From an optimization exercise on the open Yosys and OpenROAD flow, aimed at small area, a short achievable clock period and few clock cycles; shortcuts taken in it are not production practice. RTL that was checked went through simulation tests only; none was proved equivalent to the original. Some runs may be left out. An edit can pass the tests and still lose a function that they never use. Function not checked in run 2: the RTL went through the layout flow alone. Power is estimated from default activity; no workload was simulated.

==> flow/design.v, too long to show whole: its modules and the start of the top module <==
// module MulTree: 1584 lines
// module ALU: 37 lines
// module AddImm: 7 lines
// module BrCmp: 18 lines
// module RegRead: 23 lines
// module LMux: 8 lines
// module JSel: 10 lines
// module BrSel: 9 lines
// module CPU: 225 lines
module CPU(clk,reset,imem_addr,imem_rdata,dmem_addr,dmem_we,dmem_wdata,dmem_rdata);
  // ...
==> flow/flow/run.sh <==
#!/bin/bash
# Standard synthesis and layout (standard.sh), with:
#  - repair_timing aimed at a short clock period: the setup margin asks every path for this
#    much slack at the design's period, so the resizer works on the paths that set the
#    period the layout achieves;
#  - sizing free to change a cell's footprint; port buffers start as buf_4;
#  - clock tree synthesis without dummy loads, with larger sink clusters;
#  - the repair after global routing on pessimistic wire parasitics (flow/grt_rc.tcl).
#  - global placement weighs the nets of critical paths more (GLOBAL_PLACEMENT_ARGS).
# make's full output goes to make_finish.log here; each step's log is under orfs/logs/.
set -euo pipefail
bash standard.sh \
  PRE_GLOBAL_ROUTE_TCL="$PWD/flow/grt_rc.tcl" \
  SETUP_SLACK_MARGIN=14.8 \
  MATCH_CELL_FOOTPRINT=0 \
  GLOBAL_PLACEMENT_ARGS="-timing_driven_net_weight_max 5 -timing_driven_nets_percentage 20" \
  BUFFER_PORTS_ARGS="-buffer_cell sky130_fd_sc_hd__buf_4" \
  CTS_ARGS="-sink_clustering_enable -repair_clock_nets -dont_use_dummy_load -sink_clustering_size 25 -sink_clustering_max_diameter 70" \
  finish > make_finish.log 2>&1
==> flow/flow/grt_rc.tcl <==
# Sourced before global routing (PRE_GLOBAL_ROUTE_TCL): the repair after global routing sees
# wires 25% more resistive and capacitive than the platform's estimate, since the routed and
# extracted wires come out slower than that estimate.
set s 1.25
foreach {layer c r} {
  li1  1.499e-04   7.176e-02
  met1 1.72375E-04 8.929e-04
  met2 1.36233E-04 8.929e-04
  met3 2.14962E-04 1.567e-04
  met4 1.48128E-04 1.567e-04
  met5 1.54087E-04 1.781e-05
} {
  set_layer_rc -layer $layer -capacitance [expr {$c * $s}] -resistance [expr {$r * $s}]
}
set_wire_rc -signal -layer met1
set_wire_rc -clock -layer met3
==> flow/standard.sh <==
#!/bin/bash
# synth_recipe.tcl (not shown) runs the flow's synth.tcl, then flattens the netlist and writes it again
# the make line also repeats each setting of config.mk as NAME=value (left out here)
make -C /OpenROAD-flow-scripts/flow DESIGN_CONFIG=/design/flow/config.mk WORK_HOME=/design/flow/orfs CLKGATE_MAP_FILE= SYNTH_SCRIPT=/design/flow/synth_recipe.tcl "${@:-finish}"
==> flow/config.mk <==
export PLATFORM = sky130hd
export DESIGN_NAME = CPU
export DESIGN_NICKNAME = CPU
export VERILOG_FILES = /design/flow/design.v
export SDC_FILE = /design/flow/constraint.sdc
export NUM_CORES = 8
export LEC_CHECK = 0
export CAP_MARGIN = 30
export CORE_MARGIN = 2
export CORE_UTILIZATION = 55
export PLACE_DENSITY = 0.7
export SETUP_SLACK_MARGIN = 0.4
export SLEW_MARGIN = 30
export SYNTH_HIERARCHICAL = 1
==> flow/constraint.sdc <==
create_clock -name core_clock -period 20.0 [get_ports {clk}]
set_input_delay 4.0000 -clock core_clock [delete_from_list [all_inputs] [get_ports {clk}]]
set_output_delay 4.0000 -clock core_clock [all_outputs]
set_load 0.01 [all_outputs]
### PDN straps and rails, run 1

Scale bar: 100 um. Pins as bars on the die edge. Tap cells in grey.
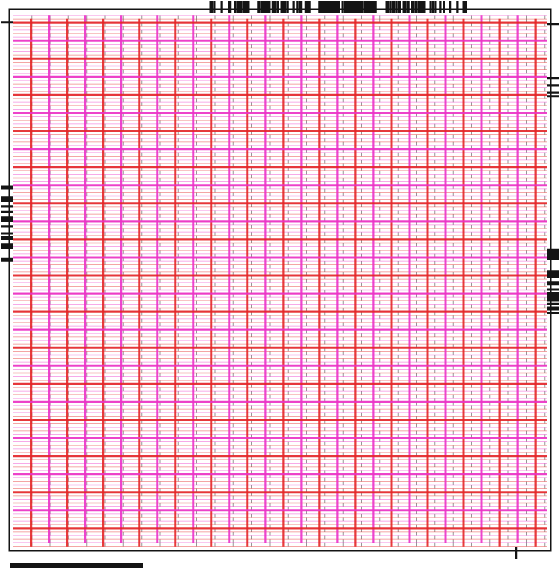
- magenta: VDD
- red: VSS
- signal pins: 163
- rows: 147
- tap cells: 2160
- met4 straps: 29
Die W: 407 um
DIE HEIGHT: 407 um
VDD IR-drop max: 0.0921 mV

### Track usage over the die, run 1

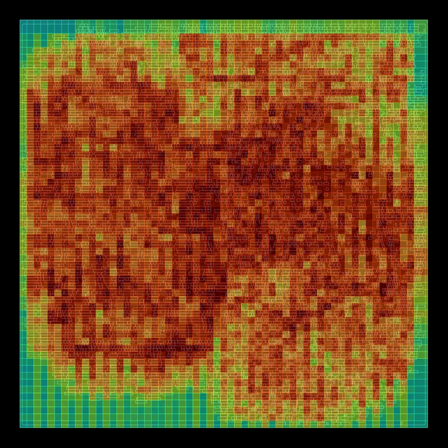
GR Util met1: 0.553
DR WL/cell: 39.4 um
met3 GRT Util: 0.217
GRT busiest layer: met2

### Register map, names as in the netlist, run 1

Scale bar: 100 um. Other sequential cells in the stronger grey, the rest of the logic in the fainter grey.
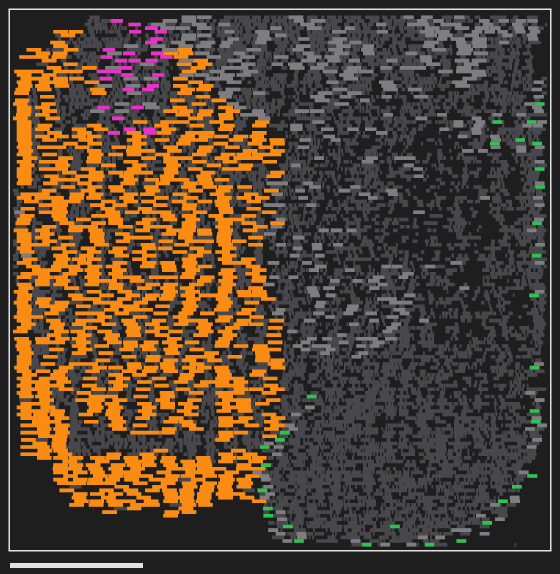
- green: m_d (sequential cells 32)
- orange: rf (sequential cells 992)
- magenta: rfv (sequential cells 31; where north-west)
- not coloured: 402
Post-Route Utilization: 0.612
register area: 40900 um2
Flop+latch power: 4.68 mW
Seq area share: 0.416

==> summary.txt, run 1 <==
Slew Viols, Final: 0
main combinational cell family by area after synthesis: compound AO/OA/AOI/OAI gates
sequential fraction of the synthesis area: 0.454
DP Worst Slack: 13830 ps
Max-Cap Viols: 0
leakage power: 34.5 nW
Core Rows: 147
Placeable Area: 161000 um2
DRC: 0
clk latency of the worst-skew pair: 810 ps
crit end category: primary output
Hold Crit Class: flip-flop to flip-flop
CTS H-tree lvls: 3
minimum clock period: 5360 ps
CTS tree: yes
Post-synth ARST share: 0.0329
Non-Filler Instances: 10200
Hold WS: 425 ps
Max Root-Sink Buffers: 3
number of flip-flops in the largest register: 992
dpl hpwl: 264000 um
Clock Sinks: 1457
period utilization: 0.268
post-synthesis cell area: 89200 um2
Tot GR Track Use: 0.474
root buf cell: clkbuf_16
ys flop type: edfxtp_1
Comb power frac: 0.490
FMAX: 187 MHz
vias in the first global route: 73400
mux cell area share after synthesis: 0.0458
die area: 165000 um2
sw power: 5.91 mW
post-route worst setup slack: 14640 ps
commonest non-fill, non-tap cell in the layout: edfxtp_1
P_comb: 6.36 mW
vias per cell: 7.56
Worst Max-Slew Pin Slew: 958 ps
sequential share of power: 0.361
Post-Synth XOR/XNOR Area: 0.0298
critical path class: flip-flop to primary output
Critical Path Fanout Max: 1
Setup TNS: 0 ps
crit path max-delay cell type: dfxtp_4
clk pwr: 1.93 mW
Layout fillers: 12800
Top Family by Delay on Critical Path: flip-flops
antenna viol nets, final: 0
IO buf count: 160
GPL Wtd Cong: 1.09
global-route wire length before repair: 549000 um
status: finished clean
critical path's largest stage delay: 430 ps
DRT Pass-1 Iters: 11
top-level port count: 163
Pwr Total: 13.0 mW
simple-gate portion of the synthesized area: 0.104
initial antenna violation count: 41
pwr/cell area: 132 nW/um2
largest net degree at the start of global routing: 69
Reg2Reg Depth: 19
Sw Ratio: 0.455
Critical Path, Cell by Cell: buf_6
Area growth, synth to finish: 10.3%
worst hold stages: 0
RSZ-0062 raised after global routing: yes
Slew HR: 0.360
Main power group: combinational logic
Register-to-Register Setup Slack: 14970 ps
Setup Viol. Count Final: 0
Post-synth EDFFs: 1111
GR Overflow Total: 0
compound-gate portion of the synthesized area: 0.182
Initial Util: 0.555
clock share of power: 0.149
Req. time, crit path: 16000 ps
final instance area: 98400 um2
total CTS buffers: 103
Initial DRC Count: 16000
YS warnings: 8
WP data arrival: 1360 ps
critical path depth in cells: 1
routed wire length: 402000 um
CP startpoint kind: flip-flop
Internal Dissipation: 7.06 mW
adder-cell share of the synthesized area: 0.124
Gate Count Post-Synth: 8064
Total Nets Final: 8712
WP buf/inv: 1
Netlist cell types: 122
Inst Count DP: 9958
layout cells sized above 1: 0.159
vias: 77100
most frequent cells in the layout: edfxtp_1 (1111), a22oi_1 (902), nand2_1 (782)
Yosys reg bits: 1457
placed cell area: 92100 um2
Setup Skew: 103 ps
Reg clk slew, reported paths: 80 ps
Mean Syn Cell Area: 11.1 um2
Hold Buf Count CTS: 0
final hold violations: 0
Testbench counts for the RTL of run 1, summed over its fixed seeds: cycles 109,277.
[run 1: synth_stat cells (all sizes together), types with 92 or more instances]
cell type,count,share of area
clkbuf,420,0.018
and2,289,0.020
nor2,349,0.015
buf,250,0.018
inv,528,0.022
ha,228,0.032
a21oi,226,0.013
a41oi,196,0.019
o21ai,199,0.011
a31oi,112,0.0079
fa,412,0.092
a22oi,922,0.078
dfxtp,298,0.067
xnor2,214,0.021
nand2,816,0.034
mux2i,139,0.016
edfxtp,1111,0.37
a211oi,92,0.0077
mux2,144,0.020
[run 1: area by class of cell]
cell class | count | area, um2 | share of cell area
well taps | 2160 | 2700 | 0.0275
inverters | 530 | 2000 | 0.0203
clock buffers | 103 | 2580 | 0.0262
multi-input cells | 5412 | 45200 | 0.460
flip-flops and latches | 1457 | 40900 | 0.416
repair buffers | 502 | 4920 | 0.0500
diodes | 32 | 80.1 | 0.000814
[run 1: layer usage]
metal  track usage  wire length (um)
met5       0.00922               565
met4         0.353             40900
met3         0.217             64500
met2         0.682            166000
met1         0.553            130000
[run 1: timing repair]
action | CTS | global route
endpoints found under the setup margin | 121 | 345
setup buffers | 30 | 49
pin swaps | 3 | 33
gates resized for setup | 299 | 372
gates cloned | 1 | 12
==> run 1 -> run 2 <==
--- a/flow/design.v
+++ b/flow/design.v
@@ -1818,9 +1818,9 @@
 	wire f2ok    = f2v & d_free & ~skv;              
 	wire f2j     = f2ok & aw_j;
 	wire hold    = ~d_free & (skv | f2v);
-	wire [31:2] fpc_rest = reset ? 30'd1 : d_jump ? d_jtgt : hold ? fpc : fpc + 30'd1;
+	wire [31:2] fpc_rest = reset ? 30'd0 : d_jump ? d_jtgt : hold ? fpc : fpc + 30'd1;
 	wire [31:2] fpc_nb, fpc_next;
-	wire f2j_ok = f2ok & ~d_jump & ~reset;
+	wire f2j_ok = f2ok & ~d_jump;
 	JSel #(15) fpc_j_lo(.op(imem_rdata[31:27]), .ok(f2j_ok), .a(imem_rdata[14:0]), .b(fpc_rest[16:2]), .y(fpc_nb[16:2]));
 	JSel #(15) fpc_j_hi(.op(imem_rdata[31:27]), .ok(f2j_ok), .a({fpc[31:28], imem_rdata[25:15]}), .b(fpc_rest[31:17]), .y(fpc_nb[31:17]));
 	wire nb_redir = d_jump | f2j | hold;            
@@ -1830,8 +1830,8 @@
 	always @(posedge clk) fpc <= fpc_next;
 	always @(posedge clk or posedge reset) begin
 		if (reset) begin
-			f2v <= 1'b1;
-			skv <= 1'b0;
+			f2v <= 1'b0;          
+			skv <= 1'b0;          
 			irv <= 1'b0;
 		end else begin
 			f2v <= ~(br_redir | nb_redir);
==> flow/flow/run.sh (replaced) <==
#!/bin/bash
# Standard synthesis and layout (standard.sh), with:
#  - repair_timing aimed at a short clock period: the setup margin asks every path for this
#    much slack at the design's period, so the resizer works on the paths that set the
#    period the layout achieves;
#  - sizing free to change a cell's footprint; port buffers start as buf_4;
#  - clock tree synthesis without dummy loads, with larger sink clusters;
#  - every step's timing on pessimistic wire parasitics (flow/grt_rc.tcl, in place of the
#    platform's setRC.tcl), since the routed and extracted wires come out slower.
# make's full output goes to make_finish.log here; each step's log is under orfs/logs/.
set -euo pipefail
bash standard.sh \
  LAYER_PARASITICS_FILE="$PWD/flow/grt_rc.tcl" \
  SETUP_SLACK_MARGIN=14.8 \
  MATCH_CELL_FOOTPRINT=0 \
  BUFFER_PORTS_ARGS="-buffer_cell sky130_fd_sc_hd__buf_4" \
  CTS_ARGS="-sink_clustering_enable -repair_clock_nets -dont_use_dummy_load -sink_clustering_size 25 -sink_clustering_max_diameter 70" \
  finish > make_finish.log 2>&1
==> flow/flow/grt_rc.tcl (replaced) <==
# Sourced in place of the platform's setRC.tcl (LAYER_PARASITICS_FILE): every step's timing
# sees wires 25% more resistive and capacitive than the platform's estimate, since the routed
# and extracted wires come out slower than that estimate.
set_layer_rc -via mcon -resistance 9.249146E-3
set_layer_rc -via via -resistance 4.5E-3
set_layer_rc -via via2 -resistance 3.368786E-3
set_layer_rc -via via3 -resistance 0.376635E-3
set_layer_rc -via via4 -resistance 0.00580E-3
set s 1.25
foreach {layer c r} {
  li1  1.499e-04   7.176e-02
  met1 1.72375E-04 8.929e-04
  met2 1.36233E-04 8.929e-04
  met3 2.14962E-04 1.567e-04
  met4 1.48128E-04 1.567e-04
  met5 1.54087E-04 1.781e-05
} {
  set_layer_rc -layer $layer -capacitance [expr {$c * $s}] -resistance [expr {$r * $s}]
}
set_wire_rc -signal -layer met1
set_wire_rc -clock -layer met3
==> run 2 against run 1 <==
  * Still clean
  * Non-clock buffer count rose by 47
  * Utilization rose by 0.24 points
  * Routed wire length fell by 1.4%
  * Die area fell by 0.28%
  * Fmax fell by 0.19%
  * Synthesized cell count fell by 0.63%
  * Hold slack got worse by 47 ps
  * Largest cell class unchanged
==> summary.txt, run 2 <==
status: finished clean
Critical Path, Cell by Cell: buf_6
Slew Viols, Final: 0
Slew HR: 0.336
largest net degree at the start of global routing: 60
Synth top area share: 0.375
top post-synthesis cells by count: edfxtp_1 (1111), a22oi_1 (924), nand2_1 (805)
clock share of power: 0.149
Worst Max-Slew Pin Slew: 990 ps
WP data arrival: 1370 ps
top-count cell post-synth: edfxtp_1
Non-Filler Instances: 10200
Sw Ratio: 0.453
Internal Dissipation: 7.02 mW
worst hold stages: 0
pwr/cell area: 130 nW/um2
critical path depth in cells: 1
GRT busiest layer: met2
Max Root-Sink Buffers: 3
met3 GRT Util: 0.185
WP buf/inv: 1
global-route wire length before repair: 543000 um
Post-synth ARST share: 0.0329
Reg clk slew, reported paths: 100 ps
layout cells sized above 1: 0.167
Setup TNS: 0 ps
Setup Viol. Count Final: 0
CP startpoint kind: flip-flop
Netlist cell types: 129
Req. time, crit path: 16000 ps
clk latency of the worst-skew pair: 810 ps
Layout fillers: 12900
root buf cell: clkbuf_16
post-route worst setup slack: 14630 ps
number of flip-flops in the largest register: 992
post-synthesis cell area: 88900 um2
Setup Skew: 97.8 ps
Hold WS: 378 ps
GR Overflow Total: 0
IO buf count: 160
Register-to-Register Setup Slack: 15020 ps
DRT met1 WL: 130000 um
crit end category: primary output
DRT Pass-1 Iters: 21
GR Util met1: 0.551
initial antenna violation count: 39
YS warnings: 8
final hold violations: 0
Hold Buf Count CTS: 0
Total Nets Final: 8718
dpl hpwl: 269000 um
Die W: 406 um
Max-Cap Viols: 0
leakage power: 35.0 nW
most frequent cells in the layout: edfxtp_1 (1111), a22oi_1 (910), nand2_1 (771)
Top Family by Delay on Critical Path: flip-flops
Mean Syn Cell Area: 11.1 um2
vias in the first global route: 73000
Comb power frac: 0.493
ys flop type: edfxtp_1
Area growth, synth to finish: 10.9%
Core Rows: 147
Reg2Reg Depth: 15
CTS H-tree lvls: 3
FMAX: 186 MHz
DR WL met3: 59600 um
max layer used: met5
sequential share of power: 0.357
grt met2 use: 0.682
critical path's largest stage delay: 440 ps
Initial Util: 0.554
Yosys reg bits: 1457
minimum clock period: 5370 ps
Gate Count Post-Synth: 8013
total CTS buffers: 102
placed cell area: 92400 um2
RSZ-0062 raised after global routing: yes
Pwr Total: 12.9 mW
commonest non-fill, non-tap cell in the layout: edfxtp_1
CTS tree: yes
Initial DRC Count: 13700
DRC: 0
Clock Sinks: 1457
period utilization: 0.268
antenna viol nets, final: 0
Hold Crit Class: flip-flop to flip-flop
GPL Wtd Cong: 1.07
VDD IR-drop max: 0.107 mV
sequential fraction of the synthesis area: 0.456
critical path class: flip-flop to primary output
final instance area: 98600 um2
top-level port count: 163
sw power: 5.83 mW
vias per cell: 7.42
largest area contributor in the synthesized netlist: edfxtp_1
largest cells by area after synthesis: edfxtp_1 (38%), fa_1 (9.3%), a22oi_1 (7.8%)
Post-synth EDFFs: 1111
die area: 165000 um2
DP Worst Slack: 13930 ps
met2 WL post-DR: 166000 um
Critical Path Fanout Max: 1
crit path max-delay cell type: dfxtp_4
Inst Count DP: 9958
[run 2: cell families after synthesis]
| group | after synthesis | share of synthesized area |
|---|---|---|
| xor gates and xnor gates | 303 | 0.0303 |
| other | 2 | 0.0000845 |
| adders and majority gates | 640 | 0.125 |
| DFF | 1457 | 0.456 |
| buffers and inverters | 1177 | 0.0576 |
| and+or+nand+nor | 1887 | 0.102 |
| muxes | 321 | 0.0456 |
| AOI/OAI and AO/OA | 2226 | 0.184 |
[run 2: power by group through the flow]
stage	registers, mW	logic, mW	clock network, mW
after floorplan	4.47	3.16	0
after global placement	4.62	5.95	0
after detailed placement	4.59	5.49	0
after CTS	4.61	6.28	2.03
after global routing	4.67	7.13	2.16
final	4.59	6.34	1.92
[run 2: timing repair]
action | 4_1_cts | 5_1_grt
resized for setup | 438 | 208
setup endpoints to repair | 140 | 171
buffers inserted | 39 | 45
cloned | 8 | 6
pin swaps | 17 | 60
[run 2: cell type report]
cell class	instances	area (um2)	area share
tap	2160	2700	0.0274
timing repair buffer	549	5320	0.0539
clock buffer	102	2550	0.0259
multi-input combinational	5384	45200	0.459
sequential	1457	40800	0.414
inverter	518	1950	0.0198
antenna	18	45.0	0.000457
### PDN straps and rails, run 2

Scale bar: 100 um. Pins as bars on the die edge. Tap cells in grey.
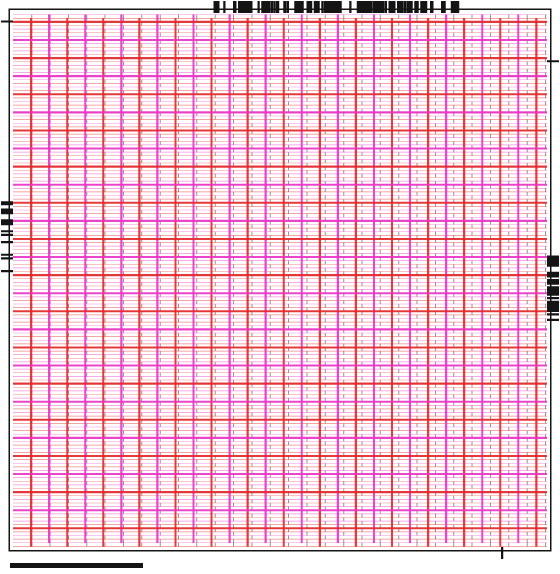
- red: VSS
- magenta: VDD
- rows: 147
- met1 rails: 148
- tap cells: 2160
- met4 straps: 29
Placeable Area: 161000 um2
DIE HEIGHT: 406 um

### Routed metal, one colour a layer, run 2

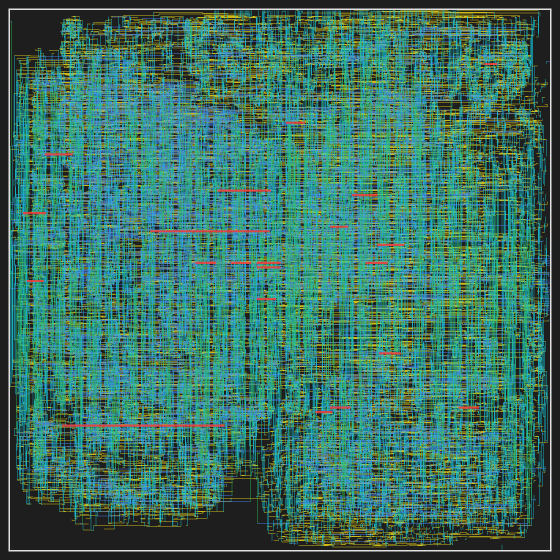
- blue: met3 (wire length 59.6 mm)
- green: met4 (wire length 40.6 mm)
- red: met5 (wire length 504 um)
- yellow: met1 (wire length 130 mm)
- cyan: met2 (wire length 166 mm)
vias: 75500
routed wire length: 396000 um
DR WL/cell: 38.9 um
Tot GR Track Use: 0.471

### Register map, names as in the netlist, run 2

Scale bar: 100 um. Other sequential cells in the stronger grey, the rest of the logic in the fainter grey.
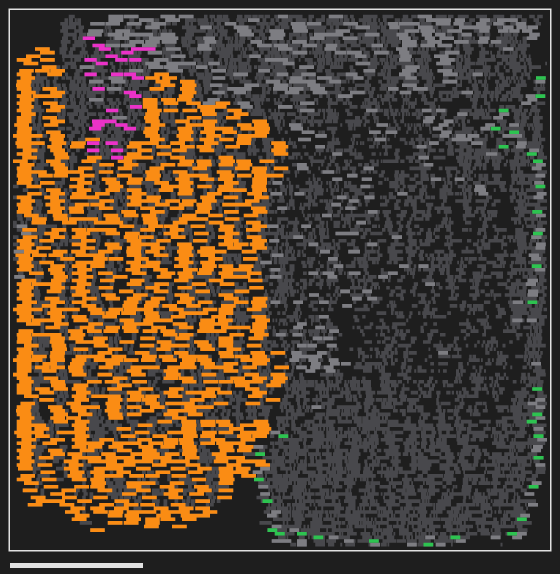
Flop+latch power: 4.59 mW
Seq area share: 0.414
Post-Route Utilization: 0.614
register area: 40800 um2

==> run 2 -> run 3 <==
--- a/flow/design.v
+++ b/flow/design.v
@@ -1818,9 +1818,9 @@
 	wire f2ok    = f2v & d_free & ~skv;              
 	wire f2j     = f2ok & aw_j;
 	wire hold    = ~d_free & (skv | f2v);
-	wire [31:2] fpc_rest = reset ? 30'd0 : d_jump ? d_jtgt : hold ? fpc : fpc + 30'd1;
+	wire [31:2] fpc_rest = reset ? 30'd1 : d_jump ? d_jtgt : hold ? fpc : fpc + 30'd1;
 	wire [31:2] fpc_nb, fpc_next;
-	wire f2j_ok = f2ok & ~d_jump;
+	wire f2j_ok = f2ok & ~d_jump & ~reset;
 	JSel #(15) fpc_j_lo(.op(imem_rdata[31:27]), .ok(f2j_ok), .a(imem_rdata[14:0]), .b(fpc_rest[16:2]), .y(fpc_nb[16:2]));
 	JSel #(15) fpc_j_hi(.op(imem_rdata[31:27]), .ok(f2j_ok), .a({fpc[31:28], imem_rdata[25:15]}), .b(fpc_rest[31:17]), .y(fpc_nb[31:17]));
 	wire nb_redir = d_jump | f2j | hold;            
@@ -1830,8 +1830,8 @@
 	always @(posedge clk) fpc <= fpc_next;
 	always @(posedge clk or posedge reset) begin
 		if (reset) begin
-			f2v <= 1'b0;          
-			skv <= 1'b0;          
+			f2v <= 1'b1;
+			skv <= 1'b0;
 			irv <= 1'b0;
 		end else begin
 			f2v <= ~(br_redir | nb_redir);
==> flow/flow/run.sh (replaced) <==
#!/bin/bash
# Standard synthesis and layout (standard.sh), with:
#  - repair_timing aimed at a short clock period: the setup margin asks every path for this
#    much slack at the design's period, so the resizer works on the paths that set the
#    period the layout achieves;
#  - sizing free to change a cell's footprint; port buffers start as buf_4;
#  - clock tree synthesis without dummy loads, with larger sink clusters;
#  - the repair after global routing on pessimistic wire parasitics (flow/grt_rc.tcl).
#  - the flops that drive output ports go next to their port buffers after global
#    placement (flow/out_flops.tcl).
# make's full output goes to make_finish.log here; each step's log is under orfs/logs/.
set -euo pipefail
bash standard.sh \
  PRE_GLOBAL_ROUTE_TCL="$PWD/flow/grt_rc.tcl" \
  POST_GLOBAL_PLACE_TCL="$PWD/flow/out_flops.tcl" \
  SETUP_SLACK_MARGIN=14.75 \
  MATCH_CELL_FOOTPRINT=0 \
  BUFFER_PORTS_ARGS="-buffer_cell sky130_fd_sc_hd__buf_4" \
  CTS_ARGS="-sink_clustering_enable -repair_clock_nets -dont_use_dummy_load -sink_clustering_size 25 -sink_clustering_max_diameter 70" \
  finish > make_finish.log 2>&1
==> flow/flow/grt_rc.tcl (replaced) <==
# Sourced before global routing (PRE_GLOBAL_ROUTE_TCL): the repair after global routing sees
# wires 25% more resistive and capacitive than the platform's estimate, since the routed and
# extracted wires come out slower than that estimate.
set s 1.25
foreach {layer c r} {
  li1  1.499e-04   7.176e-02
  met1 1.72375E-04 8.929e-04
  met2 1.36233E-04 8.929e-04
  met3 2.14962E-04 1.567e-04
  met4 1.48128E-04 1.567e-04
  met5 1.54087E-04 1.781e-05
} {
  set_layer_rc -layer $layer -capacitance [expr {$c * $s}] -resistance [expr {$r * $s}]
}
set_wire_rc -signal -layer met1
set_wire_rc -clock -layer met3
==> flow/flow/out_flops.tcl (new file) <==
# Sourced after global placement (POST_GLOBAL_PLACE_TCL). Each output port is driven by a
# port buffer placed near its pin; the flop that drives that buffer is moved next to it, so
# the path from the flop to the pin is short. Detailed placement then legalizes.
set block [ord::get_db_block]
set moved 0
foreach bterm [$block getBTerms] {
  if {[$bterm getIoType] ne "OUTPUT"} { continue }
  set net [$bterm getNet]
  if {$net eq "NULL"} { continue }
  set buf ""
  foreach iterm [$net getITerms] {
    if {[$iterm isOutputSignal]} { set buf [$iterm getInst] }
  }
  if {$buf eq ""} { continue }
  set flop ""
  foreach iterm [$buf getITerms] {
    if {![$iterm isInputSignal]} { continue }
    set in_net [$iterm getNet]
    if {$in_net eq "NULL"} { continue }
    foreach it2 [$in_net getITerms] {
      if {[$it2 isOutputSignal]} {
        set m [[$it2 getInst] getMaster]
        if {[string match "sky130_fd_sc_hd__df*" [$m getName]]} { set flop [$it2 getInst] }
      }
    }
  }
  if {$flop eq ""} { continue }
  set loc [$buf getLocation]
  $flop setLocation [lindex $loc 0] [lindex $loc 1]
  incr moved
}
puts "out_flops.tcl: moved $moved flops next to their output buffers"
==> run 3 against run 2 <==
  * Critical path depth unchanged
  * Count of clock-buffer cells in the layout down 2
  * Final cell count up 0.20%
  * Global-route usage up 0.99 points
  * First-iteration DRC count up 15%
  * Synthesized cell count up 0.64%
  * Largest power group unchanged
==> summary.txt, run 3 <==
status: finished clean
Register-to-Register Setup Slack: 14810 ps
Reg2Reg Depth: 18
Initial DRC Count: 15900
GR Overflow Total: 0
met2 WL post-DR: 166000 um
Die W: 407 um
Hold Buf Count CTS: 0
Core Rows: 147
top post-synthesis cells by count: edfxtp_1 (1111), a22oi_1 (922), nand2_1 (812)
CP startpoint kind: flip-flop
Req. time, crit path: 16000 ps
Sw Ratio: 0.459
Critical Path, Cell by Cell: buf_6
mux cell area share after synthesis: 0.0458
initial antenna violation count: 48
Non-Filler Instances: 10200
Setup Viol. Count Final: 0
Netlist cell types: 122
clock share of power: 0.147
pwr/cell area: 133 nW/um2
Pwr Total: 13.0 mW
WP buf/inv: 1
Clock Sinks: 1457
Main power group: combinational logic
Post-synth ARST share: 0.0329
vias in the first global route: 74100
crit path max-delay cell type: dfxtp_4
Hold WS: 425 ps
Setup Skew: 149 ps
Internal Dissipation: 7.02 mW
root buf cell: clkbuf_16
top-count cell post-synth: edfxtp_1
Area growth, synth to finish: 9.60%
simple-gate portion of the synthesized area: 0.104
Reg clk slew, reported paths: 90 ps
final hold violations: 0
WP data arrival: 1300 ps
compound-gate portion of the synthesized area: 0.182
number of flip-flops in the largest register: 992
Synth top area share: 0.374
Top Family by Delay on Critical Path: flip-flops
Worst Max-Slew Pin Slew: 1010 ps
DR WL/cell: 40.2 um
Inst Count DP: 9966
DIE HEIGHT: 407 um
die area: 165000 um2
most frequent cells in the layout: edfxtp_1 (1111), a22oi_1 (917), nand2_1 (797)
Critical Path Fanout Max: 2
Post-synth EDFFs: 1111
clk pwr: 1.91 mW
critical path depth in cells: 1
CTS tree: yes
dpl hpwl: 262000 um
Initial Util: 0.555
Gate Count Post-Synth: 8064
RSZ-0062 raised after global routing: yes
ys flop type: edfxtp_1
period utilization: 0.265
YS warnings: 8
DRT met1 WL: 131000 um
Post-Synth XOR/XNOR Area: 0.0298
final instance area: 97700 um2
sequential fraction of the synthesis area: 0.454
Mean Syn Cell Area: 11.1 um2
Total Nets Final: 8723
VDD IR-drop max: 0.101 mV
CTS H-tree lvls: 3
largest net degree at the start of global routing: 72
minimum clock period: 5300 ps
vias: 77700
global-route wire length before repair: 555000 um
P_comb: 6.45 mW
Comb power frac: 0.497
main combinational cell family by area after synthesis: compound AO/OA/AOI/OAI gates
adder-cell share of the synthesized area: 0.124
layout cells sized above 1: 0.147
placed cell area: 92200 um2
total CTS buffers: 100
leakage power: 34.6 nW
Slew Viols, Final: 0
worst hold stages: 0
largest cells by area after synthesis: edfxtp_1 (37%), fa_1 (9.2%), a22oi_1 (7.8%)
Yosys reg bits: 1457
Max Root-Sink Buffers: 3
clk latency of the worst-skew pair: 840 ps
post-synthesis cell area: 89200 um2
Max-Cap Viols: 0
Setup TNS: 0 ps
GRT busiest layer: met2
sw power: 5.95 mW
Hold Crit Class: flip-flop to flip-flop
DRC: 0
routed wire length: 410000 um
Placeable Area: 161000 um2
Slew HR: 0.316
crit end category: primary output
commonest non-fill, non-tap cell in the layout: edfxtp_1
largest area contributor in the synthesized netlist: edfxtp_1
DP Worst Slack: 13870 ps
post-route worst setup slack: 14700 ps
critical path's largest stage delay: 360 ps
FMAX: 189 MHz
critical path class: flip-flop to primary output
antenna viol nets, final: 0
met3 GRT Util: 0.216
sequential share of power: 0.356
DRT Pass-1 Iters: 12
DR WL met3: 67400 um
max layer used: met5
vias per cell: 7.61
Testbench counts for the RTL of run 3, summed over its fixed seeds: cycles 109,277.
## run 3: cell count changes after synthesis, moves of 12 or more
| cell | change |
|---|---|
| a211oi_1 | +17 |
| a31oi_1 | +14 |
| clkbuf_1 | +15 |
| a21oi_1 | -13 |
| a311oi_1 | -13 |
| a21o_1 | -14 |
| inv_1 | +12 |
## run 3: cell type report
| class | instances | area (um2) |
|---|---|---|
| fill | 12800 | 63000 |
| multi-input combinational | 5410 | 44600 |
| sequential | 1457 | 40800 |
| timing repair buffer | 518 | 5070 |
| tap | 2160 | 2700 |
| clock buffer | 100 | 2500 |
| inverter | 530 | 1990 |
| antenna | 33 | 82.6 |
## run 3: repair_timing
action / in CTS / in global routing
setup endpoints to repair: 123 / 360
gates resized for setup: 257 / 245
pin swaps: 5 / 25
cloned: 3 / 11
buffers inserted: 35 / 54
## run 3: worst reg2reg max path, stage by stage (launching register included)
cell and delay, ps:
edfxtp_1 430, and2_1 170, buf_4 240, buf_4 350, a22oi_1 350, a41oi_1 220, or4_4 710, nand2_1 180
nand2_1 260, xnor2_2 300, nand4_1 130, nor4_1 300, a2111oi_0 140, a21oi_1 250, o31ai_4 200, xnor2_4 300
nand2_4 80, buf_12 170, mux2_4 320
### Track usage over the die, run 3

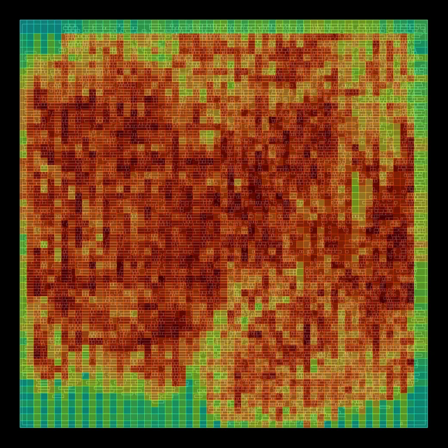
Post-Route Utilization: 0.608
GR Util met1: 0.560
Tot GR Track Use: 0.481
grt met2 use: 0.680

### Port wiring, run 3

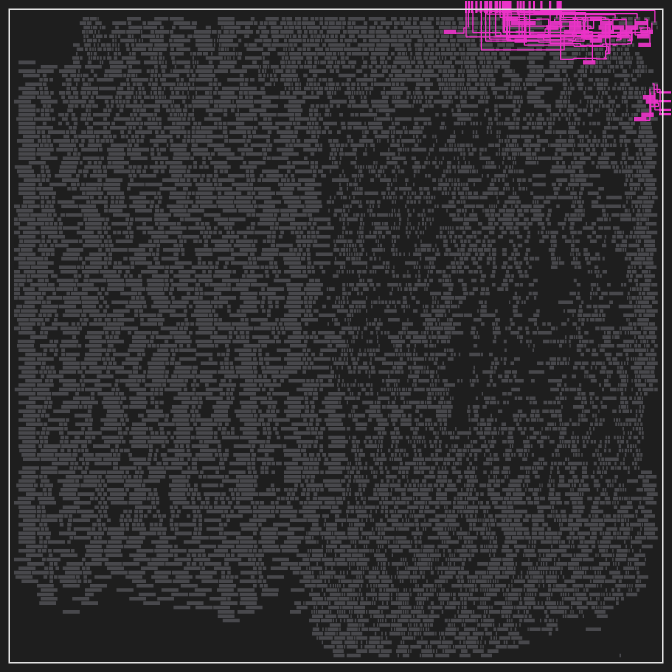
- magenta: dmem_addr (direction output; edge 28 north, 4 east; end cells 32; buffers 32; wire 2230 um)
top-level port count: 163
IO buf count: 160

### Register map, names as in the netlist, run 3

Scale bar: 100 um. Other sequential cells in the stronger grey, the rest of the logic in the fainter grey.
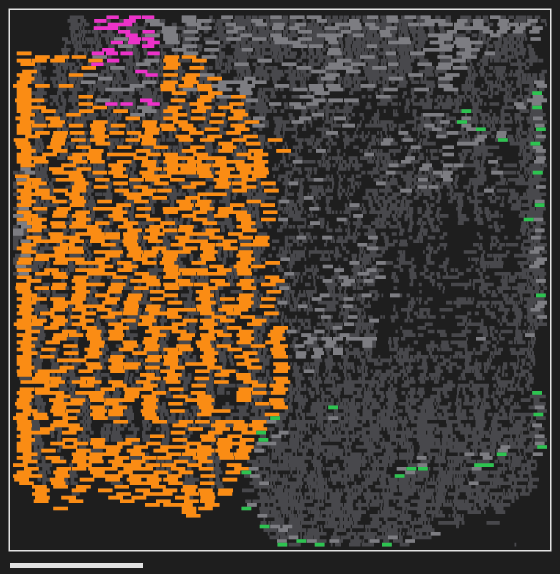
- magenta: rfv (sequential cells 31; where north-west)
- green: m_d (sequential cells 32)
- orange: rf (sequential cells 992)
Flop+latch power: 4.62 mW
Seq area share: 0.417
register area: 40800 um2

==> run 3 -> run 4 <==
--- a/flow/flow/run.sh
+++ b/flow/flow/run.sh
@@ -13,7 +13,7 @@
 bash standard.sh \
   PRE_GLOBAL_ROUTE_TCL="$PWD/flow/grt_rc.tcl" \
   POST_GLOBAL_PLACE_TCL="$PWD/flow/out_flops.tcl" \
-  SETUP_SLACK_MARGIN=14.75 \
+  SETUP_SLACK_MARGIN=14.8 \
   MATCH_CELL_FOOTPRINT=0 \
   BUFFER_PORTS_ARGS="-buffer_cell sky130_fd_sc_hd__buf_4" \
   CTS_ARGS="-sink_clustering_enable -repair_clock_nets -dont_use_dummy_load -sink_clustering_size 25 -sink_clustering_max_diameter 70" \
==> run 4 against run 3 <==
  * Final cell count barely moved
  * Non-clock buffer count is the same
  * Still clean on timing, DRC and antenna
  * Highest routed layer unchanged
  * Critical endpoint unchanged
  * Critical path depth stayed put
  * Flip-flop and latch count is the same
  * Combinational power up 0.6%
  * Critical path type unchanged
  * Register-to-register slack improved by 80 ps
  * Fmax rose by 0.15%
==> summary.txt, run 4 <==
Max-Cap Viols: 0
post-synthesis cell area: 89200 um2
final hold violations: 0
clk latency of the worst-skew pair: 840 ps
YS warnings: 8
FMAX: 189 MHz
worst hold stages: 0
die area: 165000 um2
Area growth, synth to finish: 9.90%
Gate Count Post-Synth: 8064
largest net degree at the start of global routing: 72
ys flop type: edfxtp_1
final instance area: 98000 um2
sequential fraction of the synthesis area: 0.454
top post-synthesis cells by count: edfxtp_1 (1111), a22oi_1 (922), nand2_1 (812)
Die W: 407 um
Top Family by Delay on Critical Path: flip-flops
global-route wire length before repair: 556000 um
crit end category: primary output
VDD IR-drop max: 0.102 mV
largest area contributor in the synthesized netlist: edfxtp_1
DRT met1 WL: 131000 um
Critical Path, Cell by Cell: buf_6
top-count cell post-synth: edfxtp_1
clk pwr: 1.90 mW
initial antenna violation count: 42
DR WL met3: 67300 um
Hold Buf Count CTS: 0
Main power group: combinational logic
Placeable Area: 161000 um2
Worst Max-Slew Pin Slew: 997 ps
Reg clk slew, reported paths: 90 ps
critical path's largest stage delay: 360 ps
Clock Sinks: 1457
clock share of power: 0.146
pwr/cell area: 133 nW/um2
Netlist cell types: 122
critical path class: flip-flop to primary output
Initial Util: 0.555
Reg2Reg Depth: 18
Flop+latch power: 4.62 mW
Layout fillers: 12800
P_comb: 6.49 mW
DP Worst Slack: 13870 ps
CP startpoint kind: flip-flop
DRC: 0
Critical Path Fanout Max: 2
WP buf/inv: 1
vias in the first global route: 74200
CTS tree: yes
sw power: 5.96 mW
Mean Syn Cell Area: 11.1 um2
Internal Dissipation: 7.05 mW
layout cells sized above 1: 0.155
commonest non-fill, non-tap cell in the layout: edfxtp_1
Pwr Total: 13.0 mW
Hold WS: 434 ps
register area: 40800 um2
Post-synth ARST share: 0.0329
critical path depth in cells: 1
vias per cell: 7.60
status: finished clean
multi-input logic area: 44900 um2
sequential share of power: 0.355
post-route worst setup slack: 14710 ps
Setup Viol. Count Final: 0
top-level port count: 163
dpl hpwl: 262000 um
Setup TNS: 0 ps
minimum clock period: 5290 ps
Hold Crit Class: flip-flop to flip-flop
Register-to-Register Setup Slack: 14890 ps
largest cells by area after synthesis: edfxtp_1 (37%), fa_1 (9.2%), a22oi_1 (7.8%)
most frequent cells in the layout: edfxtp_1 (1111), a22oi_1 (916), nand2_1 (787)
Max Root-Sink Buffers: 3
Synth top area share: 0.374
max layer used: met5
placed cell area: 92200 um2
met2 WL post-DR: 167000 um
antenna viol nets, final: 0
root buf cell: clkbuf_16
Initial DRC Count: 15600
Inst Count DP: 9966
Slew Viols, Final: 0
crit path max-delay cell type: dfxtp_4
GR Overflow Total: 0
Post-synth EDFFs: 1111
Setup Skew: 150 ps
Yosys reg bits: 1457
Sw Ratio: 0.458
number of flip-flops in the largest register: 992
Non-Filler Instances: 10200
DIE HEIGHT: 407 um
IO buf count: 160
Comb power frac: 0.499
Slew HR: 0.331
RSZ-0062 raised after global routing: yes
WP data arrival: 1290 ps
leakage power: 34.6 nW
period utilization: 0.265
Core Rows: 147
CTS H-tree lvls: 3
Req. time, crit path: 16000 ps
total CTS buffers: 100
DRT Pass-1 Iters: 12
Total Nets Final: 8723
==> run 4: repair_timing <==
action                     4_1_cts  5_1_grt
setup buffers                   42       46
pin swaps                        7       33
cloned                           5       10
hold endpoints to repair         0        0
setup endpoints to repair      129      416
resized for setup              282      308
==> run 4: logic make-up after synthesis <==
| group | Yosys count | share of synthesized area |
|---|---|---|
| adder cells (fa/ha/maj) | 640 | 0.124 |
| other | 2 | 0.0000842 |
| flip-flops | 1457 | 0.454 |
| AND/OR/NAND/NOR | 1924 | 0.104 |
| XOR/XNOR | 299 | 0.0298 |
| AO/OA/AOI/OAI | 2218 | 0.182 |
| buffers and inverters | 1201 | 0.0586 |
| multiplexers | 323 | 0.0458 |
==> run 4: final cells by class <==
| cell class | count | area share |
|---|---|---|
| tap | 2160 | 0.0276 |
| sequential | 1457 | 0.416 |
| inverter | 530 | 0.0203 |
| multi-input combinational | 5410 | 0.458 |
| clock buffer | 100 | 0.0255 |
| antenna | 23 | 0.000587 |
| timing repair buffer | 518 | 0.0521 |
==> run 4: metal layers <==
metal / track usage / vias up
li1: - / 29700
met1: 0.566 / 37000
met2: 0.680 / 8159
met3: 0.209 / 2536
met4: 0.399 / 40
met5: 0.0271 / -
### Routed metal, one colour a layer, run 4

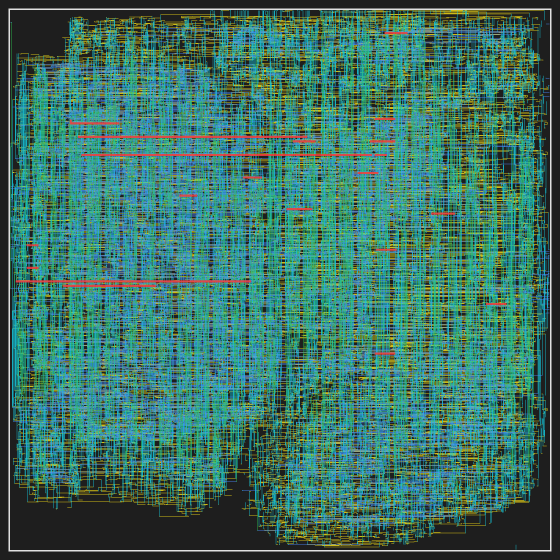
DR WL/cell: 40.2 um
routed wire length: 410000 um
vias: 77500
Tot GR Track Use: 0.482

### Port wiring, run 4

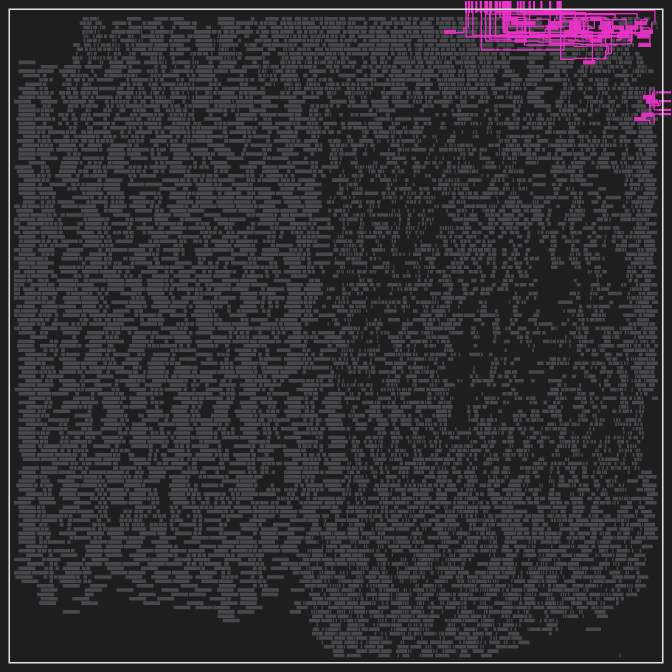
- magenta: dmem_addr (direction output; edge 28 north, 4 east; end cells 32; buffers 32; wire 2190 um)

### Register map, names as in the netlist, run 4

Scale bar: 100 um. Other sequential cells in the stronger grey, the rest of the logic in the fainter grey.
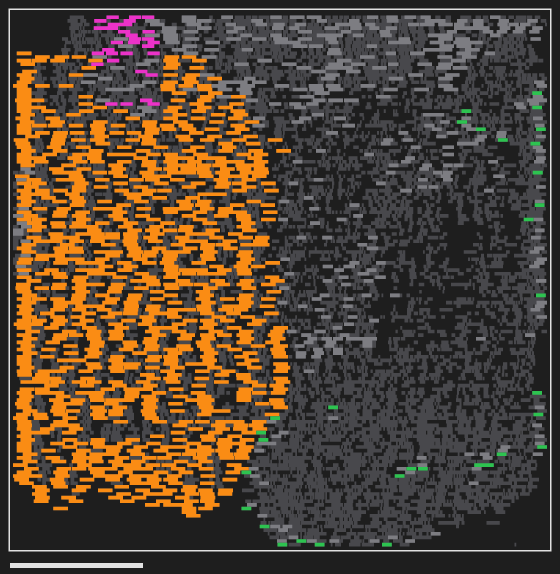
- orange: rf (sequential cells 992)
- green: m_d (sequential cells 32)
- magenta: rfv (sequential cells 31; where north-west)
- not coloured: 402
Post-Route Utilization: 0.610
Seq area share: 0.416

==> run 4 -> run 5 <==
--- a/flow/design.v
+++ b/flow/design.v
@@ -1825,8 +1825,8 @@
 	JSel #(15) fpc_j_hi(.op(imem_rdata[31:27]), .ok(f2j_ok), .a({fpc[31:28], imem_rdata[25:15]}), .b(fpc_rest[31:17]), .y(fpc_nb[31:17]));
 	wire nb_redir = d_jump | f2j | hold;            
 	wire br_redir = d_gobr & br_taken;
-	BrSel #(15) fpc_br_lo(.taken(br_taken), .go(d_gobr), .a(br_tgt[16:2]), .b(fpc_nb[16:2]), .y(fpc_next[16:2]));
-	BrSel #(15) fpc_br_hi(.taken(br_taken), .go(d_gobr), .a(br_tgt[31:17]), .b(fpc_nb[31:17]), .y(fpc_next[31:17]));
+	BrSel #(15) fpc_br_lo(.taken(br_taken), .go(d_gobr & ~reset), .a(br_tgt[16:2]), .b(fpc_nb[16:2]), .y(fpc_next[16:2]));
+	BrSel #(15) fpc_br_hi(.taken(br_taken), .go(d_gobr & ~reset), .a(br_tgt[31:17]), .b(fpc_nb[31:17]), .y(fpc_next[31:17]));
 	always @(posedge clk) fpc <= fpc_next;
 	always @(posedge clk or posedge reset) begin
 		if (reset) begin
==> run 5 against run 4 <==
  * Still clean on timing, DRC and antenna
  * Final cell count hardly changed
  * Die area about the same
  * Global-route usage shrank 2.3 points
  * Worst setup slack improved by 53 ps
==> summary.txt, run 5 <==
status: finished clean
top-level port count: 163
initial antenna violation count: 36
Setup Skew: 156 ps
Critical Path Fanout Max: 2
Signal inverters: 535
Setup TNS: 0 ps
non-clk buf share: 0.0519
vias: 77000
Netlist cell types: 117
Total Nets Final: 8724
largest area contributor in the synthesized netlist: edfxtp_1
final instance area: 98700 um2
leakage power: 35.0 nW
die area: 165000 um2
# clk buffers: 94
Worst Max-Slew Pin Slew: 1100 ps
WP data arrival: 1240 ps
ys flop type: edfxtp_1
sw power: 5.60 mW
Comb power frac: 0.487
dpl hpwl: 255000 um
clk pwr: 1.84 mW
post-synthesis cell area: 89100 um2
number of flip-flops in the largest register: 992
DP Worst Slack: 13800 ps
Synth top area share: 0.374
Critical Path, Cell by Cell: buf_6
Area growth, synth to finish: 10.7%
largest cells by area after synthesis: edfxtp_1 (37%), fa_1 (9.3%), a22oi_1 (7.9%)
WP buf/inv: 1
Hold Crit Class: flip-flop to flip-flop
top-count cell post-synth: edfxtp_1
Hold WS: 435 ps
Pwr Total: 12.4 mW
layout cells sized above 1: 0.166
Layout clock area frac: 0.0238
global-route wire length before repair: 534000 um
Reg2Reg Depth: 14
Register-to-Register Setup Slack: 15000 ps
critical path's largest stage delay: 350 ps
DR WL met3: 64900 um
Tot GR Track Use: 0.459
P_comb: 6.04 mW
Top Family by Delay on Critical Path: flip-flops
vias per cell: 7.54
CTS H-tree lvls: 3
crit end category: primary output
Reg clk slew, reported paths: 90 ps
Post-synth EDFFs: 1111
GR Overflow Total: 0
Initial DRC Count: 15300
critical path depth in cells: 1
pwr/cell area: 126 nW/um2
diode count: 28
largest net degree at the start of global routing: 74
worst hold stages: 0
Mean Syn Cell Area: 11.1 um2
critical path class: flip-flop to primary output
multi-input combinational area share: 0.463
Yosys reg bits: 1457
vias in the first global route: 72400
Sw Ratio: 0.451
multi-input logic area: 45600 um2
Gate Count Post-Synth: 8064
routed wire length: 393000 um
Die W: 407 um
minimum clock period: 5240 ps
max layer used: met5
DRT Pass-1 Iters: 10
Max Root-Sink Buffers: 3
Post-CTS Setup Bufs: 35
DRC: 0
top post-synthesis cells by count: edfxtp_1 (1111), a22oi_1 (939), nand2_1 (805)
antenna viol nets, final: 0
Post-synth ARST share: 0.0329
sequential cell count: 1457
RSZ-0062 raised after global routing: yes
Internal Dissipation: 6.82 mW
root buf cell: clkbuf_16
CP startpoint kind: flip-flop
clock share of power: 0.148
most frequent cells in the layout: edfxtp_1 (1111), a22oi_1 (903), nand2_1 (773)
# resized after CTS: 265
commonest non-fill, non-tap cell in the layout: edfxtp_1
Hold Buf Count CTS: 0
crit path max-delay cell type: dfxtp_4
CTS tree: yes
placed cell area: 92100 um2
sequential fraction of the synthesis area: 0.455
sequential share of power: 0.366
TAP cells: 2160
FMAX: 191 MHz
IO buf count: 160
Clock Sinks: 1457
Testbench counts for the RTL of run 5, summed over its fixed seeds: cycles 109,277.
run 5: cell types whose count changed in the layout (fill, tap and decap cells not counted), sizes merged, moves of 14 or more:
cell / delta
o21bai: -32
nor2: -23
o21a: +14
nor3: -23
o21ai: +38
nand3: -14
a21oi: +15
o22ai: +21
a211oi: -41
a221o: +20
a22oi: +17
clkbuf: -14
a21o: +21
run 5: kinds of logic (layout without fill, tap and decap cells):
kind of cell,Yosys count,count (layout),synth area share
AO/OA/AOI/OAI,2273,2273,0.185
AND/OR/NAND/NOR,1856,1860,0.100
flip-flops,1457,1457,0.455
buffers and inverters,1206,1150,0.0587
adder cells (fa/ha/maj),640,640,0.125
multiplexers,325,326,0.0460
XOR/XNOR,305,305,0.0304
other,2,33,0.0000843
run 5: metrics by stage:
step / instances / util
floorplan: 8067 / -
global placement: 9941 / 0.572
detailed placement: 9945 / 0.573
CTS: 10100 / 0.594
global route: 10200 / 0.614
finish: 10200 / 0.614
run 5: per-layer routing:
layer	track usage	vias to the layer above
met5	0.0161	-
met4	0.336	34
met3	0.191	2200
met2	0.658	7793
met1	0.552	37100
li1	-	29800
### Track usage over the die, run 5

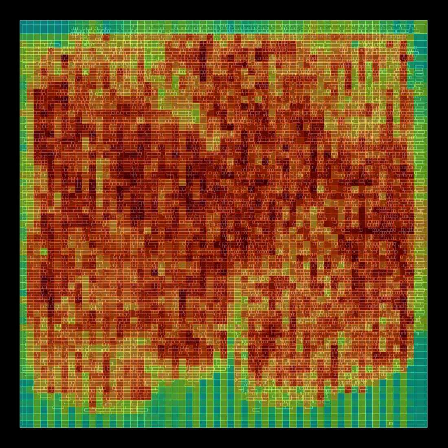
DR WL/cell: 38.5 um
GR Util met1: 0.552
grt met2 use: 0.658
met3 GRT Util: 0.191

### Register map, names as in the netlist, run 5

Scale bar: 100 um. Other sequential cells in the stronger grey, the rest of the logic in the fainter grey.
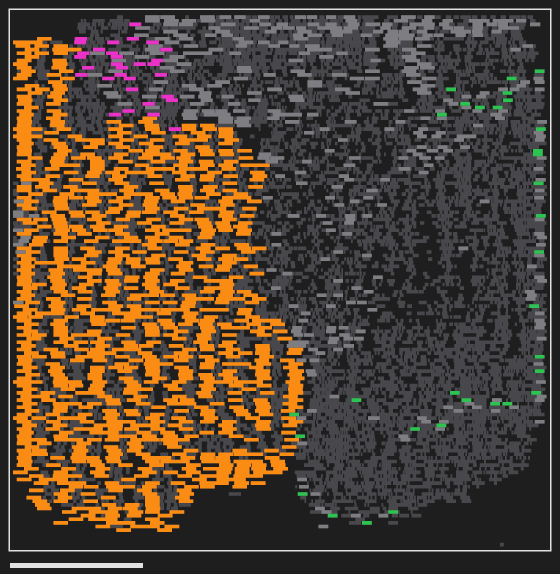
- green: m_d (sequential cells 32)
- orange: rf (sequential cells 992)
- magenta: rfv (sequential cells 31; where north-west)
- not coloured: 402
Flop+latch power: 4.54 mW
register area: 40800 um2
Seq area share: 0.413
Post-Route Utilization: 0.614

### PDN straps and rails, run 5

Scale bar: 100 um. Pins as bars on the die edge. Tap cells in grey.
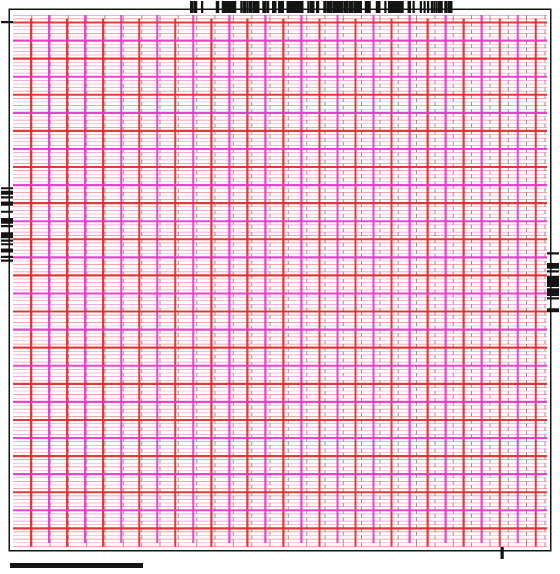
Placeable Area: 161000 um2
DIE HEIGHT: 407 um
VDD IR-drop max: 0.104 mV

==> run 5 -> run 6 <==
--- a/flow/flow/run.sh
+++ b/flow/flow/run.sh
@@ -8,6 +8,8 @@
 #  - the repair after global routing on pessimistic wire parasitics (flow/grt_rc.tcl).
 #  - the flops that drive output ports go next to their port buffers after global
 #    placement (flow/out_flops.tcl).
+#  - no repair_timing right after clock tree synthesis: the repair after global routing,
+#    on routed wire estimates, does it once.
 # make's full output goes to make_finish.log here; each step's log is under orfs/logs/.
 set -euo pipefail
 bash standard.sh \
@@ -15,6 +17,7 @@
   POST_GLOBAL_PLACE_TCL="$PWD/flow/out_flops.tcl" \
   SETUP_SLACK_MARGIN=14.8 \
   MATCH_CELL_FOOTPRINT=0 \
+  SKIP_CTS_REPAIR_TIMING=1 \
   BUFFER_PORTS_ARGS="-buffer_cell sky130_fd_sc_hd__buf_4" \
   CTS_ARGS="-sink_clustering_enable -repair_clock_nets -dont_use_dummy_load -sink_clustering_size 25 -sink_clustering_max_diameter 70" \
   finish > make_finish.log 2>&1
==> run 6 against run 5 <==
  * Highest routed layer unchanged
  * Largest cell class unchanged
  * Worst setup slack worse by 48 ps
  * Hold slack worse by 2.1 ps
  * First-iteration DRC count rose by 1.9%
  * Die area unchanged
  * Flip-flop and latch count did not move
  * Critical path depth stayed put
  * Clock skew grew 4.6 ps
  * Count of clock-buffer cells in the layout stayed put
==> summary.txt, run 6 <==
status: finished clean
max layer used: met5
Placeable Area: 161000 um2
Slew Viols, Final: 0
Total Nets Final: 8711
DRC: 0
Slew HR: 0.321
crit path max-delay cell type: dfxtp_4
Post-Synth XOR/XNOR Area: 0.0304
Die W: 407 um
die area: 165000 um2
Max-Cap Viols: 0
WP buf/inv: 1
Register-to-Register Setup Slack: 14970 ps
commonest non-fill, non-tap cell in the layout: edfxtp_1
number of flip-flops in the largest register: 992
Clock Sinks: 1457
Setup TNS: 0 ps
largest net degree at the start of global routing: 74
Tot GR Track Use: 0.456
Hold WS: 433 ps
Area growth, synth to finish: 10.5%
Top Family by Delay on Critical Path: flip-flops
pwr/cell area: 126 nW/um2
Post-synth EDFFs: 1111
root buf cell: clkbuf_16
Layout fillers: 12900
mux cell area share after synthesis: 0.0460
WP data arrival: 1290 ps
Netlist cell types: 117
Inst Count DP: 9945
GR Overflow Total: 0
global-route wire length before repair: 530000 um
crit end category: primary output
Critical Path Fanout Max: 6
vias: 77000
ys flop type: edfxtp_1
VDD IR-drop max: 0.139 mV
GRT busiest layer: met2
worst hold stages: 0
critical path depth in cells: 1
Hold Crit Class: flip-flop to flip-flop
met2 WL post-DR: 163000 um
Mean Syn Cell Area: 11.1 um2
total CTS buffers: 94
YS warnings: 8
Synth top area share: 0.374
critical path class: flip-flop to primary output
post-synthesis cell area: 89100 um2
Non-Filler Instances: 10200
Max Root-Sink Buffers: 3
main combinational cell family by area after synthesis: compound AO/OA/AOI/OAI gates
Reg2Reg Depth: 14
Post-synth ARST share: 0.0329
vias per cell: 7.56
DRT met1 WL: 128000 um
DR WL met3: 63900 um
top-count cell post-synth: edfxtp_1
Worst Max-Slew Pin Slew: 1010 ps
period utilization: 0.264
Critical Path, Cell by Cell: buf_6
Core Rows: 147
RSZ-0062 raised after global routing: yes
top post-synthesis cells by count: edfxtp_1 (1111), a22oi_1 (939), nand2_1 (805)
initial antenna violation count: 43
DR WL/cell: 38.6 um
clk latency of the worst-skew pair: 840 ps
minimum clock period: 5290 ps
routed wire length: 393000 um
FMAX: 189 MHz
Gate Count Post-Synth: 8064
largest cells by area after synthesis: edfxtp_1 (37%), fa_1 (9.3%), a22oi_1 (7.9%)
adder-cell share of the synthesized area: 0.125
DIE HEIGHT: 407 um
final hold violations: 0
Initial DRC Count: 15600
top-level port count: 163
Req. time, crit path: 16000 ps
CTS H-tree lvls: 3
most frequent cells in the layout: edfxtp_1 (1111), a22oi_1 (906), nand2_1 (770)
dpl hpwl: 255000 um
antenna viol nets, final: 0
vias in the first global route: 72000
CTS tree: yes
simple-gate portion of the synthesized area: 0.100
largest area contributor in the synthesized netlist: edfxtp_1
Setup Skew: 160 ps
CP startpoint kind: flip-flop
compound-gate portion of the synthesized area: 0.185
sequential fraction of the synthesis area: 0.455
critical path's largest stage delay: 400 ps
Setup Viol. Count Final: 0
Initial Util: 0.554
layout cells sized above 1: 0.165
IO buf count: 160
DRT Pass-1 Iters: 12
Yosys reg bits: 1457
Reg clk slew, reported paths: 100 ps
leakage power: 34.9 nW
## run 6: cell count changes in the layout (fill, tap and decap cells not counted), sizes merged
cell | before | now
diode | 28 | 23
buf | 511 | 497
clkbuf | 104 | 107
nand2 | 811 | 810
mux2i | 152 | 151
## run 6: per-stage QoR
step                instance area (um2)  total power [mW]  setup slack, ps
floorplan                         89200              7.42            13700
global placement                  92000              9.58            13680
detailed placement                92100              9.68            13800
CTS                               94400              11.5            13950
global route                      98500              13.4            14620
finish                            98500              12.4            14710
## run 6: report_power, final
part           leakage [nW]  total, mW  internal, mW  switching (mW)
registers              13.5       4.54          4.08           0.462
clock network          1.16       1.84         0.827            1.01
logic                  20.2       6.01          1.90            4.10
total                  34.9       12.4          6.81            5.58
## run 6: layout make-up
| cell class | instances | area, um2 | share of cell area |
|---|---|---|---|
| Tap cell | 2160 | 2700 | 0.0274 |
| Sequential cell | 1457 | 40800 | 0.414 |
| Timing Repair Buffer | 510 | 5000 | 0.0508 |
| Antenna cell | 23 | 57.6 | 0.000584 |
| Clock buffer | 94 | 2350 | 0.0239 |
| Multi-Input combinational cell | 5407 | 45600 | 0.463 |
| Inverter | 535 | 2010 | 0.0204 |
### Register map, names as in the netlist, run 6

Scale bar: 100 um. Other sequential cells in the stronger grey, the rest of the logic in the fainter grey.
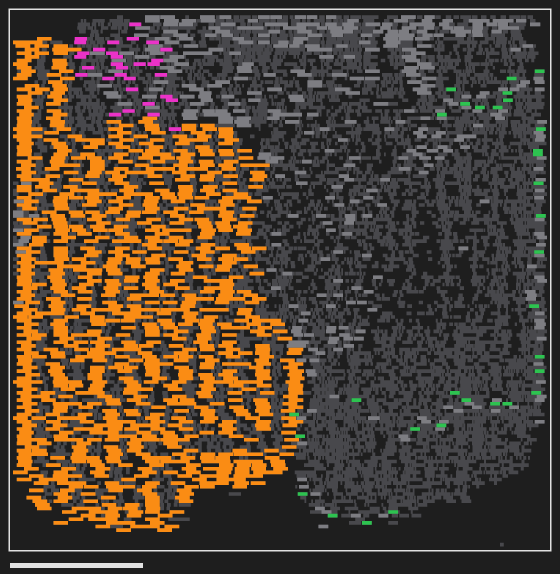
register area: 40800 um2
Seq area share: 0.414

### Port wiring, run 6

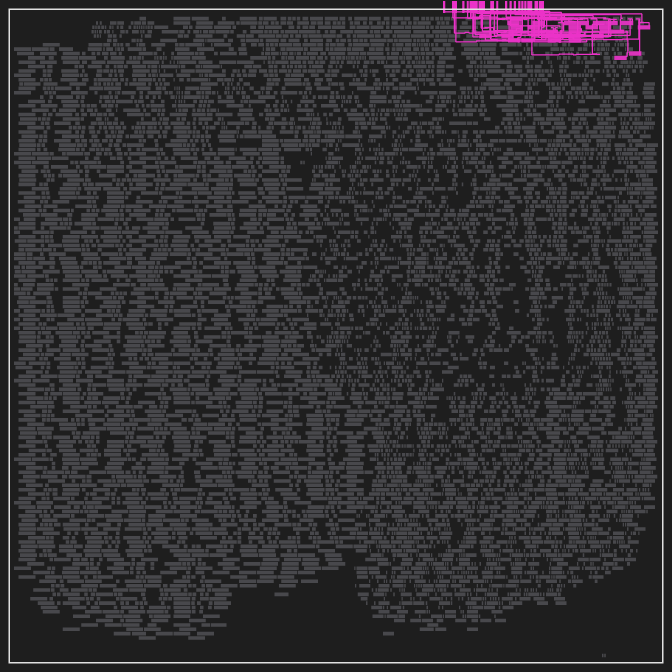
- magenta: dmem_addr (direction output; edge north; end cells 32; buffers 32; wire 2230 um)

### Track usage over the die, run 6

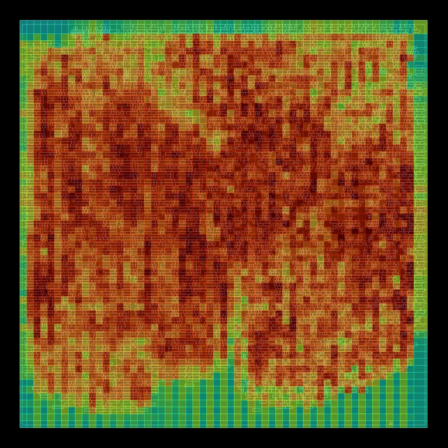
grt met2 use: 0.654
Post-Route Utilization: 0.613
GR Util met1: 0.551
met3 GRT Util: 0.187

==> run 6 -> run 7 <==
--- a/flow/flow/run.sh
+++ b/flow/flow/run.sh
@@ -8,8 +8,6 @@
 #  - the repair after global routing on pessimistic wire parasitics (flow/grt_rc.tcl).
 #  - the flops that drive output ports go next to their port buffers after global
 #    placement (flow/out_flops.tcl).
-#  - no repair_timing right after clock tree synthesis: the repair after global routing,
-#    on routed wire estimates, does it once.
 # make's full output goes to make_finish.log here; each step's log is under orfs/logs/.
 set -euo pipefail
 bash standard.sh \
@@ -17,7 +15,6 @@
   POST_GLOBAL_PLACE_TCL="$PWD/flow/out_flops.tcl" \
   SETUP_SLACK_MARGIN=14.8 \
   MATCH_CELL_FOOTPRINT=0 \
-  SKIP_CTS_REPAIR_TIMING=1 \
   BUFFER_PORTS_ARGS="-buffer_cell sky130_fd_sc_hd__buf_4" \
-  CTS_ARGS="-sink_clustering_enable -repair_clock_nets -dont_use_dummy_load -sink_clustering_size 25 -sink_clustering_max_diameter 70" \
+  CTS_ARGS="-sink_clustering_enable -repair_clock_nets -dont_use_dummy_load -sink_clustering_size 20 -sink_clustering_max_diameter 70" \
   finish > make_finish.log 2>&1
==> run 7 against run 6 <==
  * Hold slack got worse by 63 ps
  * Synthesized cell count unchanged
  * Worst setup slack improved by 17 ps
  * Register-to-register slack better by 40 ps
  * Flip-flop and latch count is the same
  * Still clean
  * Critical path depth did not move
  * Synthesized area did not move
  * Design area rose by 0.43%
==> summary.txt, run 7 <==
die area: 165000 um2
Setup Viol. Count Final: 0
sw power: 5.64 mW
Post-synth ARST share: 0.0329
DRT Pass-1 Iters: 10
worst hold stages: 0
P_comb: 6.12 mW
Sw Ratio: 0.450
Total Nets Final: 8723
Critical Path Fanout Max: 1
CTS H-tree lvls: 3
antenna viol nets, final: 0
Top Family by Delay on Critical Path: flip-flops
Setup Skew: 171 ps
Die W: 407 um
Synth top area share: 0.374
RSZ-0062 raised after global routing: yes
FMAX: 190 MHz
Mean Syn Cell Area: 11.1 um2
Initial Util: 0.554
Internal Dissipation: 6.90 mW
Reg clk slew, reported paths: 80 ps
CP startpoint kind: flip-flop
ys flop type: edfxtp_1
Max-Cap Viols: 0
dpl hpwl: 255000 um
period utilization: 0.263
largest net degree at the start of global routing: 74
Post-Synth XOR/XNOR Area: 0.0304
Hold Buf Count CTS: 0
critical path depth in cells: 1
Max Root-Sink Buffers: 3
compound-gate portion of the synthesized area: 0.185
largest cells by area after synthesis: edfxtp_1 (37%), fa_1 (9.3%), a22oi_1 (7.9%)
top-level port count: 163
DRT met1 WL: 126000 um
DR WL met3: 66700 um
Main power group: combinational logic
main combinational cell family by area after synthesis: compound AO/OA/AOI/OAI gates
Pwr Total: 12.5 mW
Gate Count Post-Synth: 8064
max layer used: met5
critical path class: flip-flop to primary output
layout cells sized above 1: 0.168
global-route wire length before repair: 535000 um
pwr/cell area: 127 nW/um2
total CTS buffers: 98
Slew Viols, Final: 0
Slew HR: 0.296
vias: 77200
GRT busiest layer: met2
Comb power frac: 0.488
Setup TNS: 0 ps
Post-synth EDFFs: 1111
WP data arrival: 1270 ps
adder-cell share of the synthesized area: 0.125
sequential share of power: 0.362
critical path's largest stage delay: 330 ps
Yosys reg bits: 1457
largest area contributor in the synthesized netlist: edfxtp_1
commonest non-fill, non-tap cell in the layout: edfxtp_1
root buf cell: clkbuf_16
Req. time, crit path: 16000 ps
GR Overflow Total: 0
initial antenna violation count: 49
Tot GR Track Use: 0.460
WP buf/inv: 1
crit end category: primary output
Initial DRC Count: 15700
DIE HEIGHT: 407 um
VDD IR-drop max: 0.102 mV
Clock Sinks: 1457
Core Rows: 147
Hold Crit Class: flip-flop to flip-flop
most frequent cells in the layout: edfxtp_1 (1111), a22oi_1 (910), nand2_1 (769)
Flop+latch power: 4.54 mW
leakage power: 35.0 nW
crit path max-delay cell type: dfxtp_2
Register-to-Register Setup Slack: 15010 ps
number of flip-flops in the largest register: 992
Netlist cell types: 117
mux cell area share after synthesis: 0.0460
clk pwr: 1.88 mW
simple-gate portion of the synthesized area: 0.100
Placeable Area: 161000 um2
Worst Max-Slew Pin Slew: 1050 ps
met2 WL post-DR: 162000 um
Reg2Reg Depth: 22
minimum clock period: 5270 ps
final hold violations: 0
status: finished clean
clk latency of the worst-skew pair: 830 ps
top-count cell post-synth: edfxtp_1
sequential fraction of the synthesis area: 0.455
post-synthesis cell area: 89100 um2
Area growth, synth to finish: 11.0%
clock share of power: 0.150
YS warnings: 8
top post-synthesis cells by count: edfxtp_1 (1111), a22oi_1 (939), nand2_1 (805)
IO buf count: 160
DRC: 0
vias per cell: 7.57
vias in the first global route: 72300
Critical Path, Cell by Cell: buf_6
met3 GRT Util: 0.193
CTS tree: yes
run 7: cell counts after synthesis:
No cell type changed its count.
run 7: area by class of cell:
type | instances | area, um2
well taps | 2160 | 2700
fillers | 12800 | 61800
inverters | 535 | 2010
flip-flops and latches | 1457 | 40800
diodes | 31 | 77.6
clock buffers | 98 | 2450
multi-input cells | 5409 | 45700
repair buffers | 516 | 5180
run 7: worst reg2reg max path, delay by kind of cell, from the launching register on:
family                     cells  cell delay [ps]
AOI/OAI and AO/OA              6             1310
xor gates and xnor gates       4              720
adders and majority gates      1              430
buffers and inverters          5              740
DFF                            1              380
muxes                          1              400
and+or+nand+nor                5              910
run 7: what timing repair did:
action                                  4_1_cts  5_1_grt
cloned                                        2       12
pin swaps                                     4       74
resized for setup                           263      495
setup buffers                                35       75
endpoints found under the setup margin      156      453
run 7: through the flow:
stage                     hold WS, ps  setup WS [ps]  cells  area (um2)
final                             369          14730  10200       98900
after global routing              394          14500  10200       98900
after global placement            349          13680   9941       92000
after detailed placement          352          13800   9945       92100
after floorplan                   346          13700   8067       89200
after CTS                         370          14720  10100       95600
### Routed metal, one colour a layer, run 7

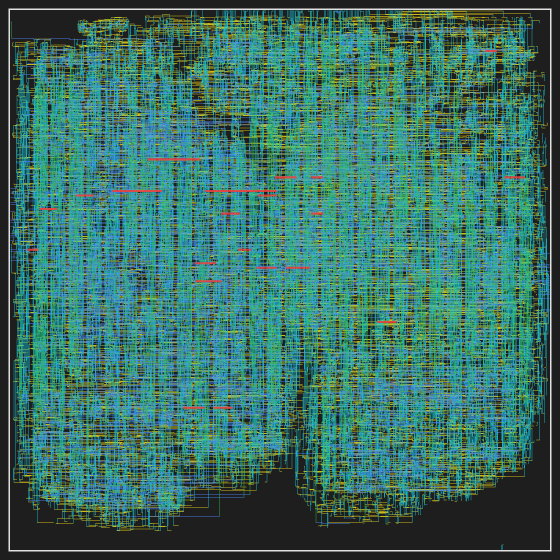
- yellow: met1 (wire length 126 mm)
- cyan: met2 (wire length 162 mm)
- blue: met3 (wire length 66.7 mm)
- green: met4 (wire length 38.7 mm)
- red: met5 (wire length 344 um)
DR WL/cell: 38.7 um
routed wire length: 395000 um

### Track usage over the die, run 7

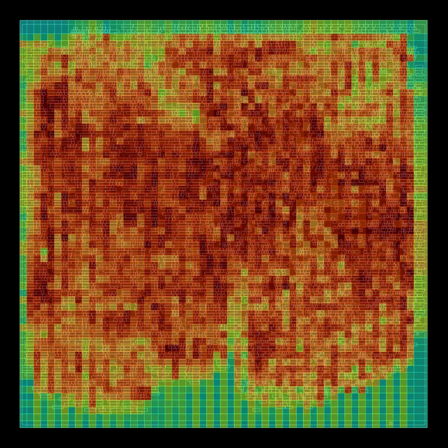
grt met2 use: 0.660
GR Util met1: 0.553

### Register map, names as in the netlist, run 7

Scale bar: 100 um. Other sequential cells in the stronger grey, the rest of the logic in the fainter grey.
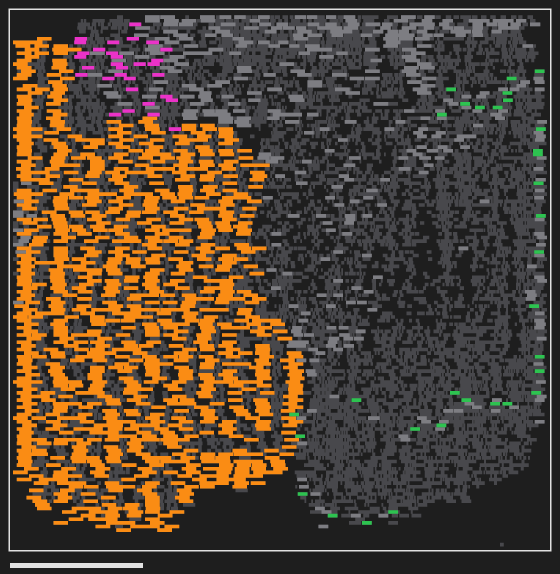
register area: 40800 um2
Post-Route Utilization: 0.615
Seq area share: 0.412

==> run 7 -> run 8 <==
--- a/flow/design.v
+++ b/flow/design.v
@@ -1702,13 +1702,13 @@
 	output dmem_we;
 	output [31:0] dmem_wdata;
 	input  [31:0] dmem_rdata;
-	reg [31:2] fpc;         
+	reg [31:0] fpc;         
 	reg        f2v;         
 	reg [31:0] sk;          
 	reg        skv;
 	reg [31:0] ir;          
 	reg        irv;
-	reg [31:2] ipc4;        
+	reg [31:0] ipc4;        
 	reg        jdone;       
 	reg [7:0]  rs_lo, rt_lo;  
 	reg [3:0]  rs_hi, rt_hi;  
@@ -1726,7 +1726,7 @@
 	reg        dwe;
 	reg [31:0] rf [1:31];
 	reg [31:1] rfv;         
-	assign imem_addr  = {fpc, 2'b00};
+	assign imem_addr  = fpc;
 	assign dmem_addr  = daddr;
 	assign dmem_we    = dwe;
 	assign dmem_wdata = dwdata;
@@ -1801,7 +1801,7 @@
 	wire br_taken;
 	BrCmp brcmp(.e_sum(e_sum), .rs_early(rs_early), .rt_early(rt_early), .rs_e(rs_e), .rt_e(rt_e),
 	            .bt(op[1:0]), .taken(br_taken));
-	wire [31:2] br_tgt = ipc4 + {{14{imm[15]}}, imm};
+	wire [31:0] br_tgt = {ipc4[31:2] + {{14{imm[15]}}, imm}, ipc4[1:0]};
 	wire [31:0] agu_sum;
 	AddImm #(32) agu(.a(rs_early), .imm(imm), .s(agu_sum));
 	wire [31:0] e_sum;
@@ -1813,20 +1813,20 @@
 	wire d_go    = irv & ~stall;                    
 	wire d_gobr  = d_go & c_br;
 	wire d_jump  = d_go & (c_jr | (c_j & ~jdone));  
-	wire [31:2] d_jtgt = c_jr ? rs_mid[31:2] : {ipc4[31:28], ir[25:0]};
+	wire [31:0] d_jtgt = c_jr ? rs_mid : {ipc4[31:28], ir[25:0], 2'b00};
 	wire aw_j    = ~(imem_rdata[31] | imem_rdata[30] | imem_rdata[29] | imem_rdata[28]) & imem_rdata[27];
 	wire f2ok    = f2v & d_free & ~skv;              
 	wire f2j     = f2ok & aw_j;
 	wire hold    = ~d_free & (skv | f2v);
-	wire [31:2] fpc_rest = reset ? 30'd1 : d_jump ? d_jtgt : hold ? fpc : fpc + 30'd1;
-	wire [31:2] fpc_nb, fpc_next;
+	wire [31:0] fpc_rest = reset ? 32'd4 : d_jump ? d_jtgt : hold ? fpc : {fpc[31:2] + 30'd1, fpc[1:0]};
+	wire [31:0] fpc_nb, fpc_next;
 	wire f2j_ok = f2ok & ~d_jump & ~reset;
-	JSel #(15) fpc_j_lo(.op(imem_rdata[31:27]), .ok(f2j_ok), .a(imem_rdata[14:0]), .b(fpc_rest[16:2]), .y(fpc_nb[16:2]));
-	JSel #(15) fpc_j_hi(.op(imem_rdata[31:27]), .ok(f2j_ok), .a({fpc[31:28], imem_rdata[25:15]}), .b(fpc_rest[31:17]), .y(fpc_nb[31:17]));
+	JSel #(16) fpc_j_lo(.op(imem_rdata[31:27]), .ok(f2j_ok), .a({imem_rdata[13:0], 2'b00}), .b(fpc_rest[15:0]), .y(fpc_nb[15:0]));
+	JSel #(16) fpc_j_hi(.op(imem_rdata[31:27]), .ok(f2j_ok), .a({fpc[31:28], imem_rdata[25:14]}), .b(fpc_rest[31:16]), .y(fpc_nb[31:16]));
 	wire nb_redir = d_jump | f2j | hold;            
 	wire br_redir = d_gobr & br_taken;
-	BrSel #(15) fpc_br_lo(.taken(br_taken), .go(d_gobr & ~reset), .a(br_tgt[16:2]), .b(fpc_nb[16:2]), .y(fpc_next[16:2]));
-	BrSel #(15) fpc_br_hi(.taken(br_taken), .go(d_gobr & ~reset), .a(br_tgt[31:17]), .b(fpc_nb[31:17]), .y(fpc_next[31:17]));
+	BrSel #(16) fpc_br_lo(.taken(br_taken), .go(d_gobr & ~reset), .a(br_tgt[15:0]), .b(fpc_nb[15:0]), .y(fpc_next[15:0]));
+	BrSel #(16) fpc_br_hi(.taken(br_taken), .go(d_gobr & ~reset), .a(br_tgt[31:16]), .b(fpc_nb[31:16]), .y(fpc_next[31:16]));
 	always @(posedge clk) fpc <= fpc_next;
 	always @(posedge clk or posedge reset) begin
 		if (reset) begin
@@ -1862,7 +1862,7 @@
 	wire a_const = c_link | c_shift | c_lui;
 	wire b_const = c_link | c_imm;
 	wire [4:0] rot_amt = fn[1] ? ir[10:6] : 5'd0 - ir[10:6];
-	wire [31:0] a_fix = c_link ? {ipc4, 2'b00} : c_shift ? {22'd0, ir[10:6], rot_amt} : 32'd0;
+	wire [31:0] a_fix = c_link ? ipc4 : c_shift ? {22'd0, ir[10:6], rot_amt} : 32'd0;
 	wire [31:0] b_fix = c_link ? 32'd0 : c_lui ? {imm, 16'd0} :
 	                    (op[2:0] == 3'h4) ? {16'd0, imm} : {{16{imm[15]}}, imm};
 	wire [31:0] opa_e, opa_next, opb_e, opb_next, dwdata_e, dwdata_next;
--- a/flow/flow/run.sh
+++ b/flow/flow/run.sh
@@ -16,5 +16,5 @@
   SETUP_SLACK_MARGIN=14.8 \
   MATCH_CELL_FOOTPRINT=0 \
   BUFFER_PORTS_ARGS="-buffer_cell sky130_fd_sc_hd__buf_4" \
-  CTS_ARGS="-sink_clustering_enable -repair_clock_nets -dont_use_dummy_load -sink_clustering_size 20 -sink_clustering_max_diameter 70" \
+  CTS_ARGS="-sink_clustering_enable -repair_clock_nets -dont_use_dummy_load -sink_clustering_size 25 -sink_clustering_max_diameter 70" \
   finish > make_finish.log 2>&1
==> run 8 against run 7 <==
  * Largest power group unchanged
  * Worst setup slack got worse by 98 ps
  * Design area decreased by 0.90%
  * Register-to-register slack worse by 30 ps
  * Clock power about the same
  * Critical path depth increased by 1
  * Highest routed layer unchanged
  * Sequential power is essentially flat
  * Power shrank 0.81%
==> summary.txt, run 8 <==
largest area contributor in the synthesized netlist: edfxtp_1
Inst Count DP: 9976
Initial DRC Count: 15300
CTS H-tree lvls: 3
Register-to-Register Setup Slack: 14980 ps
critical path class: flip-flop to primary output
DRT Pass-1 Iters: 12
layout cells sized above 1: 0.154
number of flip-flops in the largest register: 992
Synth top area share: 0.374
Clock Sinks: 1461
Hold Crit Class: flip-flop to flip-flop
top-count cell post-synth: edfxtp_1
vias in the first global route: 73200
Setup TNS: 0 ps
Reg2Reg Depth: 16
Non-Filler Instances: 10200
Yosys reg bits: 1461
DP Worst Slack: 13940 ps
vias per cell: 7.57
critical path depth in cells: 2
Gate Count Post-Synth: 8102
Placeable Area: 161000 um2
root buf cell: clkbuf_16
YS warnings: 8
CP startpoint kind: flip-flop
Critical Path, Cell by Cell: buf_12 -> buf_6
Hold WS: 394 ps
Layout fillers: 12900
Worst Max-Slew Pin Slew: 1270 ps
initial antenna violation count: 52
VDD IR-drop max: 0.118 mV
WP data arrival: 1370 ps
most frequent cells in the layout: edfxtp_1 (1113), a22oi_1 (931), nand2_1 (796)
sequential fraction of the synthesis area: 0.455
RSZ-0062 raised after global routing: yes
WP buf/inv: 2
period utilization: 0.268
Setup Skew: 92.4 ps
crit end category: primary output
Hold Buf Count CTS: 0
multi-input logic area: 44900 um2
DIE HEIGHT: 407 um
global-route wire length before repair: 549000 um
Post-Route Utilization: 0.609
adder-cell share of the synthesized area: 0.124
Slew Viols, Final: 0
Area growth, synth to finish: 9.81%
Die W: 407 um
die area: 166000 um2
Post-synth EDFFs: 1113
register area: 40900 um2
Reg clk slew, reported paths: 80 ps
Post-Synth XOR/XNOR Area: 0.0295
Netlist cell types: 115
main combinational cell family by area after synthesis: compound AO/OA/AOI/OAI gates
clk latency of the worst-skew pair: 820 ps
worst hold stages: 0
final instance area: 98000 um2
final hold violations: 0
Max Root-Sink Buffers: 3
dpl hpwl: 256000 um
# resized after CTS: 283
leakage power: 34.6 nW
post-route worst setup slack: 14630 ps
post-synthesis cell area: 89300 um2
placed cell area: 92100 um2
Slew HR: 0.151
DRC: 0
Initial Util: 0.555
crit path max-delay cell type: dfxtp_4
Setup Viol. Count Final: 0
largest net degree at the start of global routing: 61
Post-CTS Setup Bufs: 38
CTS tree: yes
mux cell area share after synthesis: 0.0423
commonest non-fill, non-tap cell in the layout: edfxtp_1
Mean Syn Cell Area: 11.0 um2
Post-synth ARST share: 0.0329
Critical Path Fanout Max: 2
minimum clock period: 5370 ps
routed wire length: 403000 um
FMAX: 186 MHz
compound-gate portion of the synthesized area: 0.185
pwr/cell area: 127 nW/um2
critical path's largest stage delay: 360 ps
total CTS buffers: 98
largest cells by area after synthesis: edfxtp_1 (37%), fa_1 (9.2%), a22oi_1 (7.9%)
Core Rows: 147
top post-synthesis cells by count: edfxtp_1 (1113), a22oi_1 (942), nand2_1 (828)
status: finished clean
ys flop type: edfxtp_1
Req. time, crit path: 16000 ps
GR Overflow Total: 0
antenna viol nets, final: 0
Top Family by Delay on Critical Path: flip-flops
Pwr Total: 12.4 mW
Total Nets Final: 8745
top-level port count: 163
simple-gate portion of the synthesized area: 0.104
Max-Cap Viols: 0
Testbench counts for the RTL of run 8, summed over its fixed seeds: cycles 109,277.
## run 8: kinds of logic (layout without fill, tap and decap cells)
logic type | after synthesis | count (layout)
compound gates | 2268 | 2270
xor+xnor | 297 | 297
fa+ha+maj | 640 | 640
buf+inv | 1211 | 1140
flops | 1461 | 1461
mux | 293 | 293
other cells | 2 | 35
simple gates | 1930 | 1931
## run 8: where the power goes
| group | internal (mW) | switching [mW] | leakage [nW] | total, mW |
|---|---|---|---|---|
| logic | 1.85 | 4.15 | 19.8 | 6.00 |
| clock network | 0.860 | 1.02 | 1.21 | 1.88 |
| registers | 4.13 | 0.433 | 13.5 | 4.56 |
## run 8: per-layer routing
layer  track usage  up-vias  wire length [um]
li1              -    29900                 -
met1         0.559    37400            129000
met2         0.674     7716            166000
met3         0.208     2377             66800
met4         0.380       46             40900
met5        0.0119        -               379
## run 8: layout make-up
| cell class | instances | share of cell area |
|---|---|---|
| Clock buffer | 98 | 0.0250 |
| Sequential cell | 1461 | 0.417 |
| Timing Repair Buffer | 511 | 0.0512 |
| Inverter | 531 | 0.0203 |
| Multi-Input combinational cell | 5436 | 0.458 |
| Tap cell | 2160 | 0.0276 |
| Antenna cell | 30 | 0.000766 |
### Track usage over the die, run 8

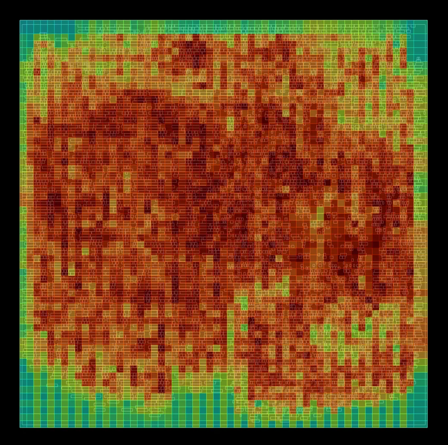
met3 GRT Util: 0.208
grt met2 use: 0.674
GR Util met1: 0.559

### Routed metal, one colour a layer, run 8

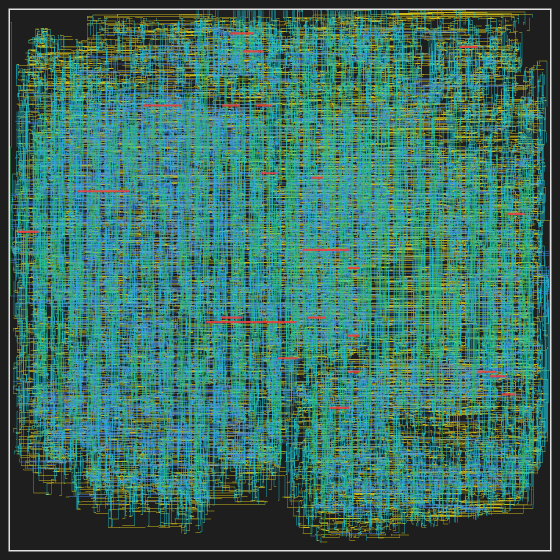
- green: met4 (wire length 40.9 mm)
- yellow: met1 (wire length 129 mm)
- red: met5 (wire length 379 um)
- blue: met3 (wire length 66.8 mm)
- cyan: met2 (wire length 166 mm)
Tot GR Track Use: 0.475
DR WL/cell: 39.4 um
vias: 77400

### Port wiring, run 8

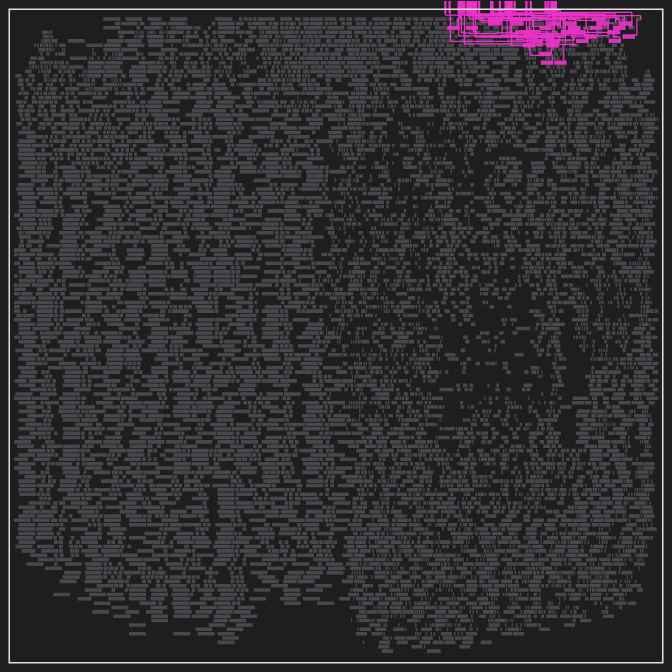
IO buf count: 162

==> run 8 -> run 9 <==
--- a/flow/design.v
+++ b/flow/design.v
@@ -1710,6 +1710,7 @@
 	reg        irv;
 	reg [31:0] ipc4;        
 	reg        jdone;       
+	reg        kill;        
 	reg [7:0]  rs_lo, rt_lo;  
 	reg [3:0]  rs_hi, rt_hi;  
 	reg [31:0] opa, opb;    
@@ -1812,34 +1813,43 @@
 	wire d_free  = ~irv | ~stall;                  
 	wire d_go    = irv & ~stall;                    
 	wire d_gobr  = d_go & c_br;
+	wire br_imm0 = imm == 16'd0;
+	wire br_imm1 = imm == 16'd1;
+	wire br_far  = ~(br_imm0 | br_imm1);
+	wire kill_set = d_gobr & br_taken & br_imm1;
 	wire d_jump  = d_go & (c_jr | (c_j & ~jdone));  
 	wire [31:0] d_jtgt = c_jr ? rs_mid : {ipc4[31:28], ir[25:0], 2'b00};
 	wire aw_j    = ~(imem_rdata[31] | imem_rdata[30] | imem_rdata[29] | imem_rdata[28]) & imem_rdata[27];
 	wire f2ok    = f2v & d_free & ~skv;              
-	wire f2j     = f2ok & aw_j;
+	wire f2j_en  = ~reset & ~kill & ~(irv & c_br & br_imm1);
+	wire f2j     = f2ok & aw_j & f2j_en;
 	wire hold    = ~d_free & (skv | f2v);
 	wire [31:0] fpc_rest = reset ? 32'd4 : d_jump ? d_jtgt : hold ? fpc : {fpc[31:2] + 30'd1, fpc[1:0]};
 	wire [31:0] fpc_nb, fpc_next;
-	wire f2j_ok = f2ok & ~d_jump & ~reset;
+	wire f2j_ok = f2ok & ~d_jump & f2j_en;
 	JSel #(16) fpc_j_lo(.op(imem_rdata[31:27]), .ok(f2j_ok), .a({imem_rdata[13:0], 2'b00}), .b(fpc_rest[15:0]), .y(fpc_nb[15:0]));
 	JSel #(16) fpc_j_hi(.op(imem_rdata[31:27]), .ok(f2j_ok), .a({fpc[31:28], imem_rdata[25:14]}), .b(fpc_rest[31:16]), .y(fpc_nb[31:16]));
 	wire nb_redir = d_jump | f2j | hold;            
-	wire br_redir = d_gobr & br_taken;
-	BrSel #(16) fpc_br_lo(.taken(br_taken), .go(d_gobr & ~reset), .a(br_tgt[15:0]), .b(fpc_nb[15:0]), .y(fpc_next[15:0]));
-	BrSel #(16) fpc_br_hi(.taken(br_taken), .go(d_gobr & ~reset), .a(br_tgt[31:16]), .b(fpc_nb[31:16]), .y(fpc_next[31:16]));
+	wire br_go    = d_gobr & br_far & ~reset;
+	wire br_redir = br_go & br_taken;
+	BrSel #(16) fpc_br_lo(.taken(br_taken), .go(br_go), .a(br_tgt[15:0]), .b(fpc_nb[15:0]), .y(fpc_next[15:0]));
+	BrSel #(16) fpc_br_hi(.taken(br_taken), .go(br_go), .a(br_tgt[31:16]), .b(fpc_nb[31:16]), .y(fpc_next[31:16]));
 	always @(posedge clk) fpc <= fpc_next;
 	always @(posedge clk or posedge reset) begin
 		if (reset) begin
 			f2v <= 1'b1;
 			skv <= 1'b0;
 			irv <= 1'b0;
+			kill <= 1'b0;
 		end else begin
 			f2v <= ~(br_redir | nb_redir);
 			if (br_redir | d_jump) begin
 				irv <= 1'b0;
 				skv <= 1'b0;
+				kill <= 1'b0;
 			end else if (d_free) begin
-				irv <= skv | f2v;
+				irv <= (skv | f2v) & ~(kill | kill_set);
+				kill <= (kill | kill_set) & ~(skv | f2v);
 				skv <= 1'b0;
 			end else if (f2v & ~skv) begin
 				skv <= 1'b1;
==> run 9 against run 8 <==
  * Global-route usage is 0.49 points lower
  * Hold slack gained 5.0 ps
  * Worst setup slack gained 84 ps
  * Routed wire length increased by 0.42%
  * Combinational power up 12%
  * Sequential power up 1%
  * Highest routed layer unchanged
==> summary.txt, run 9 <==
status: finished clean
sequential share of power: 0.349
DRC: 0
Initial Util: 0.555
clock share of power: 0.142
Synth top area share: 0.374
Sw Ratio: 0.466
Critical Path Fanout Max: 2
met2 WL post-DR: 172000 um
CP startpoint kind: flip-flop
Max Root-Sink Buffers: 3
Setup Skew: 143 ps
global-route wire length before repair: 552000 um
GR Overflow Total: 0
Setup Viol. Count Final: 0
largest area contributor in the synthesized netlist: edfxtp_1
Slew HR: 0.351
DR WL/cell: 39.6 um
period utilization: 0.264
Hold WS: 399 ps
post-route worst setup slack: 14720 ps
Total Nets Final: 8749
Critical Path, Cell by Cell: buf_6
Max-Cap Viols: 0
top post-synthesis cells by count: edfxtp_1 (1113), a22oi_1 (935), nand2_1 (825)
GRT busiest layer: met2
vias per cell: 7.45
ys flop type: edfxtp_1
Gate Count Post-Synth: 8101
DR WL met3: 60300 um
Netlist cell types: 128
Area growth, synth to finish: 10.5%
minimum clock period: 5280 ps
WP data arrival: 1280 ps
Reg clk slew, reported paths: 90 ps
final hold violations: 0
crit path max-delay cell type: dfxtp_4
max layer used: met5
largest net degree at the start of global routing: 63
Yosys reg bits: 1462
DRT Pass-1 Iters: 10
top-level port count: 163
Mean Syn Cell Area: 11.0 um2
Inst Count DP: 9994
multi-input logic area: 45900 um2
Register-to-Register Setup Slack: 14860 ps
root buf cell: clkbuf_16
crit end category: primary output
sw power: 6.17 mW
FMAX: 189 MHz
Worst Max-Slew Pin Slew: 974 ps
clk latency of the worst-skew pair: 830 ps
commonest non-fill, non-tap cell in the layout: edfxtp_1
CTS H-tree lvls: 3
pwr/cell area: 134 nW/um2
layout cells sized above 1: 0.163
Hold Crit Class: flip-flop to flip-flop
Initial DRC Count: 14400
total CTS buffers: 98
initial antenna violation count: 41
CTS tree: yes
largest cells by area after synthesis: edfxtp_1 (37%), fa_1 (9.2%), a22oi_1 (7.8%)
Req. time, crit path: 16000 ps
Testbench counts for the RTL of run 9, summed over its fixed seeds: cycles 108,076.
## run 9: power by group through the flow
stage | combinational, mW | clock [mW] | sequential, mW
2_1_floorplan | 3.33 | 0 | 4.49
3_3_place_gp | 5.77 | 0 | 4.63
3_5_place_dp | 5.85 | 0 | 4.63
4_1_cts | 6.03 | 1.87 | 4.57
5_1_grt | 7.56 | 2.11 | 4.70
6_report | 6.73 | 1.88 | 4.61
## run 9: logic make-up after synthesis
group                      after synthesis  share of synthesized area
muxes                                  303                     0.0435
and+or+nand+nor                       1905                      0.103
DFF                                   1462                      0.455
buffers and inverters                 1203                     0.0587
adders and majority gates              640                      0.124
AOI/OAI and AO/OA                     2281                      0.186
other                                    2                  0.0000840
xor gates and xnor gates               305                     0.0302
## run 9: what timing repair did
item / CTS / global route
setup buffers: 36 / 61
pin swaps: 5 / 66
setup endpoints to repair: 222 / 359
gates cloned: 2 / 9
gates resized for setup: 279 / 408
## run 9: cell type report
class	count	share of cell area
Tap cell	2160	0.0273
Antenna cell	28	0.000709
Multi-Input combinational cell	5443	0.465
Sequential cell	1462	0.414
Clock buffer	98	0.0248
Timing Repair Buffer	514	0.0488
Timing Repair inverter	1	0.0000760
Inverter	523	0.0199
### Routed metal, one colour a layer, run 9

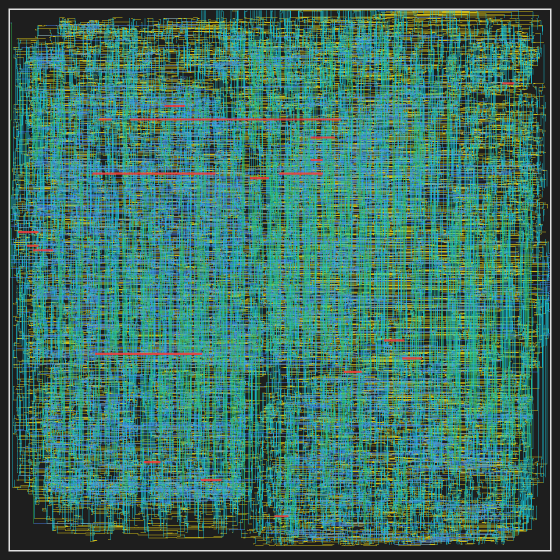
- yellow: met1 (wire length 136 mm)
- red: met5 (wire length 533 um)
- cyan: met2 (wire length 172 mm)
- green: met4 (wire length 35.8 mm)
- blue: met3 (wire length 60.3 mm)
routed wire length: 405000 um
vias: 76200

### PDN straps and rails, run 9

Scale bar: 100 um. Pins as bars on the die edge. Tap cells in grey.
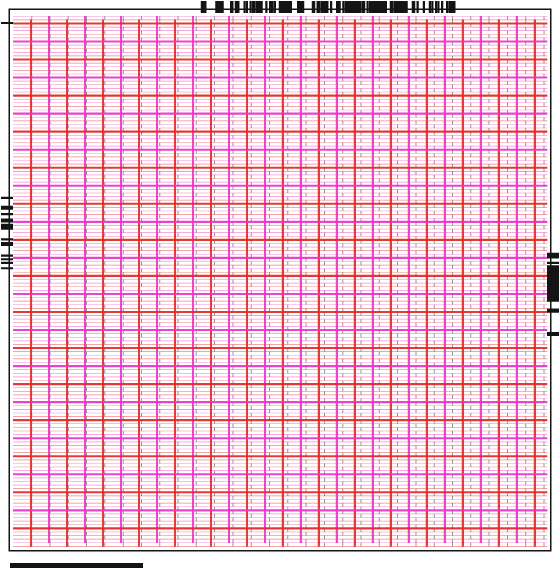
Placeable Area: 161000 um2
DIE HEIGHT: 407 um
Die W: 407 um
VDD IR-drop max: 0.0996 mV

### Port wiring, run 9

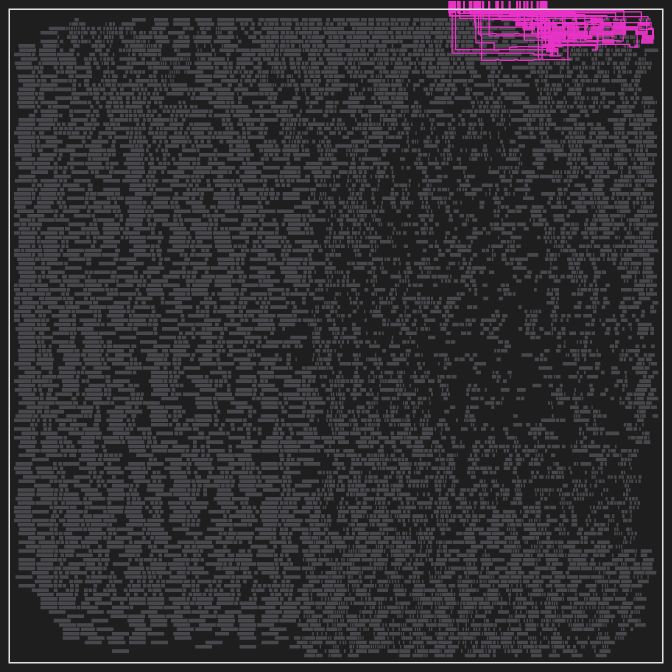
- magenta: dmem_addr (direction output; edge north; end cells 32; buffers 32; wire 2630 um)

==> run 9 -> run 10 <==
--- a/flow/design.v
+++ b/flow/design.v
@@ -1817,7 +1817,8 @@
 	wire br_imm1 = imm == 16'd1;
 	wire br_far  = ~(br_imm0 | br_imm1);
 	wire kill_set = d_gobr & br_taken & br_imm1;
-	wire d_jump  = d_go & (c_jr | (c_j & ~jdone));  
+	wire jr_next = rs_e ? (e_sel[0] & (e_sum == ipc4)) : (rs_early == ipc4);
+	wire d_jump  = d_go & ((c_jr & ~jr_next) | (c_j & ~jdone));  
 	wire [31:0] d_jtgt = c_jr ? rs_mid : {ipc4[31:28], ir[25:0], 2'b00};
 	wire aw_j    = ~(imem_rdata[31] | imem_rdata[30] | imem_rdata[29] | imem_rdata[28]) & imem_rdata[27];
 	wire f2ok    = f2v & d_free & ~skv;              
==> run 10 against run 9 <==
  * Routed wire length grew 5.8%
  * Register-to-register slack lost 590 ps
  * Synthesized area increased by 1.4%
  * Sequential share of layout area is 1.7 points lower
  * Clock power about the same
  * Critical path type is now flip-flop to flip-flop
==> summary.txt, run 10 <==
status: finished clean
diode count: 42
Setup Viol. Count Final: 0
DRC: 0
Synth top area share: 0.368
total CTS buffers: 98
VDD IR-drop max: 0.137 mV
Tot GR Track Use: 0.489
routed wire length: 429000 um
Gate Count Post-Synth: 8298
Flop+latch power: 4.76 mW
clock share of power: 0.130
non-clk buf share: 0.0575
Sw Ratio: 0.484
Initial DRC Count: 15100
largest net degree at the start of global routing: 68
met2 WL post-DR: 174000 um
crit end category: flip-flop
Slew Viols, Final: 0
DRT met1 WL: 142000 um
GR Overflow Total: 0
leakage power: 35.8 nW
period utilization: 0.286
top-count cell post-synth: edfxtp_1
Area growth, synth to finish: 13.7%
most frequent cells in the layout: edfxtp_1 (1113), a22oi_1 (851), nand2_1 (726)
commonest non-fill, non-tap cell in the layout: edfxtp_1
die area: 168000 um2
Post-synth ARST share: 0.0335
FMAX: 175 MHz
Internal Dissipation: 7.50 mW
Mean Syn Cell Area: 10.9 um2
CTS H-tree lvls: 3
crit path max-delay cell type: o211ai_1
top post-synthesis cells by count: edfxtp_1 (1113), a22oi_1 (938), nand2_1 (768)
Hold Crit Class: flip-flop to flip-flop
Post-CTS Setup Bufs: 55
multi-input combinational area share: 0.475
sequential share of power: 0.328
critical path depth in cells: 24
Initial Util: 0.552
dpl hpwl: 287000 um
register area: 40900 um2
Setup TNS: 0 ps
Critical Path, Cell by Cell: buf_12 -> xor2_1 -> ha_2 -> a211oi_4 -> o221ai_2 -> a41o_2 -> a211oi_4 -> buf_4 -> o211a_4 -> nor2_4 -> xor2_4 -> xor2_1 -> nor4_2 -> nand4_1 -> o211ai_1 -> a21oi_2 -> o21ai_4 -> buf_12 -> and2_4 -> nor4b_4 -> nand3b_4 -> buf_12 -> mux2_4 -> mux2_4
top-level port count: 163
# resized after CTS: 333
Yosys reg bits: 1462
global-route wire length before repair: 576000 um
critical path's largest stage delay: 530 ps
Max-Cap Viols: 0
GRT busiest layer: met2
post-synthesis cell area: 90700 um2
Worst Max-Slew Pin Slew: 1030 ps
antenna viol nets, final: 0
vias in the first global route: 72500
CTS tree: yes
Top Family by Delay on Critical Path: compound AO/OA/AOI/OAI gates
clk pwr: 1.89 mW
final instance area: 103000 um2
IO buf count: 162
Layout clock area frac: 0.0238
Netlist cell types: 117
most used cell, CP: buf_12
initial antenna violation count: 75
Setup Skew: 129 ps
placed cell area: 93900 um2
Non-Filler Instances: 10500
sequential fraction of the synthesis area: 0.448
Seq area share: 0.397
critical path class: flip-flop to flip-flop
Signal inverters: 546
largest cells by area after synthesis: edfxtp_1 (37%), fa_1 (9.1%), a22oi_1 (7.8%)
largest class: multi-input gates
worst hold stages: 0
Clock Sinks: 1462
TAP cells: 2189
largest area contributor in the synthesized netlist: edfxtp_1
Reg clk slew, reported paths: 60 ps
number of flip-flops in the largest register: 992
# clk buffers: 98
pwr/cell area: 141 nW/um2
vias: 79300
RSZ-0062 raised after global routing: yes
layout cells sized above 1: 0.195
Layout fillers: 12800
Critical Path Fanout Max: 15
root buf cell: clkbuf_16
Req. time, crit path: 20680 ps
max layer used: met5
WP buf/inv: 4
ys flop type: edfxtp_1
comb_multi_in: 5600
number of non-clock buffers: 591
minimum clock period: 5730 ps
Max Root-Sink Buffers: 3
final hold violations: 0
vias per cell: 7.54
Core Rows: 149
Total Nets Final: 9005
grt met2 use: 0.683
multi-input logic area: 49000 um2
sw power: 7.03 mW
Slew HR: 0.311
Main power group: combinational logic
sequential cell count: 1462
WP data arrival: 6410 ps
Post-synth EDFFs: 1113
Comb power frac: 0.542
Pwr Total: 14.5 mW
clk latency of the worst-skew pair: 850 ps
YS warnings: 8
DR WL met3: 66000 um
Inst Count DP: 10200
Register-to-Register Setup Slack: 14270 ps
Reg2Reg Depth: 24
Hold Buf Count CTS: 0
CP startpoint kind: flip-flop
DRT Pass-1 Iters: 14
P_comb: 7.88 mW
Testbench counts for the RTL of run 10, summed over its fixed seeds: cycles 106,071.
-- run 10: changes by cell type after synthesis, moves of 13 or more --
cell,before,now
a211oi_1,62,88
a311oi_1,3,20
clkbuf_1,419,433
inv_1,517,540
nand2_1,825,768
nand3_1,66,84
nand4_1,41,57
nor2_1,339,365
nor4_1,33,54
o22ai_1,17,30
xnor2_1,209,234
xor2_1,93,114
-- run 10: per-stage QoR --
stage / util / setup slack [ps] / hold slack [ps]
4_1_cts: 0.598 / 14510 / 393
3_5_place_dp: 0.571 / 12990 / 380
3_3_place_gp: 0.570 / 13110 / 364
6_report: 0.628 / 14270 / 393
5_1_grt: 0.627 / 13880 / 417
2_1_floorplan: - / 13890 / 354
-- run 10: cells by family (layout without fill, tap and decap cells) --
group | after synthesis | count (layout) | synth area share
other | 2 | 47 | 0.0000828
buffers and inverters | 1240 | 1235 | 0.0592
and+or+nand+nor | 1957 | 1958 | 0.105
DFF | 1462 | 1462 | 0.448
xor gates and xnor gates | 351 | 351 | 0.0342
AOI/OAI and AO/OA | 2345 | 2345 | 0.189
muxes | 301 | 301 | 0.0426
adders and majority gates | 640 | 640 | 0.122
### Track usage over the die, run 10

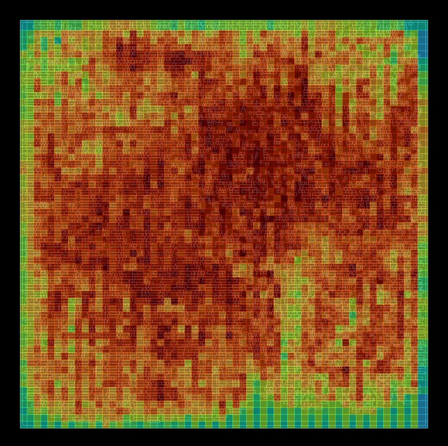
GR Util met1: 0.595
met3 GRT Util: 0.204
Post-Route Utilization: 0.628
DR WL/cell: 40.7 um

### Port wiring, run 10

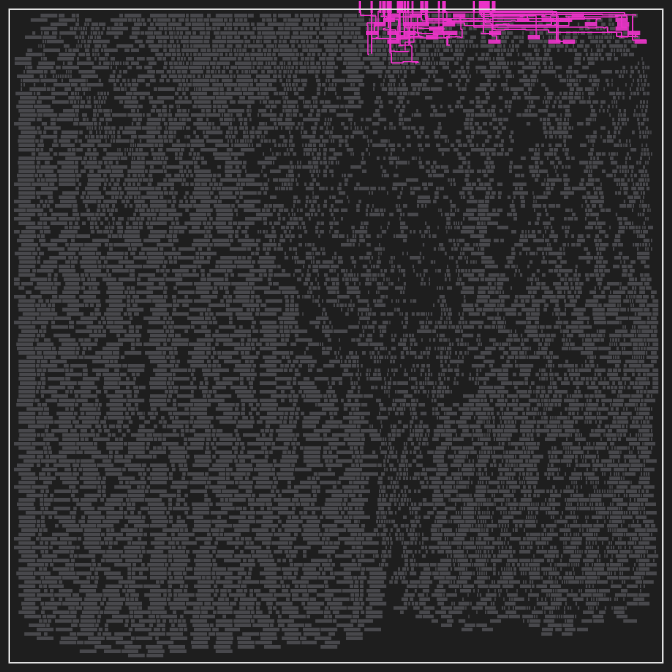
- magenta: dmem_addr (direction output; edge north; end cells 32; buffers 32; wire 2020 um)

### PDN straps and rails, run 10

Scale bar: 100 um. Pins as bars on the die edge. Tap cells in grey.
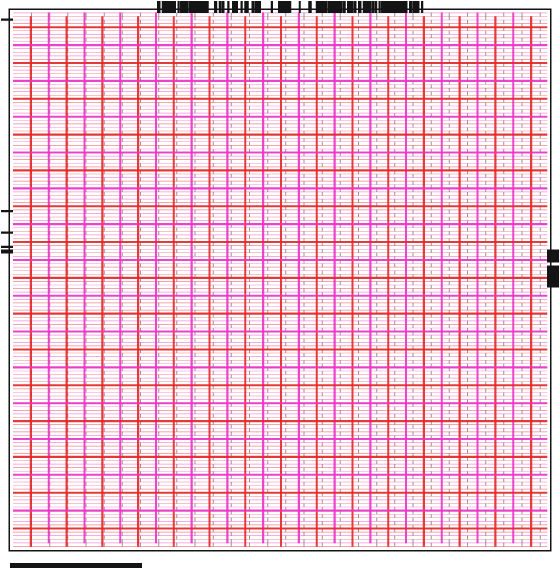
- red: VSS
- magenta: VDD
- met4 straps: 29
- rows: 149
- met1 rails: 150
Die W: 410 um
Placeable Area: 164000 um2

==> run 10 -> run 11 <==
--- a/flow/design.v
+++ b/flow/design.v
@@ -1644,6 +1644,20 @@
 	wire le = rs_e ? le_e : le_r;
 	assign taken = bt[1] ? (bt[0] ^ le) : (bt[0] ^ eq);
 endmodule
+module SumEq(
+	input  [31:0] a,
+	input  [31:0] b,
+	input         sub,
+	input  [31:0] k,
+	output        eq
+);
+	wire [31:0] bb = b ^ {32{sub}};
+	wire [31:0] p = a ^ bb;
+	wire [31:0] g = a & bb;
+	wire [31:0] cin = p ^ k;                  
+	wire [31:0] cout = g | (p & ~k);          
+	assign eq = (cin[0] == sub) & (cin[31:1] == cout[30:0]);
+endmodule
 module RegRead(
 	input  [7:0]        lo,
 	input  [3:0]        hi,
@@ -1817,7 +1831,9 @@
 	wire br_imm1 = imm == 16'd1;
 	wire br_far  = ~(br_imm0 | br_imm1);
 	wire kill_set = d_gobr & br_taken & br_imm1;
-	wire jr_next = rs_e ? (e_sel[0] & (e_sum == ipc4)) : (rs_early == ipc4);
+	wire e_sum_next;
+	SumEq jr_eq(.a(opa), .b(opb), .sub(e_sub), .k(ipc4), .eq(e_sum_next));
+	wire jr_next = rs_e ? (e_sel[0] & e_sum_next) : (rs_early == ipc4);
 	wire d_jump  = d_go & ((c_jr & ~jr_next) | (c_j & ~jdone));  
 	wire [31:0] d_jtgt = c_jr ? rs_mid : {ipc4[31:28], ir[25:0], 2'b00};
 	wire aw_j    = ~(imem_rdata[31] | imem_rdata[30] | imem_rdata[29] | imem_rdata[28]) & imem_rdata[27];
==> run 11 against run 10 <==
  * Synthesized area is 0.88% higher
  * Flip-flop and latch count unchanged
  * Final cell count increased by 0.21%
  * Global-route usage decreased by 0.85 points
  * Fmax up 3.8%
  * Critical path depth decreased by 5
  * Power fell by 4.5%
  * Design area shrank 0.45%
  * Sequential share of layout area rose by 0.21 points
  * Still clean
  * First-iteration DRC count down 1.9%
==> summary.txt, run 11 <==
status: finished clean
WP buf/inv: 4
clk latency of the worst-skew pair: 810 ps
largest area contributor in the synthesized netlist: edfxtp_1
vias in the first global route: 74400
placed cell area: 94600 um2
Yosys reg bits: 1462
Layout fillers: 13000
VDD IR-drop max: 0.115 mV
Slew HR: 0.332
Post-Synth XOR/XNOR Area: 0.0367
ys flop type: edfxtp_1
most used cell, CP: clkbuf_16
RSZ-0062 raised after global routing: yes
Post-synth EDFFs: 1113
vias per cell: 7.57
Synth top area share: 0.365
Setup Viol. Count Final: 0
pwr/cell area: 135 nW/um2
DP Worst Slack: 13450 ps
Critical Path Fanout Max: 16
Netlist cell types: 115
Max-Cap Viols: 0
Top Family by Delay on Critical Path: simple AND/OR/NAND/NOR gates
routed wire length: 424000 um
Setup Skew: 128 ps
Critical Path, Cell by Cell: buf_6 -> and2_4 -> clkbuf_16 -> a22oi_2 -> a41oi_4 -> or4_4 -> xor2_1 -> a221oi_1 -> nand4_2 -> a2111oi_4 -> nand4_1 -> o311ai_4 -> clkbuf_16 -> and2_4 -> nor4b_4 -> nand3b_4 -> clkbuf_16 -> mux2_4 -> mux2_4
Non-Filler Instances: 10600
Slew Viols, Final: 0
CTS H-tree lvls: 3
number of flip-flops in the largest register: 992
critical path class: flip-flop to flip-flop
critical path depth in cells: 19
adder-cell share of the synthesized area: 0.128
FMAX: 181 MHz
YS warnings: 8
Die W: 412 um
Inst Count DP: 10300
Pwr Total: 13.9 mW
Hold Crit Class: flip-flop to flip-flop
CP startpoint kind: flip-flop
Area growth, synth to finish: 12.2%
DRC: 0
Initial Util: 0.554
leakage power: 35.9 nW
total CTS buffers: 103
Mean Syn Cell Area: 11.0 um2
Clock Sinks: 1462
Initial DRC Count: 14800
IO buf count: 162
initial antenna violation count: 43
GR Overflow Total: 0
minimum clock period: 5510 ps
Register-to-Register Setup Slack: 14490 ps
global-route wire length before repair: 572000 um
Setup TNS: 0 ps
Req. time, crit path: 20620 ps
final hold violations: 0
final instance area: 103000 um2
largest net degree at the start of global routing: 62
top post-synthesis cells by count: edfxtp_1 (1113), a22oi_1 (936), nand2_1 (753)
Max Root-Sink Buffers: 3
Reg clk slew, reported paths: 80 ps
Core Rows: 149
period utilization: 0.276
compound-gate portion of the synthesized area: 0.187
CTS tree: yes
most frequent cells in the layout: edfxtp_1 (1113), a22oi_1 (882), nand2_1 (736)
antenna viol nets, final: 0
layout cells sized above 1: 0.176
Tot GR Track Use: 0.480
DR WL/cell: 40.2 um
post-route worst setup slack: 14490 ps
Total Nets Final: 9069
multi-input logic area: 48100 um2
DRT Pass-1 Iters: 14
WP data arrival: 6130 ps
main combinational cell family by area after synthesis: compound AO/OA/AOI/OAI gates
critical path's largest stage delay: 570 ps
crit path max-delay cell type: or4_4
post-synthesis cell area: 91500 um2
Gate Count Post-Synth: 8336
vias: 79900
worst hold stages: 0
commonest non-fill, non-tap cell in the layout: edfxtp_1
crit end category: flip-flop
sequential fraction of the synthesis area: 0.444
Hold Buf Count CTS: 0
top-level port count: 163
Hold WS: 408 ps
dpl hpwl: 277000 um
Reg2Reg Depth: 19
Worst Max-Slew Pin Slew: 1000 ps
root buf cell: clkbuf_16
die area: 170000 um2
simple-gate portion of the synthesized area: 0.101
Post-synth ARST share: 0.0335
largest cells by area after synthesis: edfxtp_1 (37%), fa_1 (9.7%), a22oi_1 (7.7%)
top-count cell post-synth: edfxtp_1
mux cell area share after synthesis: 0.0432
Testbench counts for the RTL of run 11, summed over its fixed seeds: cycles 106,071.
-- run 11: changes by cell type after synthesis, moves of 6 or more --
cell	delta
inv_1	+40
nor2_1	-39
fa_1	+31
xnor2_1	+30
nand2_1	-15
nand2b_1	+14
o31ai_1	-12
a21oi_1	+10
clkbuf_1	-8
nor4_1	-7
mux2i_1	+6
-- run 11: final cells by class --
class                      count  area share
antenna                       31    0.000755
clock buffer                 103      0.0251
inverter                     586      0.0214
multi-input combinational   5606       0.468
sequential                  1462       0.399
tap                         2189      0.0267
timing repair buffer         573      0.0592
-- run 11: metal layers --
| metal | track usage | routed length (um) | vias to the layer above |
|---|---|---|---|
| met1 | 0.583 | 138000 | 38700 |
| met3 | 0.193 | 67600 | 2203 |
| li1 | - | - | 30900 |
| met5 | 0.00791 | 464 | - |
| met2 | 0.691 | 174000 | 7981 |
| met4 | 0.348 | 44100 | 40 |
-- run 11: repair_timing --
item	CTS	global route
gates cloned	15	18
setup endpoints to repair	126	546
pin swaps	14	76
buffers inserted	48	72
resized for setup	402	488
-- run 11: report_power, final --
group | total (mW) | internal (mW) | switching, mW
Sequential | 4.79 | 4.17 | 0.626
Combinational | 7.15 | 2.28 | 4.87
Clock | 1.94 | 0.902 | 1.03
### Register map, names as in the netlist, run 11

Scale bar: 100 um. Other sequential cells in the stronger grey, the rest of the logic in the fainter grey.
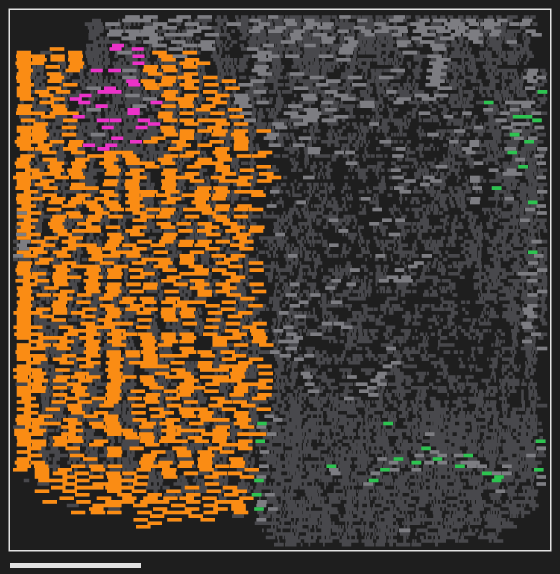
- green: m_d (sequential cells 32)
- orange: rf (sequential cells 992)
- magenta: rfv (sequential cells 31; where north-west)
- not coloured: 407
Flop+latch power: 4.79 mW
register area: 41000 um2
Post-Route Utilization: 0.622

### PDN straps and rails, run 11

Scale bar: 100 um. Pins as bars on the die edge. Tap cells in grey.
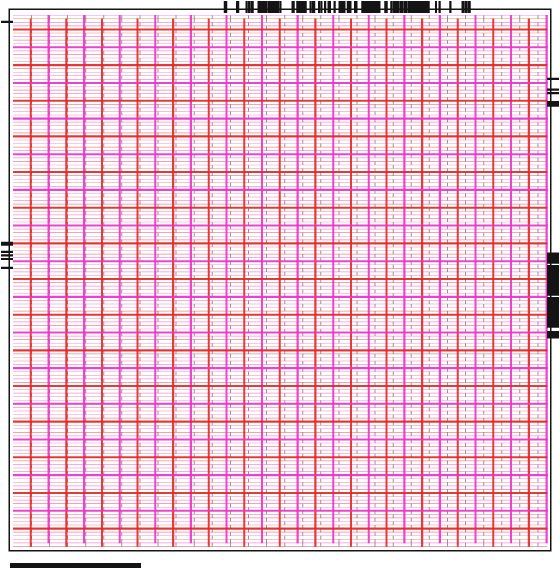
Placeable Area: 165000 um2
DIE HEIGHT: 412 um

### Port wiring, run 11

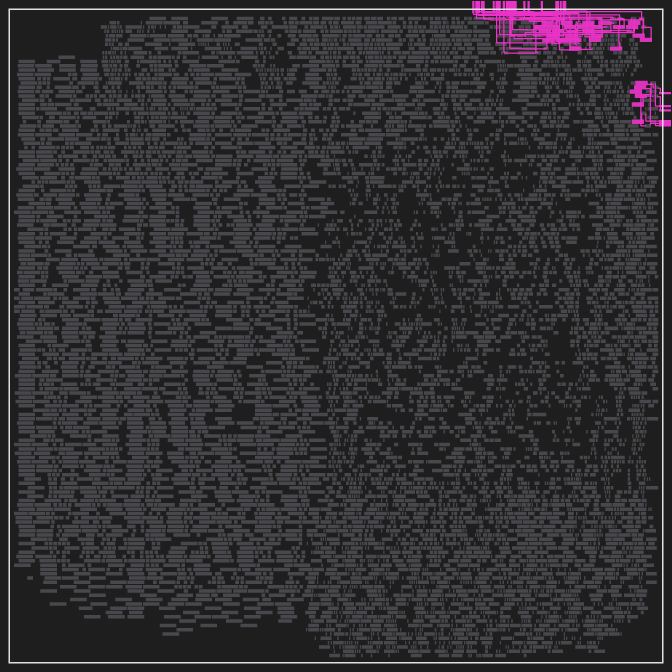
- magenta: dmem_addr (direction output; edge 26 north, 6 east; end cells 32; buffers 32; wire 1980 um)

static timing again, ports no longer ideal:
In the flow no input, the clock included, has a driving cell. The finished layouts below were timed again as built, in two steps.
Step 1 sets driving cells, clkbuf_16 on the clock port and buf_2 on the other inputs (assumed; they add their load-dependent delay and slew).
Step 2 adds t to the input delays and takes it off the output delays; t is the mean of the earliest and latest rising clock arrival at the registers after step 1. Input paths then give back, and output paths get back, about the clock's delay inside the block.
a / b / c = ideal ports / drivers / drivers and shift; a / b = the first two.
run	t (ns)	setup WS [ns]	worst hold slack (ns)	slew at the worst register clock pin (ns)	cell pins on the clock port's net
run 1	0.849	14.642 / 14.553 / 14.106	0.425 / 0.425 / 0.425	0.10 / 0.10	1
run 2	0.854	14.632 / 14.539 / 14.237	0.378 / 0.378 / 0.378	0.10 / 0.10	1
run 3	0.863	14.701 / 14.600 / 14.088	0.425 / 0.425 / 0.425	0.10 / 0.10	1
run 4	0.851	14.709 / 14.619 / 14.078	0.434 / 0.434 / 0.434	0.10 / 0.10	1
run 5	0.828	14.762 / 14.672 / 14.064	0.435 / 0.435 / 0.435	0.10 / 0.10	1
run 6	0.842	14.714 / 14.628 / 14.095	0.433 / 0.433 / 0.433	0.10 / 0.10	1
run 7	0.836	14.730 / 14.642 / 14.106	0.369 / 0.369 / 0.369	0.09 / 0.09	1
run 8	0.858	14.633 / 14.546 / 14.103	0.394 / 0.394 / 0.394	0.10 / 0.10	1
run 9	0.854	14.717 / 14.623 / 14.051	0.399 / 0.399 / 0.399	0.10 / 0.10	1
run 10	0.874	14.274 / 14.274 / 13.596	0.393 / 0.393 / 0.393	0.10 / 0.10	1
run 11	0.840	14.485 / 14.485 / 13.649	0.408 / 0.408 / 0.408	0.10 / 0.10	1
After both steps every run listed still meets setup and hold. For run 11, which loses most, drivers alone change the setup slack by 0.000 ns; drivers and shift together by -0.836 ns.
